This design comes from an exercise in tuning for small area and a short achievable clock period on the open sky130 flow, not from production work.
Where RTL was checked, it was by simulation tests only, not by an equivalence proof against the original.
The series may have gaps, and a smaller design here may also do less where the tests do not look.
Only the layout flow was run in runs 2 to 10; the RTL was not checked for function there.

## design.v

```verilog
module array_multiplier_product_row #(
    parameter DATA_WIDTH = 32
) (
    input  logic [DATA_WIDTH - 1:0] and_product_i,
    input  logic [DATA_WIDTH - 2:0] partial_product_i,
    input  logic                    prev_carry_i,
    output logic [DATA_WIDTH - 2:0] result_o,
    output logic                    product_bit_o,
    output logic                    carry_o
);
    logic carry;
    assign {carry, result_o[DATA_WIDTH - 3:0], product_bit_o} = and_product_i[DATA_WIDTH - 2:0] + partial_product_i[DATA_WIDTH - 2:0];
    assign {carry_o, result_o[DATA_WIDTH - 2]} = prev_carry_i + carry + and_product_i[DATA_WIDTH - 1];
endmodule
module pipelined_array_multiplier_stage #(
    parameter DATA_WIDTH = 8,
    parameter PRODUCT_PER_STAGE = 4
) (
    input  logic  [DATA_WIDTH - 1:0]        operand_A_i,
    input  logic  [PRODUCT_PER_STAGE - 1:0] operand_B_i,
    input  logic  [DATA_WIDTH - 2:0]        last_partial_prod_i,
    input  logic                            carry_i,
    output logic                            carry_o,
    output logic [DATA_WIDTH - 2:0]         partial_product_o,
    output logic [PRODUCT_PER_STAGE - 1:0]  final_result_bits_o
);
    logic [PRODUCT_PER_STAGE - 1:0][DATA_WIDTH - 1:0] and_product;
        always_comb begin : and_product_generation
            for (int i = 0; i < PRODUCT_PER_STAGE; ++i) begin 
                for (int j = 0; j < DATA_WIDTH; ++j) begin
                    and_product[i][j] = operand_A_i[j] & operand_B_i[i];
                end              
            end
        end : and_product_generation
    logic [PRODUCT_PER_STAGE - 1:0][DATA_WIDTH - 1:0] partial_product;
    logic [PRODUCT_PER_STAGE - 1:0] carry_next;
    genvar i;
    generate
        for (i = 0; i < PRODUCT_PER_STAGE; ++i) begin 
            if (i == 0) begin
                array_multiplier_product_row #(DATA_WIDTH) multiplier_row (
                    .and_product_i     ( and_product[0][DATA_WIDTH - 1:0]     ),
                    .partial_product_i ( last_partial_prod_i                  ),
                    .prev_carry_i      ( carry_i                              ),
                    .result_o          ( partial_product[0][DATA_WIDTH - 1:1] ),
                    .product_bit_o     ( final_result_bits_o[0]               ),
                    .carry_o           ( carry_next[0]                        ) 
                );
            end else begin
                array_multiplier_product_row #(DATA_WIDTH) multiplier_row (
                    .and_product_i     ( and_product[i]                           ),
                    .partial_product_i ( partial_product[i - 1][DATA_WIDTH - 1:1] ),
                    .prev_carry_i      ( carry_next[i - 1]                        ),
                    .result_o          ( partial_product[i][DATA_WIDTH - 1:1]     ),
                    .product_bit_o     ( final_result_bits_o[i]                   ),
                    .carry_o           ( carry_next[i]                            ) 
                );      
            end
        end
    endgenerate
    assign carry_o = carry_next[PRODUCT_PER_STAGE - 1];
    assign partial_product_o = partial_product[PRODUCT_PER_STAGE - 1][DATA_WIDTH - 1:1];
endmodule
module pipelined_array_multiplier #(
    parameter DATA_WIDTH = 32,
    parameter PIPELINE_DEPTH = 8
) (
    input  logic                          clk_i,
    input  logic                          clk_en_i,
    input  logic                          rst_n_i,
    input  logic [DATA_WIDTH - 1:0]       multiplicand_i,
    input  logic [DATA_WIDTH - 1:0]       multiplier_i,
    input  logic                          data_valid_i,
    output logic [(2 * DATA_WIDTH) - 1:0] product_o,
    output logic                          data_valid_o
);
    localparam PRODUCT_PER_STAGE = DATA_WIDTH / PIPELINE_DEPTH;
    localparam PIPELINE_REG = PIPELINE_DEPTH - 1;
    localparam RESULT_WIDTH = 2 * DATA_WIDTH;
    logic [PIPELINE_REG - 1:0][DATA_WIDTH - 1:0] multiplicand_stage, multiplier_stage;
    logic [PIPELINE_REG - 1:0] data_valid_stage;
        always_ff @(posedge clk_i      ) begin : inputs_pipeline_registers
            if (!rst_n_i) begin
                for (int i = 0; i < PIPELINE_REG; ++i) begin 
                    multiplicand_stage[i] <= 'b0;
                    multiplier_stage[i] <= 'b0;
                    data_valid_stage[i] <= 1'b0;
                end
            end else if (clk_en_i) begin
                for (int i = 0; i < PIPELINE_REG; ++i) begin 
                    if (i == 0) begin 
                        multiplicand_stage[i] <= multiplicand_i;
                        multiplier_stage[i] <= multiplier_i;
                        data_valid_stage[i] <= data_valid_i;
                    end else begin 
                        multiplicand_stage[i] <= multiplicand_stage[i - 1];
                        multiplier_stage[i] <= multiplier_stage[i - 1];
                        data_valid_stage[i] <= data_valid_stage[i - 1];
                    end
                end  
            end
        end : inputs_pipeline_registers
    logic [PIPELINE_REG - 1:0] carry_stage_in, carry_stage_out;
    logic [PIPELINE_REG - 1:0][DATA_WIDTH - 2:0] partial_product_stage_in, partial_product_stage_out;
    logic [PIPELINE_REG - 1:0][PRODUCT_PER_STAGE - 1:0] result_bits; 
    logic [PIPELINE_REG - 1:0][PIPELINE_REG - 1:0][PRODUCT_PER_STAGE - 1:0] result_bits_stage;
        always_ff @(posedge clk_i      ) begin
            if (!rst_n_i) begin
                for (int i = 0; i < PIPELINE_REG; ++i) begin 
                    carry_stage_out[i] <= 1'b0;
                    partial_product_stage_out[i] <= 'b0;
                end
            end else if (clk_en_i) begin
                for (int i = 0; i < PIPELINE_REG; ++i) begin 
                    carry_stage_out[i] <= carry_stage_in[i];
                    partial_product_stage_out[i] <= partial_product_stage_in[i];
                end
            end
        end
        always_ff @(posedge clk_i      ) begin : final_bits_pipeline_network
            if (!rst_n_i) begin
                for (int i = 0; i < PIPELINE_REG; ++i) begin
                    for (int j = i; j < PIPELINE_REG; ++j) begin
                        result_bits_stage[i][j] <= 'b0;
                    end
                end
            end else if (clk_en_i) begin
                for (int i = 0; i < PIPELINE_REG; ++i) begin
                    for (int j = i; j < PIPELINE_REG; ++j) begin
                        if (i == j) begin 
                            result_bits_stage[i][j] <= result_bits[i];
                        end else begin 
                            result_bits_stage[i][j] <= result_bits_stage[i][j - 1];
                        end
                    end
                end
            end
        end : final_bits_pipeline_network
    genvar i;
    generate 
        for (i = 0; i < PIPELINE_DEPTH; ++i) begin
            if (i == 0) begin 
                pipelined_array_multiplier_stage #(DATA_WIDTH, PRODUCT_PER_STAGE) pipeline_stage (
                    .operand_A_i         ( multiplicand_i                        ),
                    .operand_B_i         ( multiplier_i[PRODUCT_PER_STAGE - 1:0] ),
                    .last_partial_prod_i ( 'b0                                   ),
                    .carry_i             ( 1'b0                                  ),
                    .carry_o             ( carry_stage_in[0]                     ),
                    .partial_product_o   ( partial_product_stage_in[0]           ),
                    .final_result_bits_o ( result_bits[0]                        )
                );
            end else if (i == (PIPELINE_DEPTH - 1)) begin
                pipelined_array_multiplier_stage #(DATA_WIDTH, PRODUCT_PER_STAGE) pipeline_stage (
                    .operand_A_i         ( multiplicand_stage[i - 1]                                             ),
                    .operand_B_i         ( multiplier_stage[i - 1][(PRODUCT_PER_STAGE * i) +: PRODUCT_PER_STAGE] ),
                    .last_partial_prod_i ( partial_product_stage_out[i - 1]                                      ),
                    .carry_i             ( carry_stage_out[i - 1]                                                ),
                    .carry_o             ( product_o[RESULT_WIDTH - 1]                                           ),
                    .partial_product_o   ( product_o[RESULT_WIDTH - 2:DATA_WIDTH]                                ),
                    .final_result_bits_o ( product_o[DATA_WIDTH - 1:DATA_WIDTH - PRODUCT_PER_STAGE]              )
                );     
            end else begin
                pipelined_array_multiplier_stage #(DATA_WIDTH, PRODUCT_PER_STAGE) pipeline_stage (
                    .operand_A_i         ( multiplicand_stage[i - 1]                                             ),
                    .operand_B_i         ( multiplier_stage[i - 1][(PRODUCT_PER_STAGE * i) +: PRODUCT_PER_STAGE] ),
                    .last_partial_prod_i ( partial_product_stage_out[i - 1]                                      ),
                    .carry_i             ( carry_stage_out[i - 1]                                                ),
                    .carry_o             ( carry_stage_in[i]                                                     ),
                    .partial_product_o   ( partial_product_stage_in[i]                                           ),
                    .final_result_bits_o ( result_bits[i]                                                        )
                );
            end
        end
    endgenerate
    assign data_valid_o = data_valid_stage[PIPELINE_REG - 1];
    logic [DATA_WIDTH - PRODUCT_PER_STAGE - 1:0] result;
        always_comb begin 
            for (int i = 0; i < PIPELINE_REG; ++i) begin 
                result[i * PRODUCT_PER_STAGE +: PRODUCT_PER_STAGE] = result_bits_stage[i][PIPELINE_REG - 1];
            end
        end
    assign product_o[DATA_WIDTH - PRODUCT_PER_STAGE - 1:0] = result;
endmodule
```

## run.sh

```bash
#!/bin/bash
# synth_recipe.tcl (not shown) runs the flow's synth.tcl, then flattens the netlist and writes it again
# the make line also repeats each setting of config.mk as NAME=value (left out here)
make -C /OpenROAD-flow-scripts/flow DESIGN_CONFIG=/design/flow/config.mk WORK_HOME=/design/flow/orfs CLKGATE_MAP_FILE= SYNTH_SCRIPT=/design/flow/synth_recipe.tcl finish
```

## config.mk

```make
export PLATFORM = sky130hd
export DESIGN_NAME = pipelined_array_multiplier
export DESIGN_NICKNAME = pipelined_array_multiplier
export VERILOG_FILES = /design/flow/design.v
export SDC_FILE = /design/flow/constraint.sdc
export NUM_CORES = 4
export LEC_CHECK = 0
export CAP_MARGIN = 20
export CORE_MARGIN = 2
export CORE_UTILIZATION = 40
export SLEW_MARGIN = 20
```

## constraint.sdc

```tcl
create_clock -name core_clock -period 11.0 [get_ports {clk_i}]
set_input_delay 2.2000 -clock core_clock [delete_from_list [all_inputs] [get_ports {clk_i}]]
set_output_delay 2.2000 -clock core_clock [all_outputs]
set_load 0.01 [all_outputs]
```

Fig. 1: run 1, PDN straps and rails
(1 px per micron) Pins as bars on the die edge. Tap cells in grey.
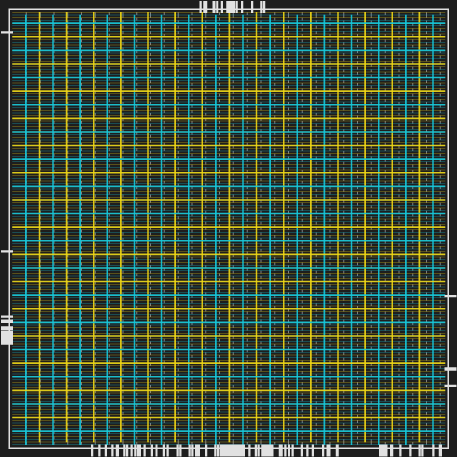
VSS -> cyan
VDD -> yellow
met1 rails = 160
met4 straps = 31
signal pins = 133
tap cells = 2495

Fig. 2: run 1, placement by cell class
(1.5 px per micron)
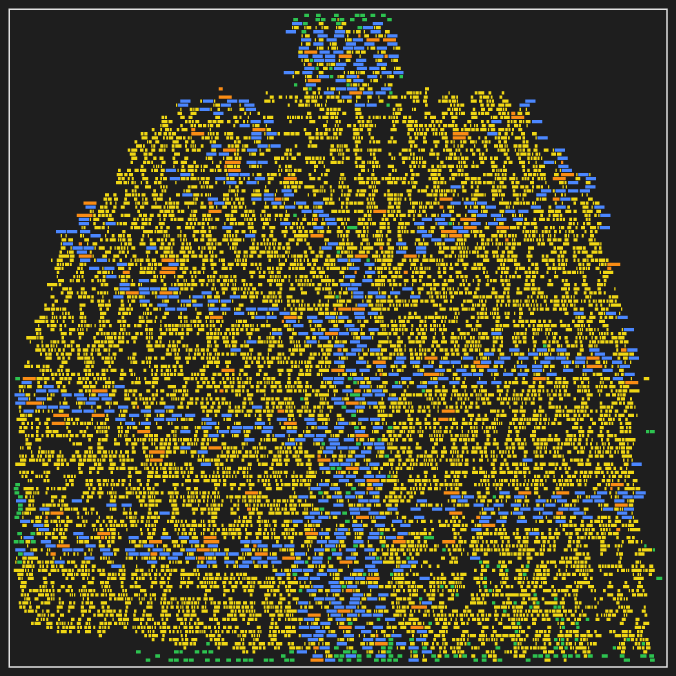
sequential cells -> blue  # cells 679, share of their area 17%
combinational and other logic -> yellow  # cells 8537, share of their area 76%
clock drivers and dummy loads -> orange  # cells 154, share of their area 3.9%
remaining buffers and delay cells -> green  # cells 214, share of their area 2.5%

Fig. 3: run 1, clock network drawn from the DEF
(1 px per micron)
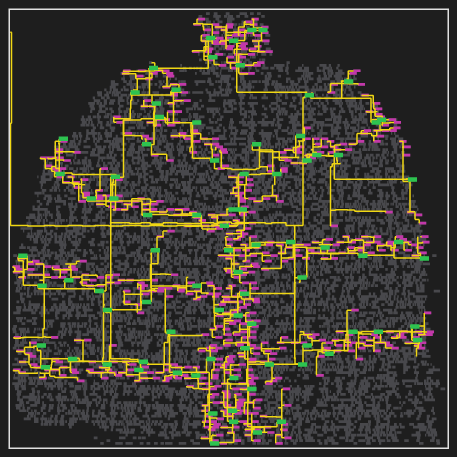
clock wires -> yellow  # length 10600 microns
flip-flops -> magenta  # count 679
clock drivers -> green  # count 84
flops lie = widely spread
routed clock nets = 85

==> impl_metrics.csv, run 1 <==
group,metric,value,unit
status,outcome,"finished clean",
synthesis,yosys.area_share.simple,22.5,%
layout,seq_cells,679,
synthesis,netlist_instances,9533,
clocking,cts_hold_buffers,0,
global_route,grt_pass1_wl,318000,microns
global_route,grt_pass1_vias,62600,
global_route,antenna_found_initial,9,
place,dp_cells,11900,
global_route,use_met1,25.3,%
layout,diodes,5,
drt,avgRoutedWirePerCell,16.1,microns
synthesis,async_reset_ff_share,0,%
synthesis,ys_seq_area_share,18.1,%
timing,tightest_slew,1.01,ns
synthesis,yosys.area_share.adder,18.2,%
clocking,cts_sinks,679,
timing,timing.hold.ws,0.463,ns
synthesis,synthesis.area,75200,sq um
hold_path,min_delay_path_depth,2,
layout,drive_gt1_share,3.63,%
layout,reg_top3,"multiplicand_stage x224, partial_product_stage_out x217",
setup_path,cp.required,8.80,ns
setup_path,ff2ff_setup_slack,1.35,ns
setup_path,crit_arrival,8.45,ns
place,dp_slack,-0.0185,ns
layout,inv_count,287,
setup_path,crit_fanout,26,
layout,nonClkBufAreaFrac,2.41,%
timing,skew,0.0618,ns
layout,largest_register_ffs,224,
die,fp.dieH,437,microns
timing,final-max-slew-violation-count,0,
die,core,187000,sq um
timing,fin_tns_setup,0,ns
layout,fin_cells,12100,
place,placed_area,78800,sq um
setup_path,endpoint_kind,"output port",
layout,area_growth,9.48,%
synthesis,synthFlopType,"dfxtp_1",
place,hpwlAfterDp,153000,microns
timing,rsz0062_at_grt,"true",
drt,drt-met1-wl,90100,microns
drt,drt_first_pass_iters,6,
timing,maxSlewHeadroom,32.7,%
die,initial_core_util,40.1,%
synthesis,synthMuxAreaShare,7.51,%
synthesis,synth_top_family_by_area,"simple AND/OR/NAND/NOR gates",
drt,wl_met3,6050,microns
flow_run,maxCapViolations,0,
layout,fin_nets,10600,
die,row_count,159,
synthesis,synth_compound_gate_area_share,21.2,%
die,die_w,437,microns
timing,fin_crit,10.65,ns
global_route,grt_most_used_layer,"met2",
setup_path,reg2reg_to,"partial_product_stage_out[123]",
timing,finalHoldViolations,0,
synthesis,postSynthAreaPerCell,7.88,sq um
layout,final_util,44.0,%
layout,num-multi-input-gates,8250,
synthesis,synth_top_area_cell,"dfxtp_1",
global_route,use_met3,1.79,%
layout,multi_input_area_share,72.2,%
global_route,grt_max_degree,109,
drt,ant_nets,0,
clocking,cts_tree,"done",
synthesis,synth_area_leaders,"dfxtp_1 18%, ha_1 17%, and2_1 8.4%",
## run 1: how the worst max path moves through the flow
stage                                startpoint  cells past startpoint            end  slack [ns]
final                     multiplier_stage[220]                     40  product_o[62]        0.35
after global routing      multiplier_stage[220]                     44  product_o[62]       -0.11
after CTS                 multiplier_stage[220]                     39  product_o[61]        0.03
after detailed placement  multiplier_stage[220]                     37  product_o[62]       -0.02
after global placement    multiplier_stage[220]                     37  product_o[62]        0.03
after floorplan           multiplier_stage[220]                     42  product_o[62]        1.01
## run 1: critical path: cells and delay by family (launching register included)
| kind | cells | cell delay [ns] |
|---|---|---|
| adder cells (fa/ha/maj) | 5 | 1.74 |
| AND/OR/NAND/NOR | 12 | 1.75 |
| flip-flops | 1 | 0.33 |
| buffers and inverters | 3 | 0.42 |
| AO/OA/AOI/OAI | 17 | 2.97 |
| XOR/XNOR | 3 | 0.45 |
## run 1: repair_timing
action,4_1_cts,5_1_grt
setup endpoints to repair,7,9
gates resized for setup,37,48
pin swaps,23,40
setup buffers,16,10
## Run 2: large edit since run 1, in outline
design.v: 183 -> 1860 lines; modules unchanged: 0
  pipelined_array_multiplier: edited, 120 -> 1817 lines
  mul_fa: new, 10 lines
  mul_bpp: new, 10 lines
  mul_ha: new, 9 lines
  mul_xnor: new, 7 lines
  mul_or: new, 7 lines
  removed: array_multiplier_product_row, pipelined_array_multiplier_stage
==> module mul_bpp as of run 2 <==
module mul_bpp (
    input  logic a_i,
    input  logic a1_i,
    input  logic one_i,
    input  logic two_i,
    input  logic neg_i,
    output logic ppn_o
);
    assign ppn_o = ~(((a_i & one_i) | (a1_i & two_i)) ^ neg_i);
endmodule
==> module mul_or as of run 2 <==
module mul_or (
    input  logic a_i,
    input  logic b_i,
    output logic y_o
);
    assign y_o = a_i | b_i;
endmodule
==> module mul_ha as of run 2 <==
module mul_ha (
    input  logic a_i,
    input  logic b_i,
    output logic s_o,
    output logic c_o
);
    assign s_o = a_i ^ b_i;
    assign c_o = a_i & b_i;
endmodule
==> module mul_fa as of run 2 <==
module mul_fa (
    input  logic a_i,
    input  logic b_i,
    input  logic c_i,
    output logic s_o,
    output logic c_o
);
    assign s_o = a_i ^ b_i ^ c_i;
    assign c_o = (a_i & b_i) | (a_i & c_i) | (b_i & c_i);
endmodule
==> module mul_xnor as of run 2 <==
module mul_xnor (
    input  logic a_i,
    input  logic b_i,
    output logic y_o
);
    assign y_o = ~(a_i ^ b_i);
endmodule
--- a/config.mk
+++ b/config.mk
@@ -10,2 +10,4 @@
 export CORE_UTILIZATION = 40
 export SLEW_MARGIN = 20
+export SYNTH_HIERARCHICAL = 1
+export SYNTH_MINIMUM_KEEP_SIZE = 0
Fig. 4: run 2, metal layers overlaid
(2 px per micron)
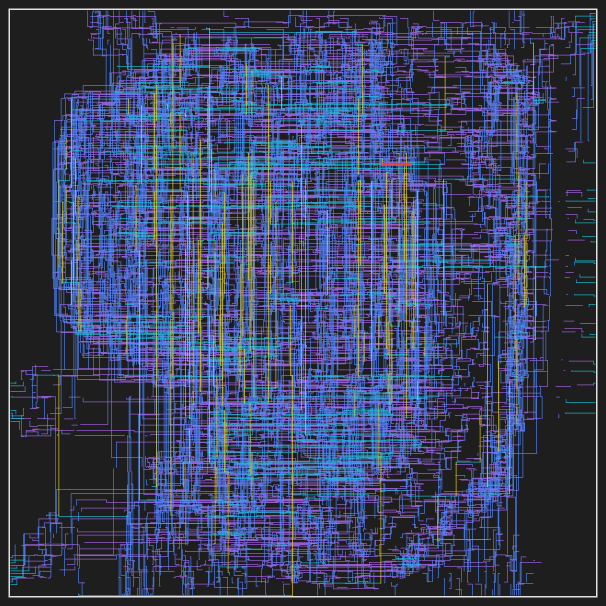
metal 4 -> yellow  # wire length 6040 microns
metal 2 -> blue  # wire length 53.6 mm
metal 3 -> cyan  # wire length 9400 microns
metal 5 -> red  # wire length 13.8 microns
metal 1 -> purple  # wire length 48.7 mm

==> run 2 against run 1 <==
Effect of this change:
- sequential share of layout area is 3.6 points higher
- setup slack better by 4.1 ns
- global-route usage is 7.9 points higher
- sequential cell count is 421 lower
- synthesized area is 56% lower
- first-iteration DRC count is 50% lower
- design area is 53% lower
- worst hold slack better by 0.061 ns
- highest routed layer unchanged
- core utilization is 2.2 points higher
==> impl_metrics.csv, run 2 <==
group,metric,value,unit
clocking,cts_hold_buffers,0,
setup_path,cp-start-kind,"flip-flop",
layout,largest-register,"cs_q",
timing,fin_tns_setup,0,ns
place,placed_area,37200,sq um
layout,multi_input_area_share,67.7,%
setup_path,crit_arrival,6.85,ns
drt,drt_first_pass_iters,7,
die,initial_core_util,40.2,%
die,die_w,293,microns
drt,avgRoutedWirePerCell,30.0,microns
layout,largest_register_ffs,127,
setup_path,crit_fanout,32,
clocking,post_cts_buffers,0,
timing,fin_crit,6.54,ns
setup_path,endpoint_kind,"flip-flop",
global_route,grt_pass1_wl,175000,microns
synthesis,synth_edf_count,255,
die,row_count,106,
layout,seq_cells,258,
synthesis,synthesis.area,33400,sq um
hold_path,min_delay_path_depth,2,
drt,ant_nets,0,
timing,skew,0.0531,ns
global_route,grt_max_degree,152,
layout,area_growth,14.9,%
synthesis,synthFlopType,"edfxtp_1",
synthesis,async_reset_ff_share,0,%
synthesis,ys_top_cells_by_count,"553 x xor2_1, 512 x a22oi_2, 464 x fa_1",
synthesis,postSynthAreaPerCell,13.0,sq um
synthesis,synth_area_leaders,"fa_1 28%, edfxtp_1 23%, a22oi_2 19%",
clocking,clk_pin_slew,0.06,ns
die,fp.dieH,293,microns
timing,maxSlewHeadroom,24.5,%
place,dp_slack,4.48,ns
timing,finalHoldViolations,0,
setup_path,worst-path-stages,14,
layout,fin_cells,3924,
layout,reg_top3,"cs_q x127, p_q x64",
place,dp_cells,3857,
setup_path,cp-endpoint,"cs_q[98]",
layout,diodes,0,
global_route,antenna_found_initial,1,
setup_path,crit_buf_inv,3,
setup_path,crit_start,"b_q[29]",
layout,nonClkBufAreaFrac,5.20,%
drt,wl_met3,9400,microns
layout,final_util,46.2,%
layout,drive_gt1_share,25.0,%
layout,num-multi-input-gates,2271,
place,gp_congestion,0.929,
flow_run,maxCapViolations,0,
setup_path,cp.required,11.31,ns
synthesis,ys_seq_area_share,23.1,%
layout,inv_count,31,
place,hpwlAfterDp,78200,microns
layout,seqCellArea,7720,sq um
setup_path,reg2reg_to,"cs_q[98]",
clocking,cts_resized,0,
synthesis,synth_top_area_cell,"fa_1",
clocking,cts_sinks,258,
setup_path,ff2ff_setup_slack,4.46,ns
die,core,83200,sq um
layout,fin_nets,3427,
synthesis,netlist_instances,2575,
setup_path,crit_family,"adder cells",
status,outcome,"finished clean",
timing,final-max-slew-violation-count,0,
clocking,numCtsBuffers,37,
timing,rsz0062_at_grt,"false",
clocking,cts_tree,"done",
drt,drt-met1-wl,48700,microns
timing,tightest_slew,1.13,ns
global_route,grt_pass1_vias,26100,
timing,timing.hold.ws,0.524,ns
synthesis,synth_most_common_cell,"xor2_1",
Fig. 5: run 2, clock network drawn from the DEF
(1 px per micron)
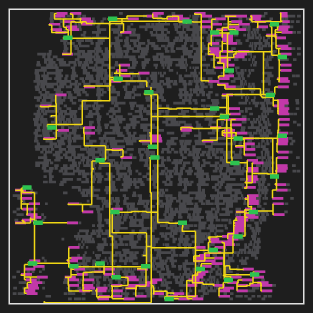
clock drivers -> green  # count 37
flip-flops -> magenta  # count 258
clock wires -> yellow  # length 4900 microns
flops lie = widely spread
routed clock nets = 38

run 2: Yosys stat by module (local to each module, per instance):
module | area [sq um] | times used | flip-flops and latches | cells
mul_bpp | 21.3 | 512 | 0 | 2
mul_fa | 20.0 | 464 | 0 | 1
mul_ha | 12.5 | 16 | 0 | 1
mul_or | 6.26 | 46 | 0 | 1
mul_xnor | 8.76 | 46 | 0 | 1
pipelined_array_multiplier | 12300 | 1 | 258 | 979
run 2: logic make-up (layout without fill, tap and decap cells):
kind of cell / Yosys count / after routing / share of synthesized area [%]
AO/OA/AOI/OAI: 789 / 789 / 24.5
XOR/XNOR: 633 / 633 / 16.6
adder cells (fa/ha/maj): 543 / 543 / 30.8
AND/OR/NAND/NOR: 286 / 286 / 4.24
flip-flops: 258 / 258 / 23.1
buffers and inverters: 61 / 315 / 0.700
multiplexers: 4 / 4 / 0.120
other: 1 / 16 / 0.0112
run 2: routing by layer:
layer	vias up	track usage, %
li1	9984	-
met1	12600	36.7
met2	1241	43.4
met3	271	5.26
met4	2	12.8
met5	-	0
==> run 3: changes to the inputs <==
==> flow/run.sh (new file) <==
#!/bin/bash
# Layout flow: the standard ORFS flow (standard.sh, unchanged synthesis),
# with timing repair asked to leave 7.0 ns of setup slack at the design's
# clock period, so that it sizes and buffers the critical paths.
set -euo pipefail
cd "$(dirname "$0")/.."
bash standard.sh synth > flow_synth.log 2>&1
bash standard.sh SETUP_SLACK_MARGIN=7.0  finish > flow_layout.log 2>&1
==> standard.sh (new file) <==
#!/bin/bash
# synth_recipe.tcl (not shown) runs the flow's synth.tcl, then flattens the netlist and writes it again
# the make line also repeats each setting of config.mk as NAME=value (left out here)
make -C /OpenROAD-flow-scripts/flow DESIGN_CONFIG=/design/flow/config.mk WORK_HOME=/design/flow/orfs CLKGATE_MAP_FILE= SYNTH_SCRIPT=/design/flow/synth_recipe.tcl "${@:-finish}"
removed: run.sh
Fig. 6: run 3, placement by cell class
(2 px per micron)
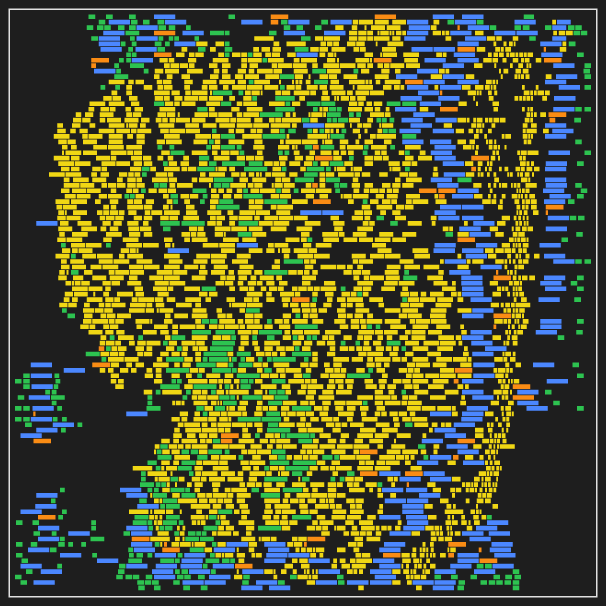
remaining buffers and delay cells -> green  # cells 508, share of their area 15%
combinational and other logic -> yellow  # cells 2302, share of their area 64%
clock drivers and dummy loads -> orange  # cells 62, share of their area 2.7%
sequential cells -> blue  # cells 258, share of their area 18%

==> run 3 against run 2 <==
Effect of this change:
- still clean
- register-to-register slack improved by 1.5 ns
- design area is 14% higher
- global-route usage up 3.3 points
==> impl_metrics.csv, run 3 <==
group,metric,value,unit
synthesis,synthFlopType,"edfxtp_1",
layout,fin_nets,3716,
setup_path,ff2ff_setup_slack,5.99,ns
synthesis,postSynthAreaPerCell,13.0,sq um
layout,layout_commonest_cell,"a22oi_2",
timing,finalHoldViolations,0,
setup_path,crit_fanout,7,
timing,rsz0062_at_grt,"true",
clocking,post_cts_buffers,181,
layout,seq_cells,258,
drt,top_layer,"met4",
setup_path,crit_buf_inv,4,
layout,nonClkBufAreaFrac,14.6,%
timing,fin_crit,5.01,ns
global_route,overflow,0,
layout,fin_cells,4211,
synthesis,ys_seq_area_share,23.1,%
hold_path,holdPathEnd,"v_q[1]",
global_route,grt_pass1_wl,193000,microns
timing,fin_tns_setup,0,ns
global_route,grt_pass1_vias,27500,
place,dp_cells,3861,
die,row_count,106,
die,die_w,293,microns
die,fp.dieH,293,microns
setup_path,worst-path-stages,15,
global_route,grt_usage,30.8,%
setup_path,cp-start-kind,"flip-flop",
timing,maxSlewHeadroom,40.5,%
global_route,antenna_found_initial,3,
clocking,clk_pin_slew,0.06,ns
layout,seqCellArea,7720,sq um
status,outcome,"finished clean",
place,gp_congestion,0.922,
drt,wl_met3,14400,microns
global_route,grt_most_used_layer,"met2",
place,dp_slack,4.86,ns
layout,largest-register,"cs_q",
timing,tightest_slew,0.893,ns
layout,reg_top3,"cs_q x127, p_q x64",
drt,wl_met2,56900,microns
clocking,cts_hold_buffers,0,
synthesis,synthesis.area,33400,sq um
layout,multi_input_area_share,61.7,%
synthesis,synth_area_leaders,"fa_1 28%, edfxtp_1 23%, a22oi_2 19%",
global_route,grt_util_met2,45.6,%
timing,skew,0.0404,ns
setup_path,crit_start,"b_q[27]",
layout,inv_count,31,
setup_path,cp-endpoint,"cs_q[101]",
place,placed_area,37500,sq um
die,initial_core_util,40.2,%
global_route,use_met3,8.57,%
hold_path,min_delay_path_depth,2,
synthesis,synth_top_area_cell,"fa_1",
synthesis,synth_most_common_cell,"xor2_1",
layout,final_util,52.7,%
drt,drt_first_pass_iters,5,
layout,drive_gt1_share,41.7,%
clocking,cts_tree,"done",
drt,ant_nets,0,
setup_path,endpoint_kind,"flip-flop",
layout,diodes,1,
global_route,use_met1,40.1,%
drt,avgRoutedWirePerCell,31.5,microns
synthesis,synth_edf_count,255,
global_route,grt_max_degree,135,
timing,timing.hold.ws,0.516,ns
synthesis,async_reset_ff_share,0,%
place,hpwlAfterDp,78400,microns
synthesis,netlist_instances,2575,
layout,sh_seq_area,17.6,%
setup_path,cp.required,11.27,ns
synthesis,ys_top_cells_by_count,"553 x xor2_1, 512 x a22oi_2, 464 x fa_1",
drt,drt-met1-wl,51900,microns
Fig. 7: run 3, clock tree after CTS
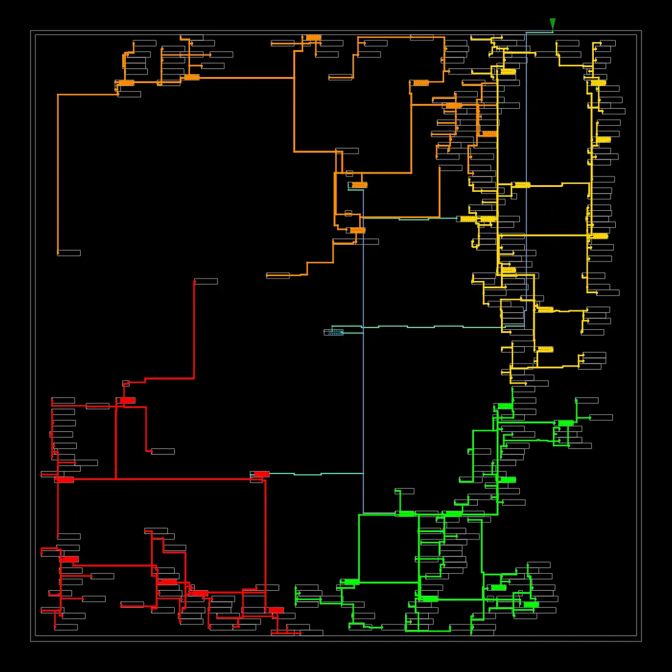
CTS buffer count: 35
Clock Sinks: 258

==> run 3: changes by cell type in the layout (fill, tap and decap cells not counted), moves of 25 or more <==
cell / change
fa_1: -232
fa_2: +232
buf_4: +113
buf_12: +66
buf_6: +48
xor2_1: -40
xor2_2: +40
bufbuf_16: +25
==> run 3: cells by family after synthesis <==
kind of cell / Yosys count / share of synthesized area [%]
adders and majority gates: 543 / 30.8
AOI/OAI and AO/OA: 789 / 24.5
muxes: 4 / 0.120
xor gates and xnor gates: 633 / 16.6
buffers and inverters: 61 / 0.700
DFF: 258 / 23.1
and+or+nand+nor: 286 / 4.24
other: 1 / 0.0112
==> run 4: changes to the inputs <==
--- a/design.v
+++ b/design.v
@@ -14,20 +14,10 @@
         else if (clk_en_i) v_q <= {v_q[1:0], data_valid_i};
     end
     assign data_valid_o = v_q[2];
-    logic [31:0] a_q, b_q;
-    always_ff @(posedge clk_i) begin
-        if (clk_en_i) begin
-            a_q <= multiplicand_i;
-            b_q <= multiplier_i;
-        end
-    end
     logic [33:0] bx;
-    assign bx = {2'b00, b_q};
+    assign bx = {2'b00, multiplier_i};
     logic [15:0] neg, one, two;
-    logic [32:0] ax;
-    assign ax = {a_q, 1'b0};
-    logic [15:0][32:0] ppn;   
-    for (genvar i = 0; i < 16; i++) begin : g_booth
+    for (genvar i = 0; i < 16; i++) begin : g_enc
         logic b_lo;
         if (i == 0) begin : g_first
             assign b_lo = 1'b0;
@@ -37,18 +27,33 @@
         assign neg[i] = bx[2*i+1];
         assign one[i] = bx[2*i] ^ b_lo;
         assign two[i] = (bx[2*i+1] & ~bx[2*i] & ~b_lo) | (~bx[2*i+1] & bx[2*i] & b_lo);
-        for (genvar j = 0; j < 33; j++) begin : g_bit
-            if (j == 32) begin : g_top
-                assign ppn[i][j] = ~((ax[j] & two[i]) ^ neg[i]);
-            end else begin : g_mid
-                mul_bpp u_bpp (.a_i(a_q[j]), .a1_i(ax[j]), .one_i(one[i]), .two_i(two[i]), .neg_i(neg[i]), .ppn_o(ppn[i][j]));
-            end
+    end
+    logic [31:0] a_q;
+    logic [15:0] neg_q, one_q, two_q;
+    logic        b31_q;
+    always_ff @(posedge clk_i) begin
+        if (clk_en_i) begin
+            a_q   <= multiplicand_i;
+            neg_q <= neg;
+            one_q <= one;
+            two_q <= two;
+            b31_q <= multiplier_i[31];
         end
     end
+    logic [32:0] ax;
+    assign ax = {a_q, 1'b0};
+    logic [15:0][32:0] ppn;
+    for (genvar i = 0; i < 16; i++) begin : g_booth
+        mul_bpp0 u_bpp0 (.a_i(a_q[0]), .one_i(one_q[i]), .neg_i(neg_q[i]), .ppn_o(ppn[i][0]));
+        for (genvar j = 1; j < 32; j++) begin : g_bit
+            mul_bpp u_bpp (.a_i(a_q[j]), .a1_i(a_q[j-1]), .one_i(one_q[i]), .two_i(two_q[i]), .neg_i(neg_q[i]), .ppn_o(ppn[i][j]));
+        end
+        mul_bpp0 u_bpp32 (.a_i(a_q[31]), .one_i(two_q[i]), .neg_i(neg_q[i]), .ppn_o(ppn[i][32]));
+    end
     logic [31:0] ppn16;
-    assign ppn16 = ~(a_q & {32{b_q[31]}});
+    assign ppn16 = ~(a_q & {32{b31_q}});
     logic [15:0] negn;
-    assign negn = ~neg;
+    assign negn = ~neg_q;
     logic [126:0] cs_q;
     logic s1;
     logic c2;
@@ -1387,7 +1392,7 @@
     mul_fa u_fa223 (.a_i(s499), .b_i(c472), .c_i(s501), .s_o(s505), .c_o(c506));
     mul_fa u_fa224 (.a_i(c474), .b_i(s503), .c_i(s505), .s_o(s507), .c_o(c508));
     mul_fa u_fa225 (.a_i(c476), .b_i(s507), .c_i(c478), .s_o(s509), .c_o(c510));
-    mul_ha u_ha1 (.a_i(neg[0]), .b_i(ppn16[1]), .s_o(s511), .c_o(c512));
+    mul_ha u_ha1 (.a_i(neg_q[0]), .b_i(ppn16[1]), .s_o(s511), .c_o(c512));
     mul_fa u_fa226 (.a_i(ppn[10][13]), .b_i(ppn[11][11]), .c_i(ppn[12][9]), .s_o(s513), .c_o(c514));
     mul_fa u_fa227 (.a_i(ppn[13][7]), .b_i(ppn[14][5]), .c_i(ppn[15][3]), .s_o(s515), .c_o(c516));
     mul_fa u_fa228 (.a_i(ppn[1][31]), .b_i(ppn[2][29]), .c_i(ppn[3][27]), .s_o(s517), .c_o(c518));
@@ -1421,7 +1426,7 @@
     mul_fa u_fa253 (.a_i(s567), .b_i(c538), .c_i(s569), .s_o(s571), .c_o(c572));
     mul_xnor u_hans32 (.a_i(c540), .b_i(s571), .y_o(s573));
     mul_or u_hanc32 (.a_i(c540), .b_i(s571), .y_o(c574));
-    mul_fa u_fa254 (.a_i(neg[1]), .b_i(ppn16[3]), .c_i(ppn[10][15]), .s_o(s575), .c_o(c576));
+    mul_fa u_fa254 (.a_i(neg_q[1]), .b_i(ppn16[3]), .c_i(ppn[10][15]), .s_o(s575), .c_o(c576));
     mul_fa u_fa255 (.a_i(ppn[11][13]), .b_i(ppn[12][11]), .c_i(ppn[13][9]), .s_o(s577), .c_o(c578));
     mul_fa u_fa256 (.a_i(ppn[14][7]), .b_i(ppn[15][5]), .c_i(ppn[2][31]), .s_o(s579), .c_o(c580));
     mul_fa u_fa257 (.a_i(ppn[3][29]), .b_i(ppn[4][27]), .c_i(ppn[5][25]), .s_o(s581), .c_o(c582));
@@ -1452,7 +1457,7 @@
     mul_fa u_fa281 (.a_i(s627), .b_i(c600), .c_i(s629), .s_o(s631), .c_o(c632));
     mul_xnor u_hans33 (.a_i(c602), .b_i(s631), .y_o(s633));
     mul_or u_hanc33 (.a_i(c602), .b_i(s631), .y_o(c634));
-    mul_fa u_fa282 (.a_i(neg[2]), .b_i(ppn16[5]), .c_i(ppn[10][17]), .s_o(s635), .c_o(c636));
+    mul_fa u_fa282 (.a_i(neg_q[2]), .b_i(ppn16[5]), .c_i(ppn[10][17]), .s_o(s635), .c_o(c636));
     mul_fa u_fa283 (.a_i(ppn[11][15]), .b_i(ppn[12][13]), .c_i(ppn[13][11]), .s_o(s637), .c_o(c638));
     mul_fa u_fa284 (.a_i(ppn[14][9]), .b_i(ppn[15][7]), .c_i(ppn[3][31]), .s_o(s639), .c_o(c640));
     mul_fa u_fa285 (.a_i(ppn[4][29]), .b_i(ppn[5][27]), .c_i(ppn[6][25]), .s_o(s641), .c_o(c642));
@@ -1481,7 +1486,7 @@
     mul_fa u_fa307 (.a_i(s683), .b_i(c658), .c_i(s685), .s_o(s687), .c_o(c688));
     mul_xnor u_hans34 (.a_i(c660), .b_i(s687), .y_o(s689));
     mul_or u_hanc34 (.a_i(c660), .b_i(s687), .y_o(c690));
-    mul_fa u_fa308 (.a_i(neg[3]), .b_i(ppn16[7]), .c_i(ppn[10][19]), .s_o(s691), .c_o(c692));
+    mul_fa u_fa308 (.a_i(neg_q[3]), .b_i(ppn16[7]), .c_i(ppn[10][19]), .s_o(s691), .c_o(c692));
     mul_fa u_fa309 (.a_i(ppn[11][17]), .b_i(ppn[12][15]), .c_i(ppn[13][13]), .s_o(s693), .c_o(c694));
     mul_fa u_fa310 (.a_i(ppn[14][11]), .b_i(ppn[15][9]), .c_i(ppn[4][31]), .s_o(s695), .c_o(c696));
     mul_fa u_fa311 (.a_i(ppn[5][29]), .b_i(ppn[6][27]), .c_i(ppn[7][25]), .s_o(s697), .c_o(c698));
@@ -1508,7 +1513,7 @@
     mul_fa u_fa331 (.a_i(s735), .b_i(c712), .c_i(s737), .s_o(s739), .c_o(c740));
     mul_xnor u_hans35 (.a_i(c714), .b_i(s739), .y_o(s741));
     mul_or u_hanc35 (.a_i(c714), .b_i(s739), .y_o(c742));
-    mul_fa u_fa332 (.a_i(neg[4]), .b_i(ppn16[9]), .c_i(ppn[10][21]), .s_o(s743), .c_o(c744));
+    mul_fa u_fa332 (.a_i(neg_q[4]), .b_i(ppn16[9]), .c_i(ppn[10][21]), .s_o(s743), .c_o(c744));
     mul_fa u_fa333 (.a_i(ppn[11][19]), .b_i(ppn[12][17]), .c_i(ppn[13][15]), .s_o(s745), .c_o(c746));
     mul_fa u_fa334 (.a_i(ppn[14][13]), .b_i(ppn[15][11]), .c_i(ppn[5][31]), .s_o(s747), .c_o(c748));
     mul_fa u_fa335 (.a_i(ppn[6][29]), .b_i(ppn[7][27]), .c_i(ppn[8][25]), .s_o(s749), .c_o(c750));
@@ -1533,7 +1538,7 @@
     mul_fa u_fa353 (.a_i(s783), .b_i(c762), .c_i(s785), .s_o(s787), .c_o(c788));
     mul_xnor u_hans36 (.a_i(c764), .b_i(s787), .y_o(s789));
     mul_or u_hanc36 (.a_i(c764), .b_i(s787), .y_o(c790));
-    mul_fa u_fa354 (.a_i(neg[5]), .b_i(ppn16[11]), .c_i(ppn[10][23]), .s_o(s791), .c_o(c792));
+    mul_fa u_fa354 (.a_i(neg_q[5]), .b_i(ppn16[11]), .c_i(ppn[10][23]), .s_o(s791), .c_o(c792));
     mul_fa u_fa355 (.a_i(ppn[11][21]), .b_i(ppn[12][19]), .c_i(ppn[13][17]), .s_o(s793), .c_o(c794));
     mul_fa u_fa356 (.a_i(ppn[14][15]), .b_i(ppn[15][13]), .c_i(ppn[6][31]), .s_o(s795), .c_o(c796));
     mul_fa u_fa357 (.a_i(ppn[7][29]), .b_i(ppn[8][27]), .c_i(ppn[9][25]), .s_o(s797), .c_o(c798));
@@ -1556,7 +1561,7 @@
     mul_fa u_fa373 (.a_i(s827), .b_i(c808), .c_i(s829), .s_o(s831), .c_o(c832));
     mul_xnor u_hans37 (.a_i(c810), .b_i(s831), .y_o(s833));
     mul_or u_hanc37 (.a_i(c810), .b_i(s831), .y_o(c834));
-    mul_fa u_fa374 (.a_i(neg[6]), .b_i(ppn16[13]), .c_i(ppn[10][25]), .s_o(s835), .c_o(c836));
+    mul_fa u_fa374 (.a_i(neg_q[6]), .b_i(ppn16[13]), .c_i(ppn[10][25]), .s_o(s835), .c_o(c836));
     mul_fa u_fa375 (.a_i(ppn[11][23]), .b_i(ppn[12][21]), .c_i(ppn[13][19]), .s_o(s837), .c_o(c838));
     mul_fa u_fa376 (.a_i(ppn[14][17]), .b_i(ppn[15][15]), .c_i(ppn[7][31]), .s_o(s839), .c_o(c840));
     mul_fa u_fa377 (.a_i(ppn[8][29]), .b_i(ppn[9][27]), .c_i(c814), .s_o(s841), .c_o(c842));
@@ -1577,7 +1582,7 @@
     mul_fa u_fa391 (.a_i(s867), .b_i(c850), .c_i(s869), .s_o(s871), .c_o(c872));
     mul_xnor u_hans38 (.a_i(c852), .b_i(s871), .y_o(s873));
     mul_or u_hanc38 (.a_i(c852), .b_i(s871), .y_o(c874));
-    mul_fa u_fa392 (.a_i(neg[7]), .b_i(ppn16[15]), .c_i(ppn[10][27]), .s_o(s875), .c_o(c876));
+    mul_fa u_fa392 (.a_i(neg_q[7]), .b_i(ppn16[15]), .c_i(ppn[10][27]), .s_o(s875), .c_o(c876));
     mul_fa u_fa393 (.a_i(ppn[11][25]), .b_i(ppn[12][23]), .c_i(ppn[13][21]), .s_o(s877), .c_o(c878));
     mul_fa u_fa394 (.a_i(ppn[14][19]), .b_i(ppn[15][17]), .c_i(ppn[8][31]), .s_o(s879), .c_o(c880));
     mul_fa u_fa395 (.a_i(ppn[9][29]), .b_i(c856), .c_i(c858), .s_o(s881), .c_o(c882));
@@ -1596,7 +1601,7 @@
     mul_fa u_fa407 (.a_i(s903), .b_i(c888), .c_i(s905), .s_o(s907), .c_o(c908));
     mul_xnor u_hans39 (.a_i(c890), .b_i(s907), .y_o(s909));
     mul_or u_hanc39 (.a_i(c890), .b_i(s907), .y_o(c910));
-    mul_fa u_fa408 (.a_i(neg[8]), .b_i(ppn16[17]), .c_i(ppn[10][29]), .s_o(s911), .c_o(c912));
+    mul_fa u_fa408 (.a_i(neg_q[8]), .b_i(ppn16[17]), .c_i(ppn[10][29]), .s_o(s911), .c_o(c912));
     mul_fa u_fa409 (.a_i(ppn[11][27]), .b_i(ppn[12][25]), .c_i(ppn[13][23]), .s_o(s913), .c_o(c914));
     mul_fa u_fa410 (.a_i(ppn[14][21]), .b_i(ppn[15][19]), .c_i(ppn[9][31]), .s_o(s915), .c_o(c916));
     mul_fa u_fa411 (.a_i(c894), .b_i(c896), .c_i(c898), .s_o(s917), .c_o(c918));
@@ -1613,7 +1618,7 @@
     mul_fa u_fa421 (.a_i(s935), .b_i(c922), .c_i(s937), .s_o(s939), .c_o(c940));
     mul_xnor u_hans40 (.a_i(c924), .b_i(s939), .y_o(s941));
     mul_or u_hanc40 (.a_i(c924), .b_i(s939), .y_o(c942));
-    mul_fa u_fa422 (.a_i(neg[9]), .b_i(ppn16[19]), .c_i(ppn[10][31]), .s_o(s943), .c_o(c944));
+    mul_fa u_fa422 (.a_i(neg_q[9]), .b_i(ppn16[19]), .c_i(ppn[10][31]), .s_o(s943), .c_o(c944));
     mul_fa u_fa423 (.a_i(ppn[11][29]), .b_i(ppn[12][27]), .c_i(ppn[13][25]), .s_o(s945), .c_o(c946));
     mul_fa u_fa424 (.a_i(ppn[14][23]), .b_i(ppn[15][21]), .c_i(c928), .s_o(s947), .c_o(c948));
     mul_fa u_fa425 (.a_i(c930), .b_i(c932), .c_i(s943), .s_o(s949), .c_o(c950));
@@ -1628,7 +1633,7 @@
     mul_fa u_fa433 (.a_i(s963), .b_i(c952), .c_i(s965), .s_o(s967), .c_o(c968));
     mul_xnor u_hans41 (.a_i(c954), .b_i(s967), .y_o(s969));
     mul_or u_hanc41 (.a_i(c954), .b_i(s967), .y_o(c970));
-    mul_fa u_fa434 (.a_i(neg[10]), .b_i(ppn16[21]), .c_i(ppn[11][31]), .s_o(s971), .c_o(c972));
+    mul_fa u_fa434 (.a_i(neg_q[10]), .b_i(ppn16[21]), .c_i(ppn[11][31]), .s_o(s971), .c_o(c972));
     mul_fa u_fa435 (.a_i(ppn[12][29]), .b_i(ppn[13][27]), .c_i(ppn[14][25]), .s_o(s973), .c_o(c974));
     mul_fa u_fa436 (.a_i(ppn[15][23]), .b_i(c958), .c_i(c960), .s_o(s975), .c_o(c976));
     mul_fa u_fa437 (.a_i(s971), .b_i(s973), .c_i(c962), .s_o(s977), .c_o(c978));
@@ -1641,7 +1646,7 @@
     mul_fa u_fa443 (.a_i(s987), .b_i(c978), .c_i(s989), .s_o(s991), .c_o(c992));
     mul_xnor u_hans42 (.a_i(c980), .b_i(s991), .y_o(s993));
     mul_or u_hanc42 (.a_i(c980), .b_i(s991), .y_o(c994));
-    mul_fa u_fa444 (.a_i(neg[11]), .b_i(ppn16[23]), .c_i(ppn[12][31]), .s_o(s995), .c_o(c996));
+    mul_fa u_fa444 (.a_i(neg_q[11]), .b_i(ppn16[23]), .c_i(ppn[12][31]), .s_o(s995), .c_o(c996));
     mul_fa u_fa445 (.a_i(ppn[13][29]), .b_i(ppn[14][27]), .c_i(ppn[15][25]), .s_o(s997), .c_o(c998));
     mul_fa u_fa446 (.a_i(c984), .b_i(c986), .c_i(s995), .s_o(s999), .c_o(c1000));
     mul_fa u_fa447 (.a_i(s997), .b_i(c988), .c_i(s999), .s_o(s1001), .c_o(c1002));
@@ -1652,7 +1657,7 @@
     mul_fa u_fa451 (.a_i(s1007), .b_i(s1009), .c_i(c1000), .s_o(s1011), .c_o(c1012));
     mul_xnor u_hans43 (.a_i(c1002), .b_i(s1011), .y_o(s1013));
     mul_or u_hanc43 (.a_i(c1002), .b_i(s1011), .y_o(c1014));
-    mul_fa u_fa452 (.a_i(neg[12]), .b_i(ppn16[25]), .c_i(ppn[13][31]), .s_o(s1015), .c_o(c1016));
+    mul_fa u_fa452 (.a_i(neg_q[12]), .b_i(ppn16[25]), .c_i(ppn[13][31]), .s_o(s1015), .c_o(c1016));
     mul_fa u_fa453 (.a_i(ppn[14][29]), .b_i(ppn[15][27]), .c_i(c1006), .s_o(s1017), .c_o(c1018));
     mul_fa u_fa454 (.a_i(c1008), .b_i(s1015), .c_i(s1017), .s_o(s1019), .c_o(c1020));
     mul_fa u_fa455 (.a_i(c1010), .b_i(s1019), .c_i(c1012), .s_o(s1021), .c_o(c1022));
@@ -1661,19 +1666,19 @@
     mul_fa u_fa457 (.a_i(c1016), .b_i(c1018), .c_i(s1025), .s_o(s1027), .c_o(c1028));
     mul_xnor u_hans44 (.a_i(c1020), .b_i(s1027), .y_o(s1029));
     mul_or u_hanc44 (.a_i(c1020), .b_i(s1027), .y_o(c1030));
-    mul_fa u_fa458 (.a_i(neg[13]), .b_i(ppn16[27]), .c_i(ppn[14][31]), .s_o(s1031), .c_o(c1032));
+    mul_fa u_fa458 (.a_i(neg_q[13]), .b_i(ppn16[27]), .c_i(ppn[14][31]), .s_o(s1031), .c_o(c1032));
     mul_fa u_fa459 (.a_i(ppn[15][29]), .b_i(c1024), .c_i(s1031), .s_o(s1033), .c_o(c1034));
     mul_fa u_fa460 (.a_i(c1026), .b_i(s1033), .c_i(c1028), .s_o(s1035), .c_o(c1036));
     mul_ha u_ha15 (.a_i(ppn16[28]), .b_i(ppn[14][32]), .s_o(s1037), .c_o(c1038));
     mul_fa u_fa461 (.a_i(ppn[15][30]), .b_i(s1037), .c_i(c1032), .s_o(s1039), .c_o(c1040));
     mul_xnor u_hans45 (.a_i(s1039), .b_i(c1034), .y_o(s1041));
     mul_or u_hanc45 (.a_i(s1039), .b_i(c1034), .y_o(c1042));
-    mul_fa u_fa462 (.a_i(neg[14]), .b_i(ppn16[29]), .c_i(ppn[15][31]), .s_o(s1043), .c_o(c1044));
+    mul_fa u_fa462 (.a_i(neg_q[14]), .b_i(ppn16[29]), .c_i(ppn[15][31]), .s_o(s1043), .c_o(c1044));
     mul_fa u_fa463 (.a_i(c1038), .b_i(s1043), .c_i(c1040), .s_o(s1045), .c_o(c1046));
     mul_ha u_ha16 (.a_i(ppn16[30]), .b_i(ppn[15][32]), .s_o(s1047), .c_o(c1048));
     mul_xnor u_hans46 (.a_i(s1047), .b_i(c1044), .y_o(s1049));
     mul_or u_hanc46 (.a_i(s1047), .b_i(c1044), .y_o(c1050));
-    mul_fa u_fa464 (.a_i(neg[15]), .b_i(ppn16[31]), .c_i(c1048), .s_o(s1051), .c_o(c1052));
+    mul_fa u_fa464 (.a_i(neg_q[15]), .b_i(ppn16[31]), .c_i(c1048), .s_o(s1051), .c_o(c1052));
     always_ff @(posedge clk_i) begin
         if (clk_en_i) begin
             cs_q[0] <= negn[0];   
@@ -1835,6 +1840,14 @@
 );
     assign ppn_o = ~(((a_i & one_i) | (a1_i & two_i)) ^ neg_i);
 endmodule
+module mul_bpp0 (
+    input  logic a_i,
+    input  logic one_i,
+    input  logic neg_i,
+    output logic ppn_o
+);
+    assign ppn_o = ~((a_i & one_i) ^ neg_i);
+endmodule
 module mul_ha (
     input  logic a_i,
     input  logic b_i,
==> run.sh (new file) <==
#!/bin/bash
# synth_recipe.tcl (not shown) runs the flow's synth.tcl, then flattens the netlist and writes it again
# the make line also repeats each setting of config.mk as NAME=value (left out here)
make -C /OpenROAD-flow-scripts/flow DESIGN_CONFIG=/design/flow/config.mk WORK_HOME=/design/flow/orfs CLKGATE_MAP_FILE= SYNTH_SCRIPT=/design/flow/synth_recipe.tcl finish
removed: flow/run.sh
removed: standard.sh
Fig. 8: run 4, placement by cell class
(2 px per micron)
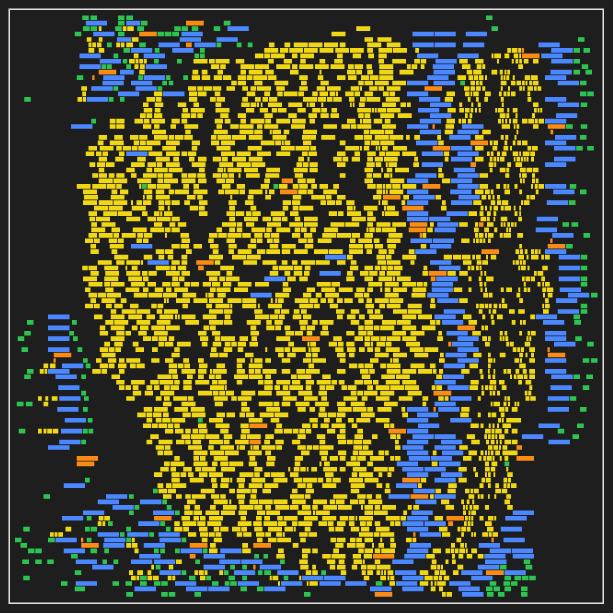
sequential cells -> blue  # cells 274, share of their area 22%
combinational and other logic -> yellow  # cells 2341, share of their area 70%
clock drivers and dummy loads -> orange  # cells 62, share of their area 3.0%
remaining buffers and delay cells -> green  # cells 217, share of their area 5.3%

==> run 4 against run 3 <==
Effect of this change:
- sequential share of layout area rose by 3.7 points
- core utilization is 7.3 points lower
- first-iteration DRC count is 27% lower
- global-route usage decreased by 5.1 points
- register-to-register slack gained 0.16 ns
- fmax is 3.3% higher
- critical endpoint is now cs_q[98]
==> impl_metrics.csv, run 4 <==
group,metric,value,unit
synthesis,synthMuxAreaShare,0.205,%
place,gp_congestion,0.908,
synthesis,synth_top_family_by_area,"adder cells",
die,initial_core_util,40.3,%
hold_path,min_delay_path_depth,2,
setup_path,ff2ff_setup_slack,6.15,ns
timing,finalHoldViolations,0,
setup_path,crit_fanout,39,
layout,reg_top3,"cs_q x127, p_q x64, a_q x32",
global_route,use_met1,35.1,%
timing,rsz0062_at_grt,"false",
setup_path,cp.required,11.29,ns
setup_path,crit_buf_inv,2,
synthesis,synthFlopType,"edfxtp_1",
timing,tightest_slew,0.854,ns
layout,inv_count,34,
global_route,grt_most_used_layer,"met2",
clocking,numCtsBuffers,34,
clocking,post_cts_buffers,0,
global_route,overflow,0,
global_route,use_met3,5.01,%
layout,layout_commonest_cell,"xor2_1",
global_route,grt_pass1_wl,169000,microns
global_route,grt_pass1_vias,26200,
synthesis,netlist_instances,2649,
place,hpwlAfterDp,72200,microns
global_route,grt_usage,25.8,%
place,dp_cells,3976,
synthesis,synth_area_leaders,"fa_1 27%, edfxtp_1 24%, a22oi_2 18%",
die,io_pins,133,
clocking,cts-root-buf,"clkbuf_16",
timing,fin_tns_setup,0,ns
layout,sh_seq_area,21.3,%
global_route,grt_util_met2,41.0,%
global_route,antenna_found_initial,0,
setup_path,path_cells,"buf_4 -> buf_4 -> xor2_1 -> fa_1 -> fa_1 -> fa_1 -> fa_1 -> fa_1 -> fa_1 -> fa_1",
synthesis,async_reset_ff_share,0,%
synthesis,ys_top_cells_by_count,"563 x xor2_1, 497 x a22oi_2, 464 x fa_1",
place,placed_area,37400,sq um
drt,avgRoutedWirePerCell,27.8,microns
synthesis,synth_compound_gate_area_share,22.9,%
layout,num-multi-input-gates,2307,
status,outcome,"finished clean",
die,fp.dieH,296,microns
layout,fill_cells,7786,
layout,nonClkBufAreaFrac,5.10,%
clocking,clk_pin_slew,0.06,ns
layout,fin_nets,3479,
setup_path,r2r_cells,10,
layout,seq_cells,274,
clocking,cts_hold_buffers,0,
setup_path,crit_start,"b31_q",
synthesis,ys_seq_area_share,24.0,%
layout,multi_input_area_share,66.6,%
timing,final-max-slew-violation-count,0,
setup_path,endpoint_kind,"flip-flop",
synthesis,synth_top_area_cell,"fa_1",
hold_path,holdPathEnd,"v_q[0]",
setup_path,worst-path-stages,10,
synthesis,postSynthAreaPerCell,12.9,sq um
synthesis,synth.top_cell.area_share,27.2,%
timing,timing.hold.ws,0.526,ns
layout,drive_gt1_share,22.5,%
global_route,grt_max_degree,88,
synthesis,synthesis.area,34200,sq um
drt,ant_nets,0,
layout,final_util,45.4,%
synthesis,synth_most_common_cell,"xor2_1",
layout,largest-register,"cs_q",
synthesis,synth_edf_count,271,
setup_path,cp-endpoint,"cs_q[98]",
layout,seqCellArea,8200,sq um
clocking,clk_path_buf_depth,3,
die,row_count,107,
synthesis,yosys.area_share.simple,5.40,%
clocking,cts_sinks,274,
timing,maxSlewHeadroom,43.1,%
setup_path,cp-start-kind,"flip-flop",
layout,diodes,1,
timing,fmax,206,MHz
die,die_w,296,microns
clocking,cts_tree,"done",
timing,skew,0.0213,ns
place,dp_slack,6.19,ns
synthesis,yosys.area_share.adder,30.1,%
timing,fin_crit,4.85,ns
layout,fin_cells,4039,
synthesis,synth_xor_area_share,16.5,%
layout,layout_common_cells,"563 x xor2_1, 497 x a22oi_2, 464 x fa_1",
setup_path,crit_family,"adder cells",
drt,drt_first_pass_iters,5,
clocking,h-tree-depth,2,
Fig. 9: run 4, clock network drawn from the DEF
(1 px per micron)
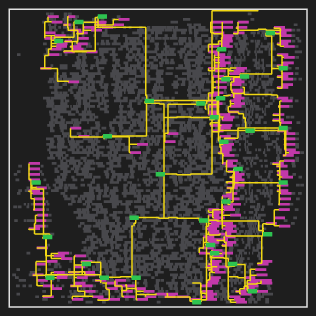
clock wires -> yellow  # length 4550 microns
flip-flops -> magenta  # count 274
clock drivers -> green  # count 34
routed clock nets = 35

-- run 4: Yosys stat by module (local to each module, per instance), a selection --
| module | copies in the design | cells inside | flip-flops and latches |
|---|---|---|---|
| mul_xnor | 46 | 1 | 0 |
| pipelined_array_multiplier | 1 | 1021 | 274 |
| mul_bpp | 496 | 2 | 0 |
| mul_ha | 16 | 1 | 0 |
| mul_or | 46 | 1 | 0 |
| mul_bpp0 | 32 | 2 | 0 |
-- run 4: worst register-to-register path, stage by stage (launching register included) --
cell	delay [ns]
edfxtp_1	0.34
buf_4	0.40
buf_4	0.57
xor2_1	0.18
fa_1	0.46
fa_1	0.43
fa_1	0.53
fa_1	0.40
fa_1	0.46
fa_1	0.39
fa_1	0.43
-- run 4: per-layer routing --
layer / up-vias / share of wire [%] / wire length [microns]
met2: 1151 / 46 / 51400
met4: 0 / 3.4 / 3870
li1: 10200 / - / -
met3: 243 / 8.0 / 9000
met1: 12600 / 43 / 47800
met5: - / 0 / 0
==> run 5: changes to the inputs <==
==> flow/run.sh (new file) <==
#!/bin/bash
# Layout flow: the standard ORFS flow (standard.sh) with the standard
# synthesis unchanged, plus
#  - after floorplan, combinational cells downsized to their smallest drive
#    strength (flow/downsize.tcl), so that area is only spent where timing
#    repair asks for it;
#  - optionally a chosen buffer cell for the port buffers.
# Settings are in flow/settings.sh. Each tool's output goes to a log here.
set -euo pipefail
cd "$(dirname "$0")/.."
W=$PWD
source flow/settings.sh
args=()
if [[ "$DOWNSIZE" != "none" ]]; then
  args+=("POST_FLOORPLAN_TCL=$W/flow/downsize.tcl" "DOWNSIZE_FAMILIES=$DOWNSIZE")
fi
args+=("SETUP_SLACK_MARGIN=$SETUP_MARGIN")
if [[ -n "$PORT_BUFFER" ]]; then
  args+=("BUFFER_PORTS_ARGS=-buffer_cell $PORT_BUFFER")
fi
args+=($EXTRA)
bash standard.sh synth > flow_synth.log 2>&1
bash standard.sh "${args[@]}" finish > flow_layout.log 2>&1
==> flow/downsize.tcl (new file) <==
# Downsize combinational cells to the smallest drive strength of their
# family (same function and footprint). Timing repair later sizes the
# critical ones back up. Registers and clock cells are left alone.
# DOWNSIZE_FAMILIES: space-separated family names (e.g. a22oi), or "all".
set families [expr {[info exists ::env(DOWNSIZE_FAMILIES)] ? $::env(DOWNSIZE_FAMILIES) : "all"}]
set skip {^(dfxtp|dfxbp|dfrtp|dfrbp|dfstp|dfbbp|dfsbp|dfrtn|dfbbn|edfxtp|edfxbp|sdf.*|sedf.*|dl.*|clk.*|conb|tap.*|fill.*|decap.*|diode.*|probe.*|lpflow.*)$}
set smallest [dict create]
set count 0
foreach inst [get_cells *] {
  set ref [get_property $inst ref_name]
  if {![regexp {^sky130_fd_sc_hd__(.+)_(\d+)$} $ref -> fam drive]} { continue }
  if {[regexp $skip $fam]} { continue }
  if {$families ne "all" && [lsearch -exact $families $fam] < 0} { continue }
  if {![dict exists $smallest $fam]} {
    set best ""
    set best_area 1e9
    foreach lc [get_lib_cells sky130_fd_sc_hd__${fam}_*] {
      set name [get_property $lc name]
      if {![regexp "^sky130_fd_sc_hd__${fam}_\\d+\$" $name]} { continue }
      if {[get_property $lc dont_use]} { continue }
      set a [get_property $lc area]
      if {$a < $best_area} { set best $name; set best_area $a }
    }
    dict set smallest $fam $best
  }
  set to [dict get $smallest $fam]
  if {$to ne "" && $to ne $ref} {
    replace_cell $inst $to
    incr count
  }
}
puts "downsize: replaced $count cells"
==> flow/settings.sh (new file) <==
SETUP_MARGIN=0
DOWNSIZE="a22oi"
PORT_BUFFER=
EXTRA=""
==> standard.sh (new file) <==
#!/bin/bash
# synth_recipe.tcl (not shown) runs the flow's synth.tcl, then flattens the netlist and writes it again
# the make line also repeats each setting of config.mk as NAME=value (left out here)
make -C /OpenROAD-flow-scripts/flow DESIGN_CONFIG=/design/flow/config.mk WORK_HOME=/design/flow/orfs CLKGATE_MAP_FILE= SYNTH_SCRIPT=/design/flow/synth_recipe.tcl "${@:-finish}"
removed: run.sh
Fig. 10: run 5, clock tree after CTS
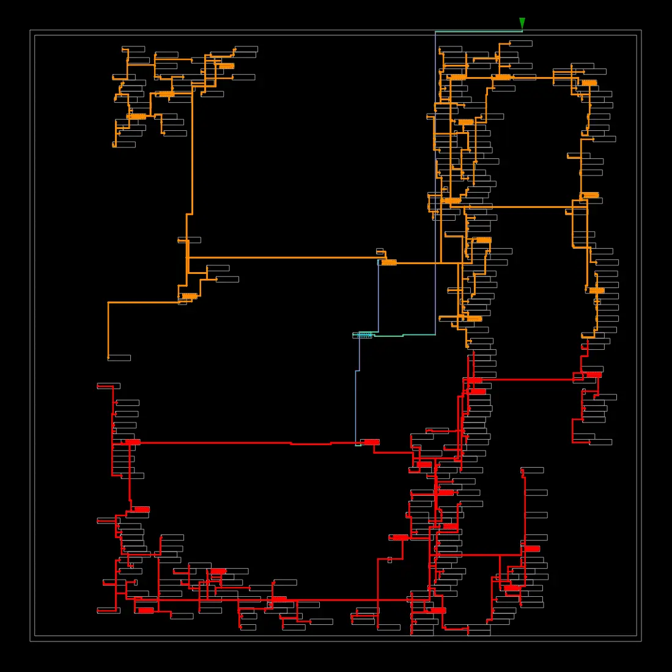
Clock Sinks: 274
FFs & Latches: 274
root buffer cell: clkbuf_16
CTS buffer count: 31
htree depth: 1

==> run 5 against run 4 <==
Effect of this change:
- sequential cell count is the same
- setup slack lost 0.059 ns
- clock skew shrank 0.0024 ns
- worst hold slack lost 0.0061 ns
- highest routed layer is now met5
==> impl_metrics.csv, run 5 <==
group,metric,value,unit
status,outcome,"finished clean",
layout,drive_gt1_share,5.13,%
die,fp.dieH,296,microns
setup_path,cp.required,11.33,ns
setup_path,crit_fanout,42,
global_route,overflow,0,
timing,finalHoldViolations,0,
setup_path,cp-start-kind,"flip-flop",
drt,top_layer,"met5",
timing,maxSlewHeadroom,43.2,%
clocking,clk_pin_slew,0.07,ns
timing,tightest_slew,0.841,ns
timing,final-max-slew-violation-count,0,
hold_path,holdPathEnd,"v_q[1]",
synthesis,synth_most_common_cell,"xor2_1",
global_route,grt_max_degree,91,
synthesis,netlist_instances,2649,
layout,diodes,0,
place,dp_cells,3975,
die,io_pins,133,
global_route,grt_most_used_layer,"met2",
synthesis,ys_top_cells_by_count,"563 x xor2_1, 497 x a22oi_2, 464 x fa_1",
drt,avgRoutedWirePerCell,27.7,microns
synthesis,synthFlopType,"edfxtp_1",
place,placed_area,34900,sq um
synthesis,synth_area_leaders,"fa_1 27%, edfxtp_1 24%, a22oi_2 18%",
drt,drt_first_pass_iters,7,
setup_path,endpoint_kind,"flip-flop",
synthesis,synthesis.area,34200,sq um
timing,timing.hold.ws,0.520,ns
layout,final_util,42.3,%
setup_path,crit_family,"adder cells",
global_route,use_met3,8.06,%
place,hpwlAfterDp,70600,microns
drt,ant_nets,0,
layout,layout_common_cells,"563 x xor2_1, 497 x a22oi_1, 464 x fa_1",
layout,largest-register,"cs_q",
timing,fin_tns_setup,0,ns
synthesis,postSynthAreaPerCell,12.9,sq um
place,dp_slack,6.14,ns
timing,fin_crit,4.91,ns
clocking,cts_hold_buffers,0,
hold_path,min_delay_path_depth,2,
layout,layout_commonest_cell,"xor2_1",
place,gp_congestion,0.906,
global_route,use_met1,32.7,%
synthesis,async_reset_ff_share,0,%
setup_path,ff2ff_setup_slack,6.09,ns
global_route,grt_pass1_wl,169000,microns
synthesis,ys_warn_count,7,
timing,fmax,204,MHz
synthesis,synth_top_area_cell,"fa_1",
drt,wl_met3,13800,microns
layout,fin_cells,4031,
timing,skew,0.0189,ns
setup_path,crit_buf_inv,2,
die,initial_core_util,40.3,%
die,row_count,107,
drt,drt-met1-wl,42200,microns
clocking,cts_tree,"done",
synthesis,synth_edf_count,271,
clocking,post_cts_buffers,0,
Fig. 11: run 5, placement by cell class
(2 px per micron)
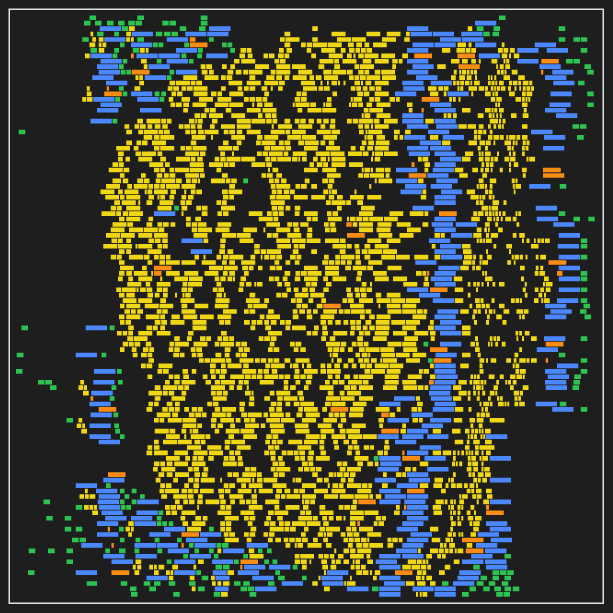
combinational and other logic -> yellow  # cells 2341, share of their area 68%
clock drivers and dummy loads -> orange  # cells 56, share of their area 2.9%
remaining buffers and delay cells -> green  # cells 216, share of their area 5.7%
sequential cells -> blue  # cells 274, share of their area 24%

-- run 5: cell counts after synthesis --
Identical to the previous run, type by type.
-- run 5: final cells by class --
class                           count  area [sq um]
Inverter                           34           128
Sequential cell                   274          8200
Timing Repair Buffer              216          1960
Clock inverter                     16           179
Multi-Input combinational cell   2307         23200
Fill cell                        8088         49000
Clock buffer                       40           810
Tap cell                         1144          1430
-- run 5: kinds of logic (layout without fill, tap and decap cells) --
| group | count (synthesis) | in the layout | share of synthesized area, % |
|---|---|---|---|
| AO/OA/AOI/OAI | 756 | 756 | 22.9 |
| AND/OR/NAND/NOR | 359 | 359 | 5.40 |
| flip-flops | 274 | 274 | 24.0 |
| multiplexers | 7 | 7 | 0.205 |
| buffers and inverters | 68 | 306 | 0.915 |
| adder cells (fa/ha/maj) | 543 | 543 | 30.1 |
| XOR/XNOR | 642 | 642 | 16.5 |
-- run 5: worst max path at each step --
stage	start	endpoint	depth (start not counted)
finish	b31_q	cs_q[98]	10
global route	b31_q	cs_q[98]	10
detailed placement	b31_q	cs_q[98]	10
global placement	b31_q	cs_q[98]	10
CTS	b31_q	cs_q[98]	10
floorplan	b31_q	cs_q[98]	10
==> run 6: changes to the inputs <==
==> flow/settings.sh (replaced) <==
SETUP_MARGIN=6.6
DOWNSIZE="all"
PORT_BUFFER=
EXTRA=""
Fig. 12: run 6, clock network drawn from the DEF
(1 px per micron)
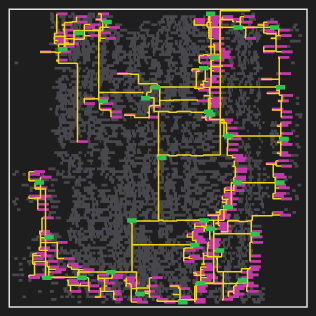
flip-flops -> magenta  # count 274
clock wires -> yellow  # length 4350 microns
clock drivers -> green  # count 35
flops lie = widely spread

==> run 6 against run 5 <==
Effect of this change:
- still clean on timing, DRC and antenna
- sequential cell count did not move
- non-clock buffer count rose by 78
- core utilization rose by 3.3 points
- final cell count rose by 2.1%
- setup slack improved by 0.46 ns
- worst hold slack improved by 0.0095 ns
- design area rose by 7.9%
==> impl_metrics.csv, run 6 <==
group,metric,value,unit
setup_path,cp.required,11.29,ns
synthesis,async_reset_ff_share,0,%
setup_path,cp-start-kind,"flip-flop",
timing,fin_crit,4.45,ns
place,dp_slack,6.11,ns
clocking,cts_hold_buffers,0,
hold_path,min_delay_path_depth,2,
synthesis,synth_most_common_cell,"xor2_1",
global_route,grt_max_degree,82,
setup_path,crit_fanout,17,
layout,seqCellArea,8200,sq um
clocking,cts_tree,"done",
global_route,overflow,0,
drt,drt_first_pass_iters,7,
synthesis,ys_top_cells_by_count,"563 x xor2_1, 497 x a22oi_2, 464 x fa_1",
timing,skew,0.0243,ns
synthesis,synth_compound_gate_area_share,22.9,%
synthesis,ys_warn_count,7,
synthesis,synth_top_family_by_area,"adder cells",
die,initial_core_util,40.3,%
layout,multi_input_area,23700,sq um
setup_path,crit_family,"adder cells",
place,placed_area,34800,sq um
drt,wl_met3,16700,microns
timing,tightest_slew,1.07,ns
synthesis,synthMuxAreaShare,0.205,%
layout,drive_gt1_share,12.4,%
clocking,post_cts_buffers,31,
synthesis,postSynthAreaPerCell,12.9,sq um
clocking,cts-root-buf,"clkbuf_16",
timing,maxSlewHeadroom,29.0,%
layout,layout_common_cells,"560 x xor2_1, 434 x a22oi_1, 378 x fa_1",
die,fp.dieH,296,microns
synthesis,synth_xor_area_share,16.5,%
clocking,numCtsBuffers,35,
clocking,clk_pin_slew,0.06,ns
place,hpwlAfterDp,72900,microns
layout,largest-register,"cs_q",
status,outcome,"finished clean",
layout,diodes,0,
die,row_count,107,
drt,drt-met1-wl,46600,microns
synthesis,netlist_instances,2649,
clocking,h-tree-depth,2,
global_route,grt_most_used_layer,"met2",
layout,fill_cells,7665,
drt,avgRoutedWirePerCell,30.5,microns
layout,final_util,45.6,%
drt,top_layer,"met5",
layout,fin_cells,4116,
global_route,use_met1,35.8,%
die,io_pins,133,
Fig. 13: run 6, PDN straps and rails
(1.5 px per micron) Pins as bars on the die edge. Tap cells in grey.
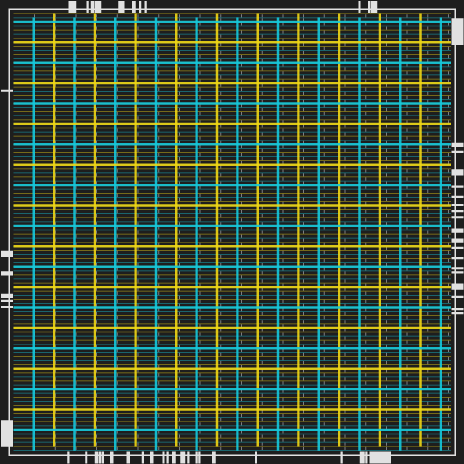
VSS -> cyan
VDD -> yellow
met1 rails = 108
met4 straps = 21
tap cells = 1144

## run 6: cell counts after synthesis
No cell type changed its count.
## run 6: final cells by class
type,count,area share [%]
inverter,34,0.330
tap,1144,3.70
clock inverter,22,0.637
clock buffer,41,2.38
sequential,274,21.2
multi-input combinational,2307,61.2
timing repair buffer,294,10.6
## run 6: worst paths after layout
check,start,endpoint,slack (ns)
min reg2reg,v_q[1],v_q[1],0.53
max reg2reg,a_q[8],cs_q[98],6.55
min,v_q[1],v_q[1],0.53
max,a_q[8],cs_q[98],6.55
## run 6: kinds of logic after synthesis
kind of cell,Yosys count
buffers and inverters,68
AOI/OAI and AO/OA,756
xor gates and xnor gates,642
muxes,7
and+or+nand+nor,359
DFF,274
adders and majority gates,543
## run 6: modules after synthesis, one instance, submodules excluded
module	area, sq um	times used	flops+latches	cells
mul_bpp	21.3	496	0	2
pipelined_array_multiplier	13000	1	274	1021
mul_fa	20.0	464	0	1
mul_bpp0	12.5	32	0	2
mul_or	6.26	46	0	1
mul_xnor	8.76	46	0	1
mul_ha	12.5	16	0	1
--- run 7: outline of the changes from run 6 ---
design.v: 1873 -> 2986 lines; modules unchanged: 2
  pipelined_array_multiplier: edited, 1822 -> 2958 lines
  mul_ha_n: new, 9 lines
  removed: mul_bpp, mul_bpp0, mul_xnor, mul_or
==> module mul_ha_n as of run 7 <==
module mul_ha_n (
    input  logic a_i,
    input  logic b_i,
    output logic s_o,
    output logic c_o
);
    assign s_o = ~(a_i ^ b_i);
    assign c_o = a_i | b_i;
endmodule
==> run.sh (new file) <==
#!/bin/bash
# synth_recipe.tcl (not shown) runs the flow's synth.tcl, then flattens the netlist and writes it again
# the make line also repeats each setting of config.mk as NAME=value (left out here)
make -C /OpenROAD-flow-scripts/flow DESIGN_CONFIG=/design/flow/config.mk WORK_HOME=/design/flow/orfs CLKGATE_MAP_FILE= SYNTH_SCRIPT=/design/flow/synth_recipe.tcl finish
removed: flow/run.sh
removed: flow/downsize.tcl
removed: flow/settings.sh
removed: standard.sh
Fig. 14: run 7, placement by cell class
(2 px per micron)
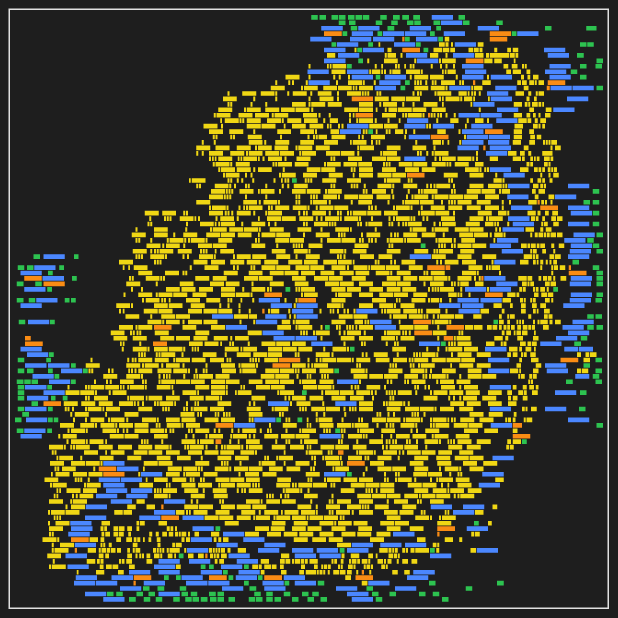
combinational and other logic -> yellow  # cells 2597, share of their area 71%
sequential cells -> blue  # cells 256, share of their area 21%
remaining buffers and delay cells -> green  # cells 202, share of their area 5.0%
clock drivers and dummy loads -> orange  # cells 62, share of their area 3.2%

==> run 7 against run 6 <==
Effect of this change:
- still clean
- final cell count increased by 3.8%
- register-to-register slack worse by 1.0 ns
- core utilization fell by 1.2 points
- critical endpoint is now y_q[36]
==> impl_metrics.csv, run 7 <==
group,metric,value,unit
die,initial_core_util,40.2,%
place,dp_slack,5.72,ns
layout,final_util,44.4,%
setup_path,path_cells,"buf_4 -> nand2_1 -> fa_1 -> fa_1 -> fa_1 -> fa_1 -> fa_1 -> fa_1 -> fa_1 -> fa_1",
global_route,overflow,0,
timing,timing.hold.ws,0.520,ns
layout,nonClkBufAreaFrac,4.82,%
synthesis,synth_top_area_cell,"fa_1",
clocking,cts-root-buf,"clkbuf_16",
setup_path,crit_arrival,5.81,ns
clocking,clkLatencyLatePin,0.58,ns
setup_path,crit_start,"b_q[20]",
layout,largest_register_ffs,64,
layout,fin_cells,4272,
die,dieArea,89300,sq um
global_route,grt_pass1_wl,165000,microns
layout,largest-register,"p_q",
synthesis,synth.top_cell.area_share,51.8,%
timing,tightest_slew,1.05,ns
die,die_w,299,microns
clocking,cts_tree,"done",
setup_path,crit_type,"reg2reg",
hold_path,worstHoldPathType,"reg2reg",
layout,reg_top3,"p_q x64, x_q x63, y_q x62",
layout,seqCellArea,7660,sq um
drt,routed_wl,110000,microns
drt,via_per_inst,5.68,
timing,skew,0.0385,ns
layout,diodes,0,
layout,seq_cells,256,
setup_path,r2r_cells,10,
layout,fill_cells,8000,
timing,finalHoldViolations,0,
layout,num-nonclk-buffers,202,
layout,multi_input_area,25700,sq um
setup_path,ff2ff_setup_slack,5.51,ns
setup_path,slowest_stage,"fa_1",
drt,drt_first_pass_iters,5,
clocking,h-tree-depth,2,
die,fp.dieH,299,microns
layout,inv_count,145,
synthesis,ys_top_cells_by_count,"1075 x nand2_1, 900 x fa_1, 253 x edfxtp_1",
hold_path,holdPathEnd,"v_q[2]",
layout,layout_common_cells,"1075 x nand2_1, 900 x fa_1, 253 x edfxtp_1",
setup_path,cp-endpoint,"y_q[36]",
timing,fin_crit,5.49,ns
setup_path,cp.required,11.32,ns
clocking,numCtsBuffers,34,
layout,layout_commonest_cell,"nand2_1",
clocking,cts_resized,0,
layout,multi_input_area_share,67.0,%
synthesis,ys_warn_count,7,
timing,fin_tns_setup,0,ns
synthesis,yosysUniqueCellTypes,55,
layout,drive_gt1_share,4.14,%
synthesis,synthesis.area,34800,sq um
drt,avgRoutedWirePerCell,25.7,microns
die,row_count,108,
synthesis,synth_most_common_cell,"nand2_1",
synthesis,netlist_instances,3071,
timing,final-max-slew-violation-count,0,
drt,drt_iter0_drc,2615,
place,placed_area,37200,sq um
die,io_pins,133,
drt,ant_nets,0,
global_route,grt_pass1_vias,26500,
layout,fin_nets,4152,
synthesis,postSynthAreaPerCell,11.3,sq um
layout,num-multi-input-gates,2452,
layout,area_growth,10.5,%
flow_run,maxCapViolations,0,
synthesis,async_reset_ff_share,0,%
clocking,cts_hold_buffers,0,
setup_path,crit_family,"adder cells",
timing,maxSlewHeadroom,29.8,%
layout,clockBufferCount,46,
setup_path,worst-path-stages,10,
synthesis,ys_seq_area_share,22.0,%
setup_path,crit_fanout,32,
synthesis,synthFlopType,"edfxtp_1",
global_route,antenna_found_initial,0,
global_route,grt_max_degree,83,
timing,worst_slack,5.51,ns
status,outcome,"finished clean",
clocking,post_cts_buffers,0,
setup_path,reg2reg_to,"y_q[36]",
drt,drc,0,
hold_path,hp-start,"v_q[2]",
synthesis,synth_area_leaders,"fa_1 52%, edfxtp_1 22%, nand2_1 12%",
timing,setup_viol,0,
layout,dominant_cells,"multi-input combinational cells",
clocking,clk_pin_slew,0.06,ns
layout,clock_area_share,3.03,%
die,core,86500,sq um
place,hpwlAfterDp,73000,microns
setup_path,cp-start-kind,"flip-flop",
setup_path,r2r-start,"b_q[20]",
die,tap_cells,1155,
hold_path,min_delay_path_depth,2,
setup_path,endpoint_kind,"flip-flop",
layout,sh_seq_area,19.9,%
place,io_buffers,132,
drt,routed-via-count,24300,
Fig. 15: run 7, clock network drawn from the DEF
(1 px per micron)
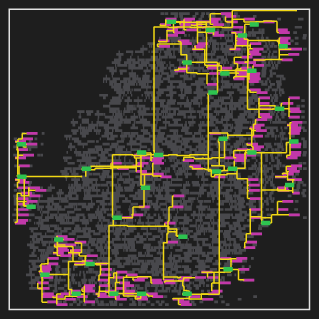
clock drivers -> green  # count 34
flip-flops -> magenta  # count 256
clock wires -> yellow  # length 4470 microns
flops lie = widely spread

-- run 7: cell count changes after synthesis, moves of 18 or more --
cell / previous run / this run
fa_1: 464 / 900
o21ai_0: 63 / 35
clkbuf_1: 20 / 214
xor2_1: 563 / 24
nand2b_1: 22 / 3
a22oi_2: 497 / 0
a21oi_1: 87 / 69
or2_1: 47 / 0
xnor2_1: 79 / 33
edfxtp_1: 271 / 253
nand2_1: 128 / 1075
inv_1: 34 / 145
-- run 7: kinds of logic after synthesis --
logic type               count (synthesis)  synth area share (%)
XOR/XNOR                                57                  1.44
flip-flops                             256                  22.0
adder cells (fa/ha/maj)                993                  55.2
buffers and inverters                  363                  3.93
multiplexers                             3                0.0864
AO/OA/AOI/OAI                          217                  4.13
AND/OR/NAND/NOR                       1182                  13.2
-- run 7: metal layers --
metal	vias up	track usage, %	part of all wire [%]
met2	1649	38.8	46
met5	-	0	0
met3	286	7.10	12
li1	9679	-	-
met1	12600	33.4	39
met4	0	8.95	3.9
==> run 8: too many edits to list; what changed since run 7 <==
design.v: 2986 -> 3033 lines; modules unchanged: 2
  pipelined_array_multiplier: edited, 2958 -> 2990 lines
  mul_bpp: new, 10 lines
  mul_xnor: new, 7 lines
  mul_or: new, 7 lines
  removed: mul_ha_n
==> module mul_xnor as of run 8 <==
module mul_xnor (
    input  logic a_i,
    input  logic b_i,
    output logic y_o
);
    assign y_o = ~(a_i ^ b_i);
endmodule
==> module mul_or as of run 8 <==
module mul_or (
    input  logic a_i,
    input  logic b_i,
    output logic y_o
);
    assign y_o = a_i | b_i;
endmodule
==> module mul_bpp as of run 8 <==
module mul_bpp (
    input  logic a_i,
    input  logic a1_i,
    input  logic one_i,
    input  logic two_i,
    input  logic neg_i,
    output logic ppn_o
);
    assign ppn_o = ~(((a_i & one_i) | (a1_i & two_i)) ^ neg_i);
endmodule
Fig. 16: run 8, placement by cell class
(2 px per micron)
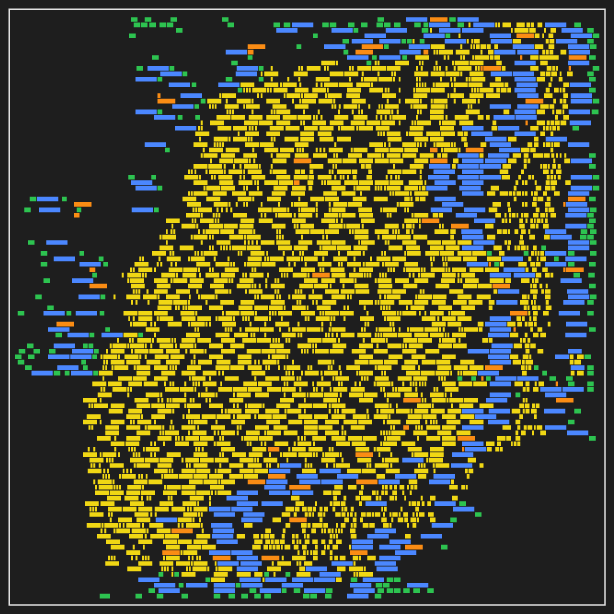
clock drivers and dummy loads -> orange  # cells 58, share of their area 3.0%
combinational and other logic -> yellow  # cells 2504, share of their area 71%
sequential cells -> blue  # cells 256, share of their area 21%
remaining buffers and delay cells -> green  # cells 201, share of their area 5.1%

==> run 8 against run 7 <==
Effect of this change:
- first-iteration DRC count down 5.2%
- global-route usage fell by 0.23 points
- clock skew is 0.0021 ns lower
- design area is 1.2% lower
- via count decreased by 1.1%
- non-clock buffer count decreased by 1
==> impl_metrics.csv, run 8 <==
group,metric,value,unit
layout,drive_gt1_share,4.21,%
clocking,cts_resized,0,
drt,avgRoutedWirePerCell,26.0,microns
timing,skew,0.0364,ns
global_route,antenna_found_initial,3,
timing,timing.hold.ws,0.512,ns
synthesis,synthFlopType,"edfxtp_1",
synthesis,yosys.area_share.adder,54.7,%
synthesis,async_reset_ff_share,0,%
timing,maxSlewHeadroom,32.8,%
drt,top_layer,"met5",
clocking,cts_tree,"done",
synthesis,synth_xor_area_share,2.24,%
setup_path,crit_start,"a_q[26]",
hold_path,hp-start,"v_q[2]",
timing,final-max-slew-violation-count,0,
global_route,grt_pass1_wl,163000,microns
setup_path,crit_type,"reg2reg",
synthesis,yosysUniqueCellTypes,56,
die,initial_core_util,40.4,%
status,outcome,"finished clean",
hold_path,worstHoldPathType,"reg2reg",
clocking,h-tree-depth,2,
layout,layout_common_cells,"1075 x nand2_1, 900 x fa_1, 253 x edfxtp_1",
setup_path,endpoint_kind,"flip-flop",
setup_path,reg2reg_to,"cs_q[95]",
synthesis,postSynthAreaPerCell,11.5,sq um
hold_path,holdPathEnd,"v_q[2]",
drt,drt_iter0_drc,2478,
global_route,grt_util_met2,38.6,%
setup_path,crit_fanout,32,
synthesis,synth_most_common_cell,"nand2_1",
timing,finalHoldViolations,0,
layout,layout_commonest_cell,"nand2_1",
place,dp_slack,5.88,ns
clocking,cts-root-buf,"clkbuf_16",
layout,area_growth,10.3,%
drt,wl_met2,49200,microns
setup_path,cp-endpoint,"cs_q[95]",
synthesis,synthMuxAreaShare,0.0874,%
hold_path,min_delay_path_depth,2,
synthesis,synth_top_area_cell,"fa_1",
global_route,grt_most_used_layer,"met2",
clocking,clk_pin_slew,0.06,ns
synthesis,yosys.area_share.simple,13.9,%
drt,drt-met1-wl,42300,microns
synthesis,ys_seq_area_share,22.3,%
drt,drc,0,
setup_path,cp-start-kind,"flip-flop",
Fig. 17: run 8, finished layout with every layer on
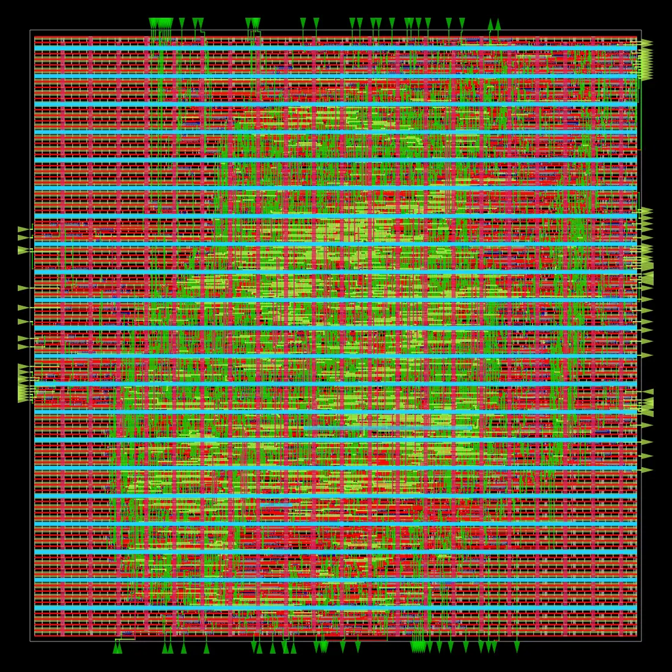
Non-Filler Instances: 4165
Rows: 107
IO Count: 133
final wirelength: 108000 microns
Die X-Extent: 297 microns

run 8: cell count changes after synthesis:
cell,delta
xnor2_1,+31
or2_1,+31
ha_1,-31
inv_1,-124
run 8: Yosys stat by module, one instance, submodules excluded:
module	copies in the design	flops+latches	cell area, sq um	cells inside
mul_fa	899	0	20.0	1
mul_or	31	0	6.26	1
mul_xnor	31	0	8.76	1
pipelined_array_multiplier	1	256	15900	2017
run 8: cell type report:
| cell class | instances | area, sq um |
|---|---|---|
| antenna | 2 | 5.00 |
| clock buffer | 40 | 873 |
| clock inverter | 18 | 223 |
| fill | 7837 | 47200 |
| inverter | 21 | 78.8 |
| multi-input combinational | 2483 | 25800 |
| sequential | 256 | 7660 |
| tap | 1144 | 1430 |
| timing repair buffer | 201 | 1840 |
run 8: worst max-delay path, stage by stage (launching register included):
cell and delay [ns]:
edfxtp_1 0.33, buf_4 0.52, nand2_1 0.17, fa_1 0.53, fa_1 0.53, fa_1 0.48, fa_1 0.44, fa_1 0.45
fa_1 0.49, fa_1 0.47, fa_1 0.47
==> run 9: changes to the inputs <==
==> flow/run.sh (new file) <==
#!/bin/bash
# Layout flow: the standard ORFS flow (standard.sh, unchanged synthesis),
# with timing repair asked to leave 7.0 ns of setup slack at the design's
# clock period, so that it sizes and buffers the critical paths.
set -euo pipefail
cd "$(dirname "$0")/.."
bash standard.sh synth > flow_synth.log 2>&1
bash standard.sh SETUP_SLACK_MARGIN=7.0  finish > flow_layout.log 2>&1
==> standard.sh (new file) <==
#!/bin/bash
# synth_recipe.tcl (not shown) runs the flow's synth.tcl, then flattens the netlist and writes it again
# the make line also repeats each setting of config.mk as NAME=value (left out here)
make -C /OpenROAD-flow-scripts/flow DESIGN_CONFIG=/design/flow/config.mk WORK_HOME=/design/flow/orfs CLKGATE_MAP_FILE= SYNTH_SCRIPT=/design/flow/synth_recipe.tcl "${@:-finish}"
removed: run.sh
Fig. 18: run 9, PDN straps and rails
(1.5 px per micron) Pins as bars on the die edge. Tap cells in grey.
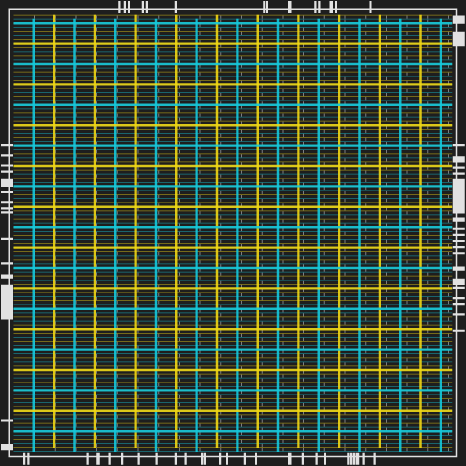
VSS -> cyan
VDD -> yellow
met1 rails = 108
rows = 107
met5 straps = 21

==> run 9 against run 8 <==
Effect of this change:
- via count rose by 14%
- global-route usage rose by 5.7 points
- count of clock-buffer cells in the layout rose by 1
- critical path depth rose by 1
- register-to-register slack improved by 0.46 ns
- core utilization rose by 8.2 points
- setup slack improved by 0.46 ns
- synthesized area did not move
==> impl_metrics.csv, run 9 <==
group,metric,value,unit
clocking,cts-root-buf,"clkbuf_16",
setup_path,crit_fanout,9,
timing,final-max-slew-violation-count,0,
synthesis,synth_edf_count,253,
drt,drt-met1-wl,47200,microns
synthesis,async_reset_ff_share,0,%
setup_path,r2r-start,"a_q[15]",
synthesis,postSynthAreaPerCell,11.5,sq um
setup_path,cp-start-kind,"flip-flop",
timing,finalHoldViolations,0,
layout,largest_register_ffs,125,
synthesis,ys_top_cells_by_count,"1075 x nand2_1, 900 x fa_1, 253 x edfxtp_1",
global_route,antenna_found_initial,1,
clocking,numCtsBuffers,37,
synthesis,yosysUniqueCellTypes,56,
drt,routed_wl,138000,microns
place,dp_slack,5.68,ns
setup_path,cpMostUsedCell,"fa_2",
timing,worst_slack,6.26,ns
setup_path,reg2reg_to,"cs_q[28]",
clocking,h-tree-depth,2,
clocking,cts_sinks,256,
global_route,grt_pass1_wl,194000,microns
drt,top_layer,"met4",
die,row_count,107,
synthesis,synthMuxAreaShare,0.0874,%
timing,timing.hold.ws,0.515,ns
die,io_pins,133,
global_route,use_met3,12.5,%
setup_path,endpoint_kind,"flip-flop",
layout,layout_common_cells,"1034 x nand2_1, 559 x fa_1, 341 x fa_2",
drt,avgRoutedWirePerCell,30.4,microns
setup_path,slowest_stage,"fa_1",
synthesis,synth_most_common_cell,"nand2_1",
setup_path,crit_buf_inv,2,
layout,area_growth,30.7,%
timing,skew,0.0244,ns
flow_run,maxCapViolations,0,
timing,fin_tns_setup,0,ns
global_route,use_met1,37.3,%
setup_path,cp_slowest_stage_delay,0.56,ns
layout,layout_commonest_cell,"nand2_1",
drt,wl_met2,58600,microns
clocking,cts_tree,"done",
layout,fin_nets,4394,
hold_path,worstHoldPathType,"reg2reg",
synthesis,ys_warn_count,7,
timing,fin_crit,4.74,ns
global_route,grt_util_met2,44.0,%
layout,reg_top3,"cs_q x125, p_q x64",
setup_path,crit_family,"adder cells",
synthesis,synthFlopType,"edfxtp_1",
global_route,grt_most_used_layer,"met2",
hold_path,min_delay_path_depth,2,
timing,rsz0062_at_grt,"true",
setup_path,worst-path-stages,11,
synthesis,ys_seq_area_share,22.3,%
status,outcome,"finished clean",
global_route,grt_pass1_vias,29000,
setup_path,path_cells,"buf_12 -> buf_12 -> nand2_1 -> fa_2 -> fa_1 -> fa_1 -> fa_2 -> fa_2 -> fa_2 -> fa_2 -> or2_1",
setup_path,crit_type,"reg2reg",
synthesis,ys_ff_latch,256,
synthesis,yosys.area_share.simple,13.9,%
layout,drive_gt1_share,26.8,%
drt,drt_iter0_drc,4059,
synthesis,netlist_instances,2978,
setup_path,crit_start,"a_q[15]",
setup_path,cp-endpoint,"cs_q[28]",
timing,maxSlewHeadroom,31.8,%
drt,drc,0,
die,initial_core_util,40.4,%
synthesis,synth_xor_area_share,2.24,%
synthesis,synth_top_area_cell,"fa_1",
place,hpwlAfterDp,72200,microns
clocking,cts_resized,470,
die,fp.dieH,297,microns
global_route,grt_max_degree,74,
synthesis,yosys.area_share.adder,54.7,%
clocking,clk_pin_slew,0.06,ns
die,die_w,297,microns
Fig. 19: run 9, finished layout with every layer on
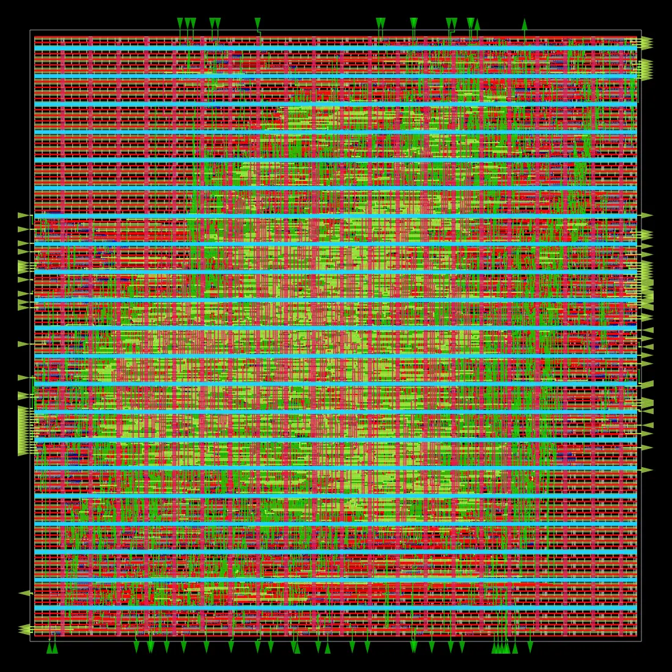
Non-Filler Instances: 4539
fin util: 52.8%
final cell area excluding filler cells: 44900 sq um

-- run 9: cell types whose count changed in the layout (fill, tap and decap cells not counted), sizes merged --
cell,delta
clkbuf,+6
inv,+4
bufbuf,+11
bufinv,-1
clkinv,+6
buf,+348
-- run 9: how the worst min path moves through the flow --
stage,from,to,slack [ns]
finish,v_q[0],v_q[0],0.51
global route,v_q[1],v_q[1],0.56
CTS,v_q[1],v_q[1],0.53
detailed placement,v_q[1],v_q[1],0.51
global placement,v_q[2],v_q[2],0.50
floorplan,v_q[0],v_q[0],0.48
-- run 9: cell type report --
| class | count | area (sq um) |
|---|---|---|
| Tap cell | 1144 | 1430 |
| Clock inverter | 27 | 269 |
| Timing Repair Buffer | 565 | 7550 |
| Multi-Input combinational cell | 2483 | 27000 |
| Fill cell | 7157 | 40200 |
| Inverter | 21 | 78.8 |
| Sequential cell | 256 | 7660 |
| Clock buffer | 41 | 941 |
| Antenna cell | 2 | 5.00 |
## Run 10: large edit since run 9, in outline
design.v: 3033 -> 1918 lines; modules unchanged: 5
  pipelined_array_multiplier: edited, 2990 -> 1867 lines
  mul_bpp0: new, 8 lines
==> module mul_bpp0 as of run 10 <==
module mul_bpp0 (
    input  logic a_i,
    input  logic one_i,
    input  logic neg_i,
    output logic ppn_o
);
    assign ppn_o = ~((a_i & one_i) ^ neg_i);
endmodule
==> run.sh (new file) <==
#!/bin/bash
# synth_recipe.tcl (not shown) runs the flow's synth.tcl, then flattens the netlist and writes it again
# the make line also repeats each setting of config.mk as NAME=value (left out here)
make -C /OpenROAD-flow-scripts/flow DESIGN_CONFIG=/design/flow/config.mk WORK_HOME=/design/flow/orfs CLKGATE_MAP_FILE= SYNTH_SCRIPT=/design/flow/synth_recipe.tcl finish
removed: flow/run.sh
removed: standard.sh
Fig. 20: run 10, clock network drawn from the DEF
(1 px per micron)
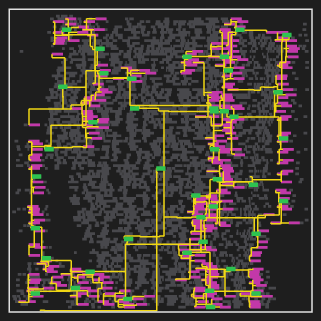
clock drivers -> green  # count 42
clock wires -> yellow  # length 5160 microns
flip-flops -> magenta  # count 324
routed clock nets = 43

==> run 10 against run 9 <==
Effect of this change:
- wire length down 12%
- first-iteration DRC count is 47% lower
- setup slack got worse by 0.22 ns
- design area shrank 11%
- synthesized area up 2.8%
==> impl_metrics.csv, run 10 <==
group,metric,value,unit
drt,routed_wl,121000,microns
layout,diodes,0,
layout,final_cell_area,40100,sq um
synthesis,async_reset_ff_share,0,%
layout,largest_register_ffs,177,
clocking,cts_sinks,324,
drt,drc,0,
timing,rsz0062_at_grt,"false",
global_route,grt_pass1_wl,180000,microns
drt,avgRoutedWirePerCell,29.9,microns
drt,drt_iter0_drc,2154,
synthesis,ys_ff_latch,324,
layout,area_growth,13.4,%
synthesis,ys_warn_count,7,
clocking,cts-root-buf,"clkbuf_16",
clocking,cts_resized,0,
global_route,use_met3,7.07,%
global_route,use_met1,35.2,%
drt,top_layer,"met5",
timing,fin_crit,4.96,ns
timing,finalHoldViolations,0,
clocking,h-tree-depth,2,
layout,fin_nets,3474,
synthesis,synth_most_common_cell,"xor2_1",
global_route,grt_pass1_vias,27300,
setup_path,crit_start,"r0_q[60]",
drt,drt-met1-wl,48800,microns
flow_run,maxCapViolations,0,
layout,layout_common_cells,"566 x xor2_1, 496 x a22oi_2, 469 x fa_1",
clocking,numCtsBuffers,42,
die,io_pins,133,
hold_path,hp-start,"v_q[1]",
status,outcome,"finished clean",
layout,fin_cells,4051,
global_route,antenna_found_initial,4,
die,initial_core_util,40.5,%
die,row_count,108,
timing,worst_slack,6.04,ns
setup_path,endpoint_kind,"flip-flop",
timing,final-max-slew-violation-count,0,
setup_path,cp-start-kind,"flip-flop",
synthesis,synth_xor_area_share,15.9,%
synthesis,synthFlopType,"edfxtp_1",
timing,maxSlewHeadroom,33.3,%
synthesis,yosys.area_share.simple,4.75,%
place,dp_slack,6.09,ns
timing,skew,0.0386,ns
synthesis,synthMuxAreaShare,0.142,%
global_route,grt_most_used_layer,"met2",
layout,final_util,46.0,%
synthesis,yosysUniqueCellTypes,63,
layout,drive_gt1_share,23.0,%
layout,reg_top3,"r0_q x177, p_q x64, a_q x32",
global_route,grt_max_degree,78,
synthesis,postSynthAreaPerCell,13.4,sq um
setup_path,crit_fanout,7,
timing,fin_tns_setup,0,ns
setup_path,crit_type,"reg2reg",
layout,layout_commonest_cell,"xor2_1",
die,die_w,301,microns
hold_path,worstHoldPathType,"reg2reg",
setup_path,reg2reg_to,"p_q[54]",
synthesis,ys_top_cells_by_count,"566 x xor2_1, 496 x a22oi_2, 469 x fa_1",
Fig. 21: run 10, placement by cell class
(2 px per micron)
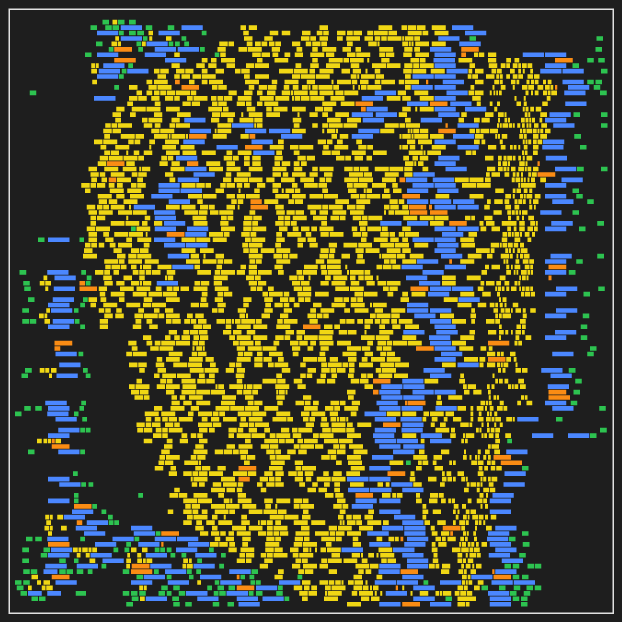
combinational and other logic -> yellow  # cells 2278, share of their area 66%
remaining buffers and delay cells -> green  # cells 217, share of their area 5.1%
clock drivers and dummy loads -> orange  # cells 77, share of their area 3.8%
sequential cells -> blue  # cells 324, share of their area 25%

-- run 10: cell types whose count changed after synthesis, moves of 20 or more --
cell	before	now
clkbuf_1	214	29
a22oi_2	0	496
o21ai_0	35	55
xor2_1	24	566
nand2_1	1075	112
edfxtp_1	253	321
fa_1	900	469
-- run 10: critical path: stages (launching register included) --
cell and delay, ns:
edfxtp_1 0.41, fa_1 0.52, or2_1 0.27, or2_1 0.26, xnor2_1 0.13, ha_1 0.39
nand2_1 0.13, nor4_1 0.30, o311a_1 0.21, o21ai_0 0.19, a2111oi_0 0.65, o21ai_0 0.29
a21oi_1 0.53, a21boi_0 0.23, xor2_1 0.19
-- run 10: final cells by class --
type	instances	area (sq um)
clock buffer	50	1100
fill	7820	47100
tap	1155	1450
multi-input combinational	2244	25400
timing repair buffer	217	1960
sequential	324	9700
inverter	34	128
clock inverter	27	354
-- run 10: worst min-delay path by stage --
stage / endpoint / depth (start not counted)
finish: v_q[1] / 2
global route: v_q[1] / 2
CTS: v_q[0] / 2
detailed placement: v_q[0] / 2
global placement: v_q[1] / 2
floorplan: v_q[0] / 2

==> gallery <==
Metal layers overlaid.
shot_01.png
(2 px per micron)
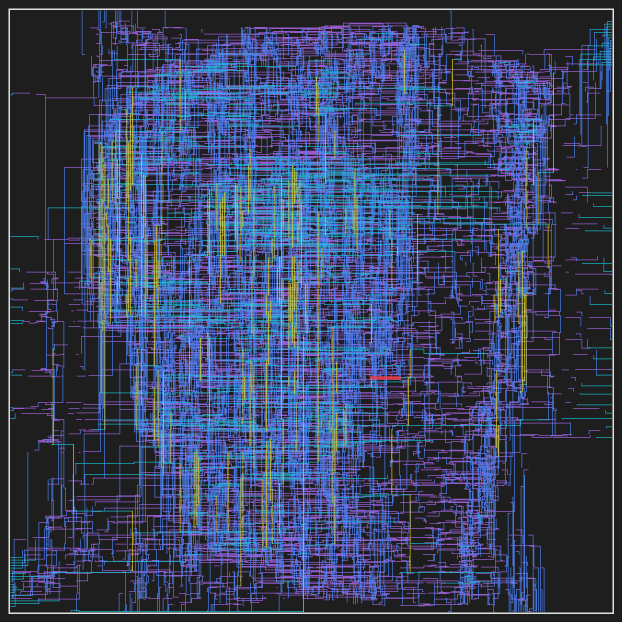
shot_02.png
(2 px per micron)
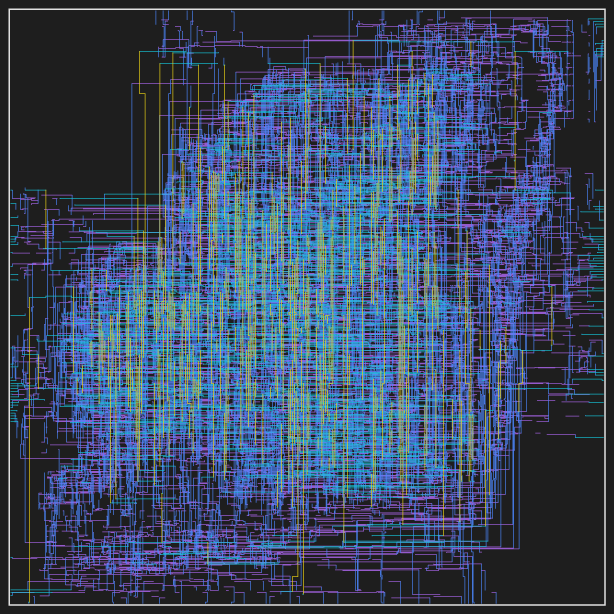
shot_03.png
(1 px per micron)
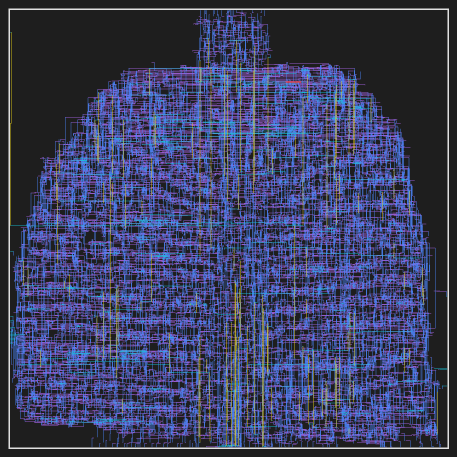
shot_04.png
(2 px per micron)
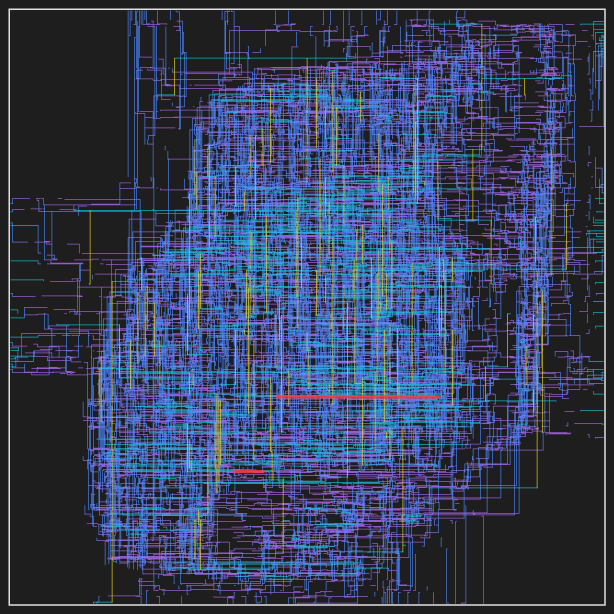
shot_03.png is run 1.
shot_01.png is run 10.
shot_02.png is run 9.
shot_04.png is run 8.
The one with the most wire is shot_03.png.
The one with the largest die is shot_03.png.

Key to shot_03.png:
metal 5 -> red  # wire length 13.8 microns
metal 2 -> blue  # wire length 91.4 mm
metal 1 -> purple  # wire length 90.1 mm
metal 3 -> cyan  # wire length 6050 microns
metal 4 -> yellow  # wire length 6420 microns


==> gallery <==
PDN straps and rails.
(1.5 px per micron) Pins as bars on the die edge. Tap cells in grey.
image #1
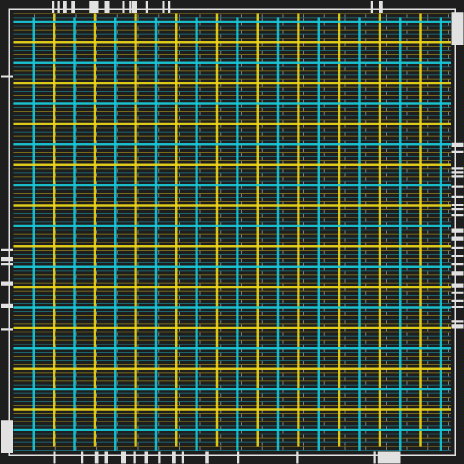
image #2
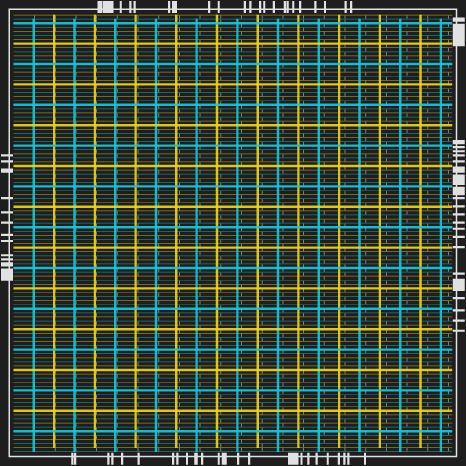
image #3
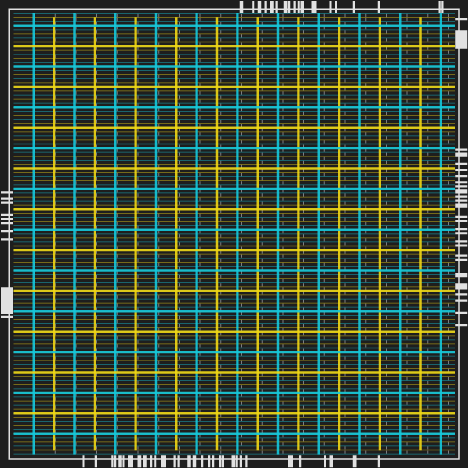
image #4
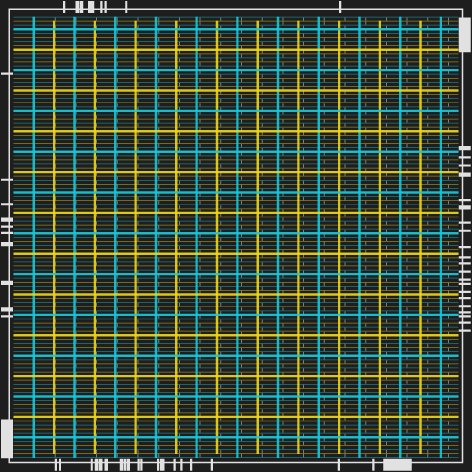
| from | picture |
|---|---|
| run 7 | image #3 |
| run 8 | image #2 |
| run 10 | image #4 |
| run 4 | image #1 |

Key to image #3:
VSS -> cyan
VDD -> yellow
met4 straps = 21
met1 rails = 109
tap cells = 1155

==> afterwards: timing with drivers on the ports <==
No port has a modelled driver above. Below, the same layouts with a new extraction and two added sets of constraints. Step 1: set_driving_cell puts a clkbuf_16 on clk_i and a buf_2 on each other input, an assumption about the parent block. Step 2 adds t to the input delays and takes it off the output delays; t is the mean of the earliest and latest rising clock arrival at the registers after step 1. Input paths then give back, and output paths get back, about the clock's delay inside the block. a / b / c = ideal / step 1 / step 2; a / b = the first two.
run | t, ns | setup slack, ns | hold slack, ns | worst setup path at the end
run 1 | 0.787 | 0.354 / 0.273 / 1.048 | 0.463 / 0.463 / 0.463 | input to register
run 2 | 0.626 | 4.458 / 4.458 / 4.458 | 0.524 / 0.524 / 0.524 | register to register
run 3 | 0.623 | 5.994 / 5.994 / 5.994 | 0.516 / 0.516 / 0.516 | register to register
run 4 | 0.609 | 6.153 / 6.153 / 6.153 | 0.526 / 0.526 / 0.526 | register to register
run 5 | 0.661 | 6.094 / 6.094 / 6.094 | 0.520 / 0.520 / 0.520 | register to register
run 6 | 0.607 | 6.550 / 6.550 / 6.550 | 0.529 / 0.529 / 0.529 | register to register
run 7 | 0.625 | 5.511 / 5.511 / 5.511 | 0.520 / 0.520 / 0.520 | register to register
run 8 | 0.635 | 5.796 / 5.796 / 5.796 | 0.512 / 0.512 / 0.512 | register to register
run 9 | 0.645 | 6.256 / 6.256 / 6.256 | 0.515 / 0.515 / 0.515 | register to register
run 10 | 0.655 | 6.041 / 6.041 / 6.041 | 0.535 / 0.535 / 0.535 | register to register
After both steps every run listed still meets setup and hold.
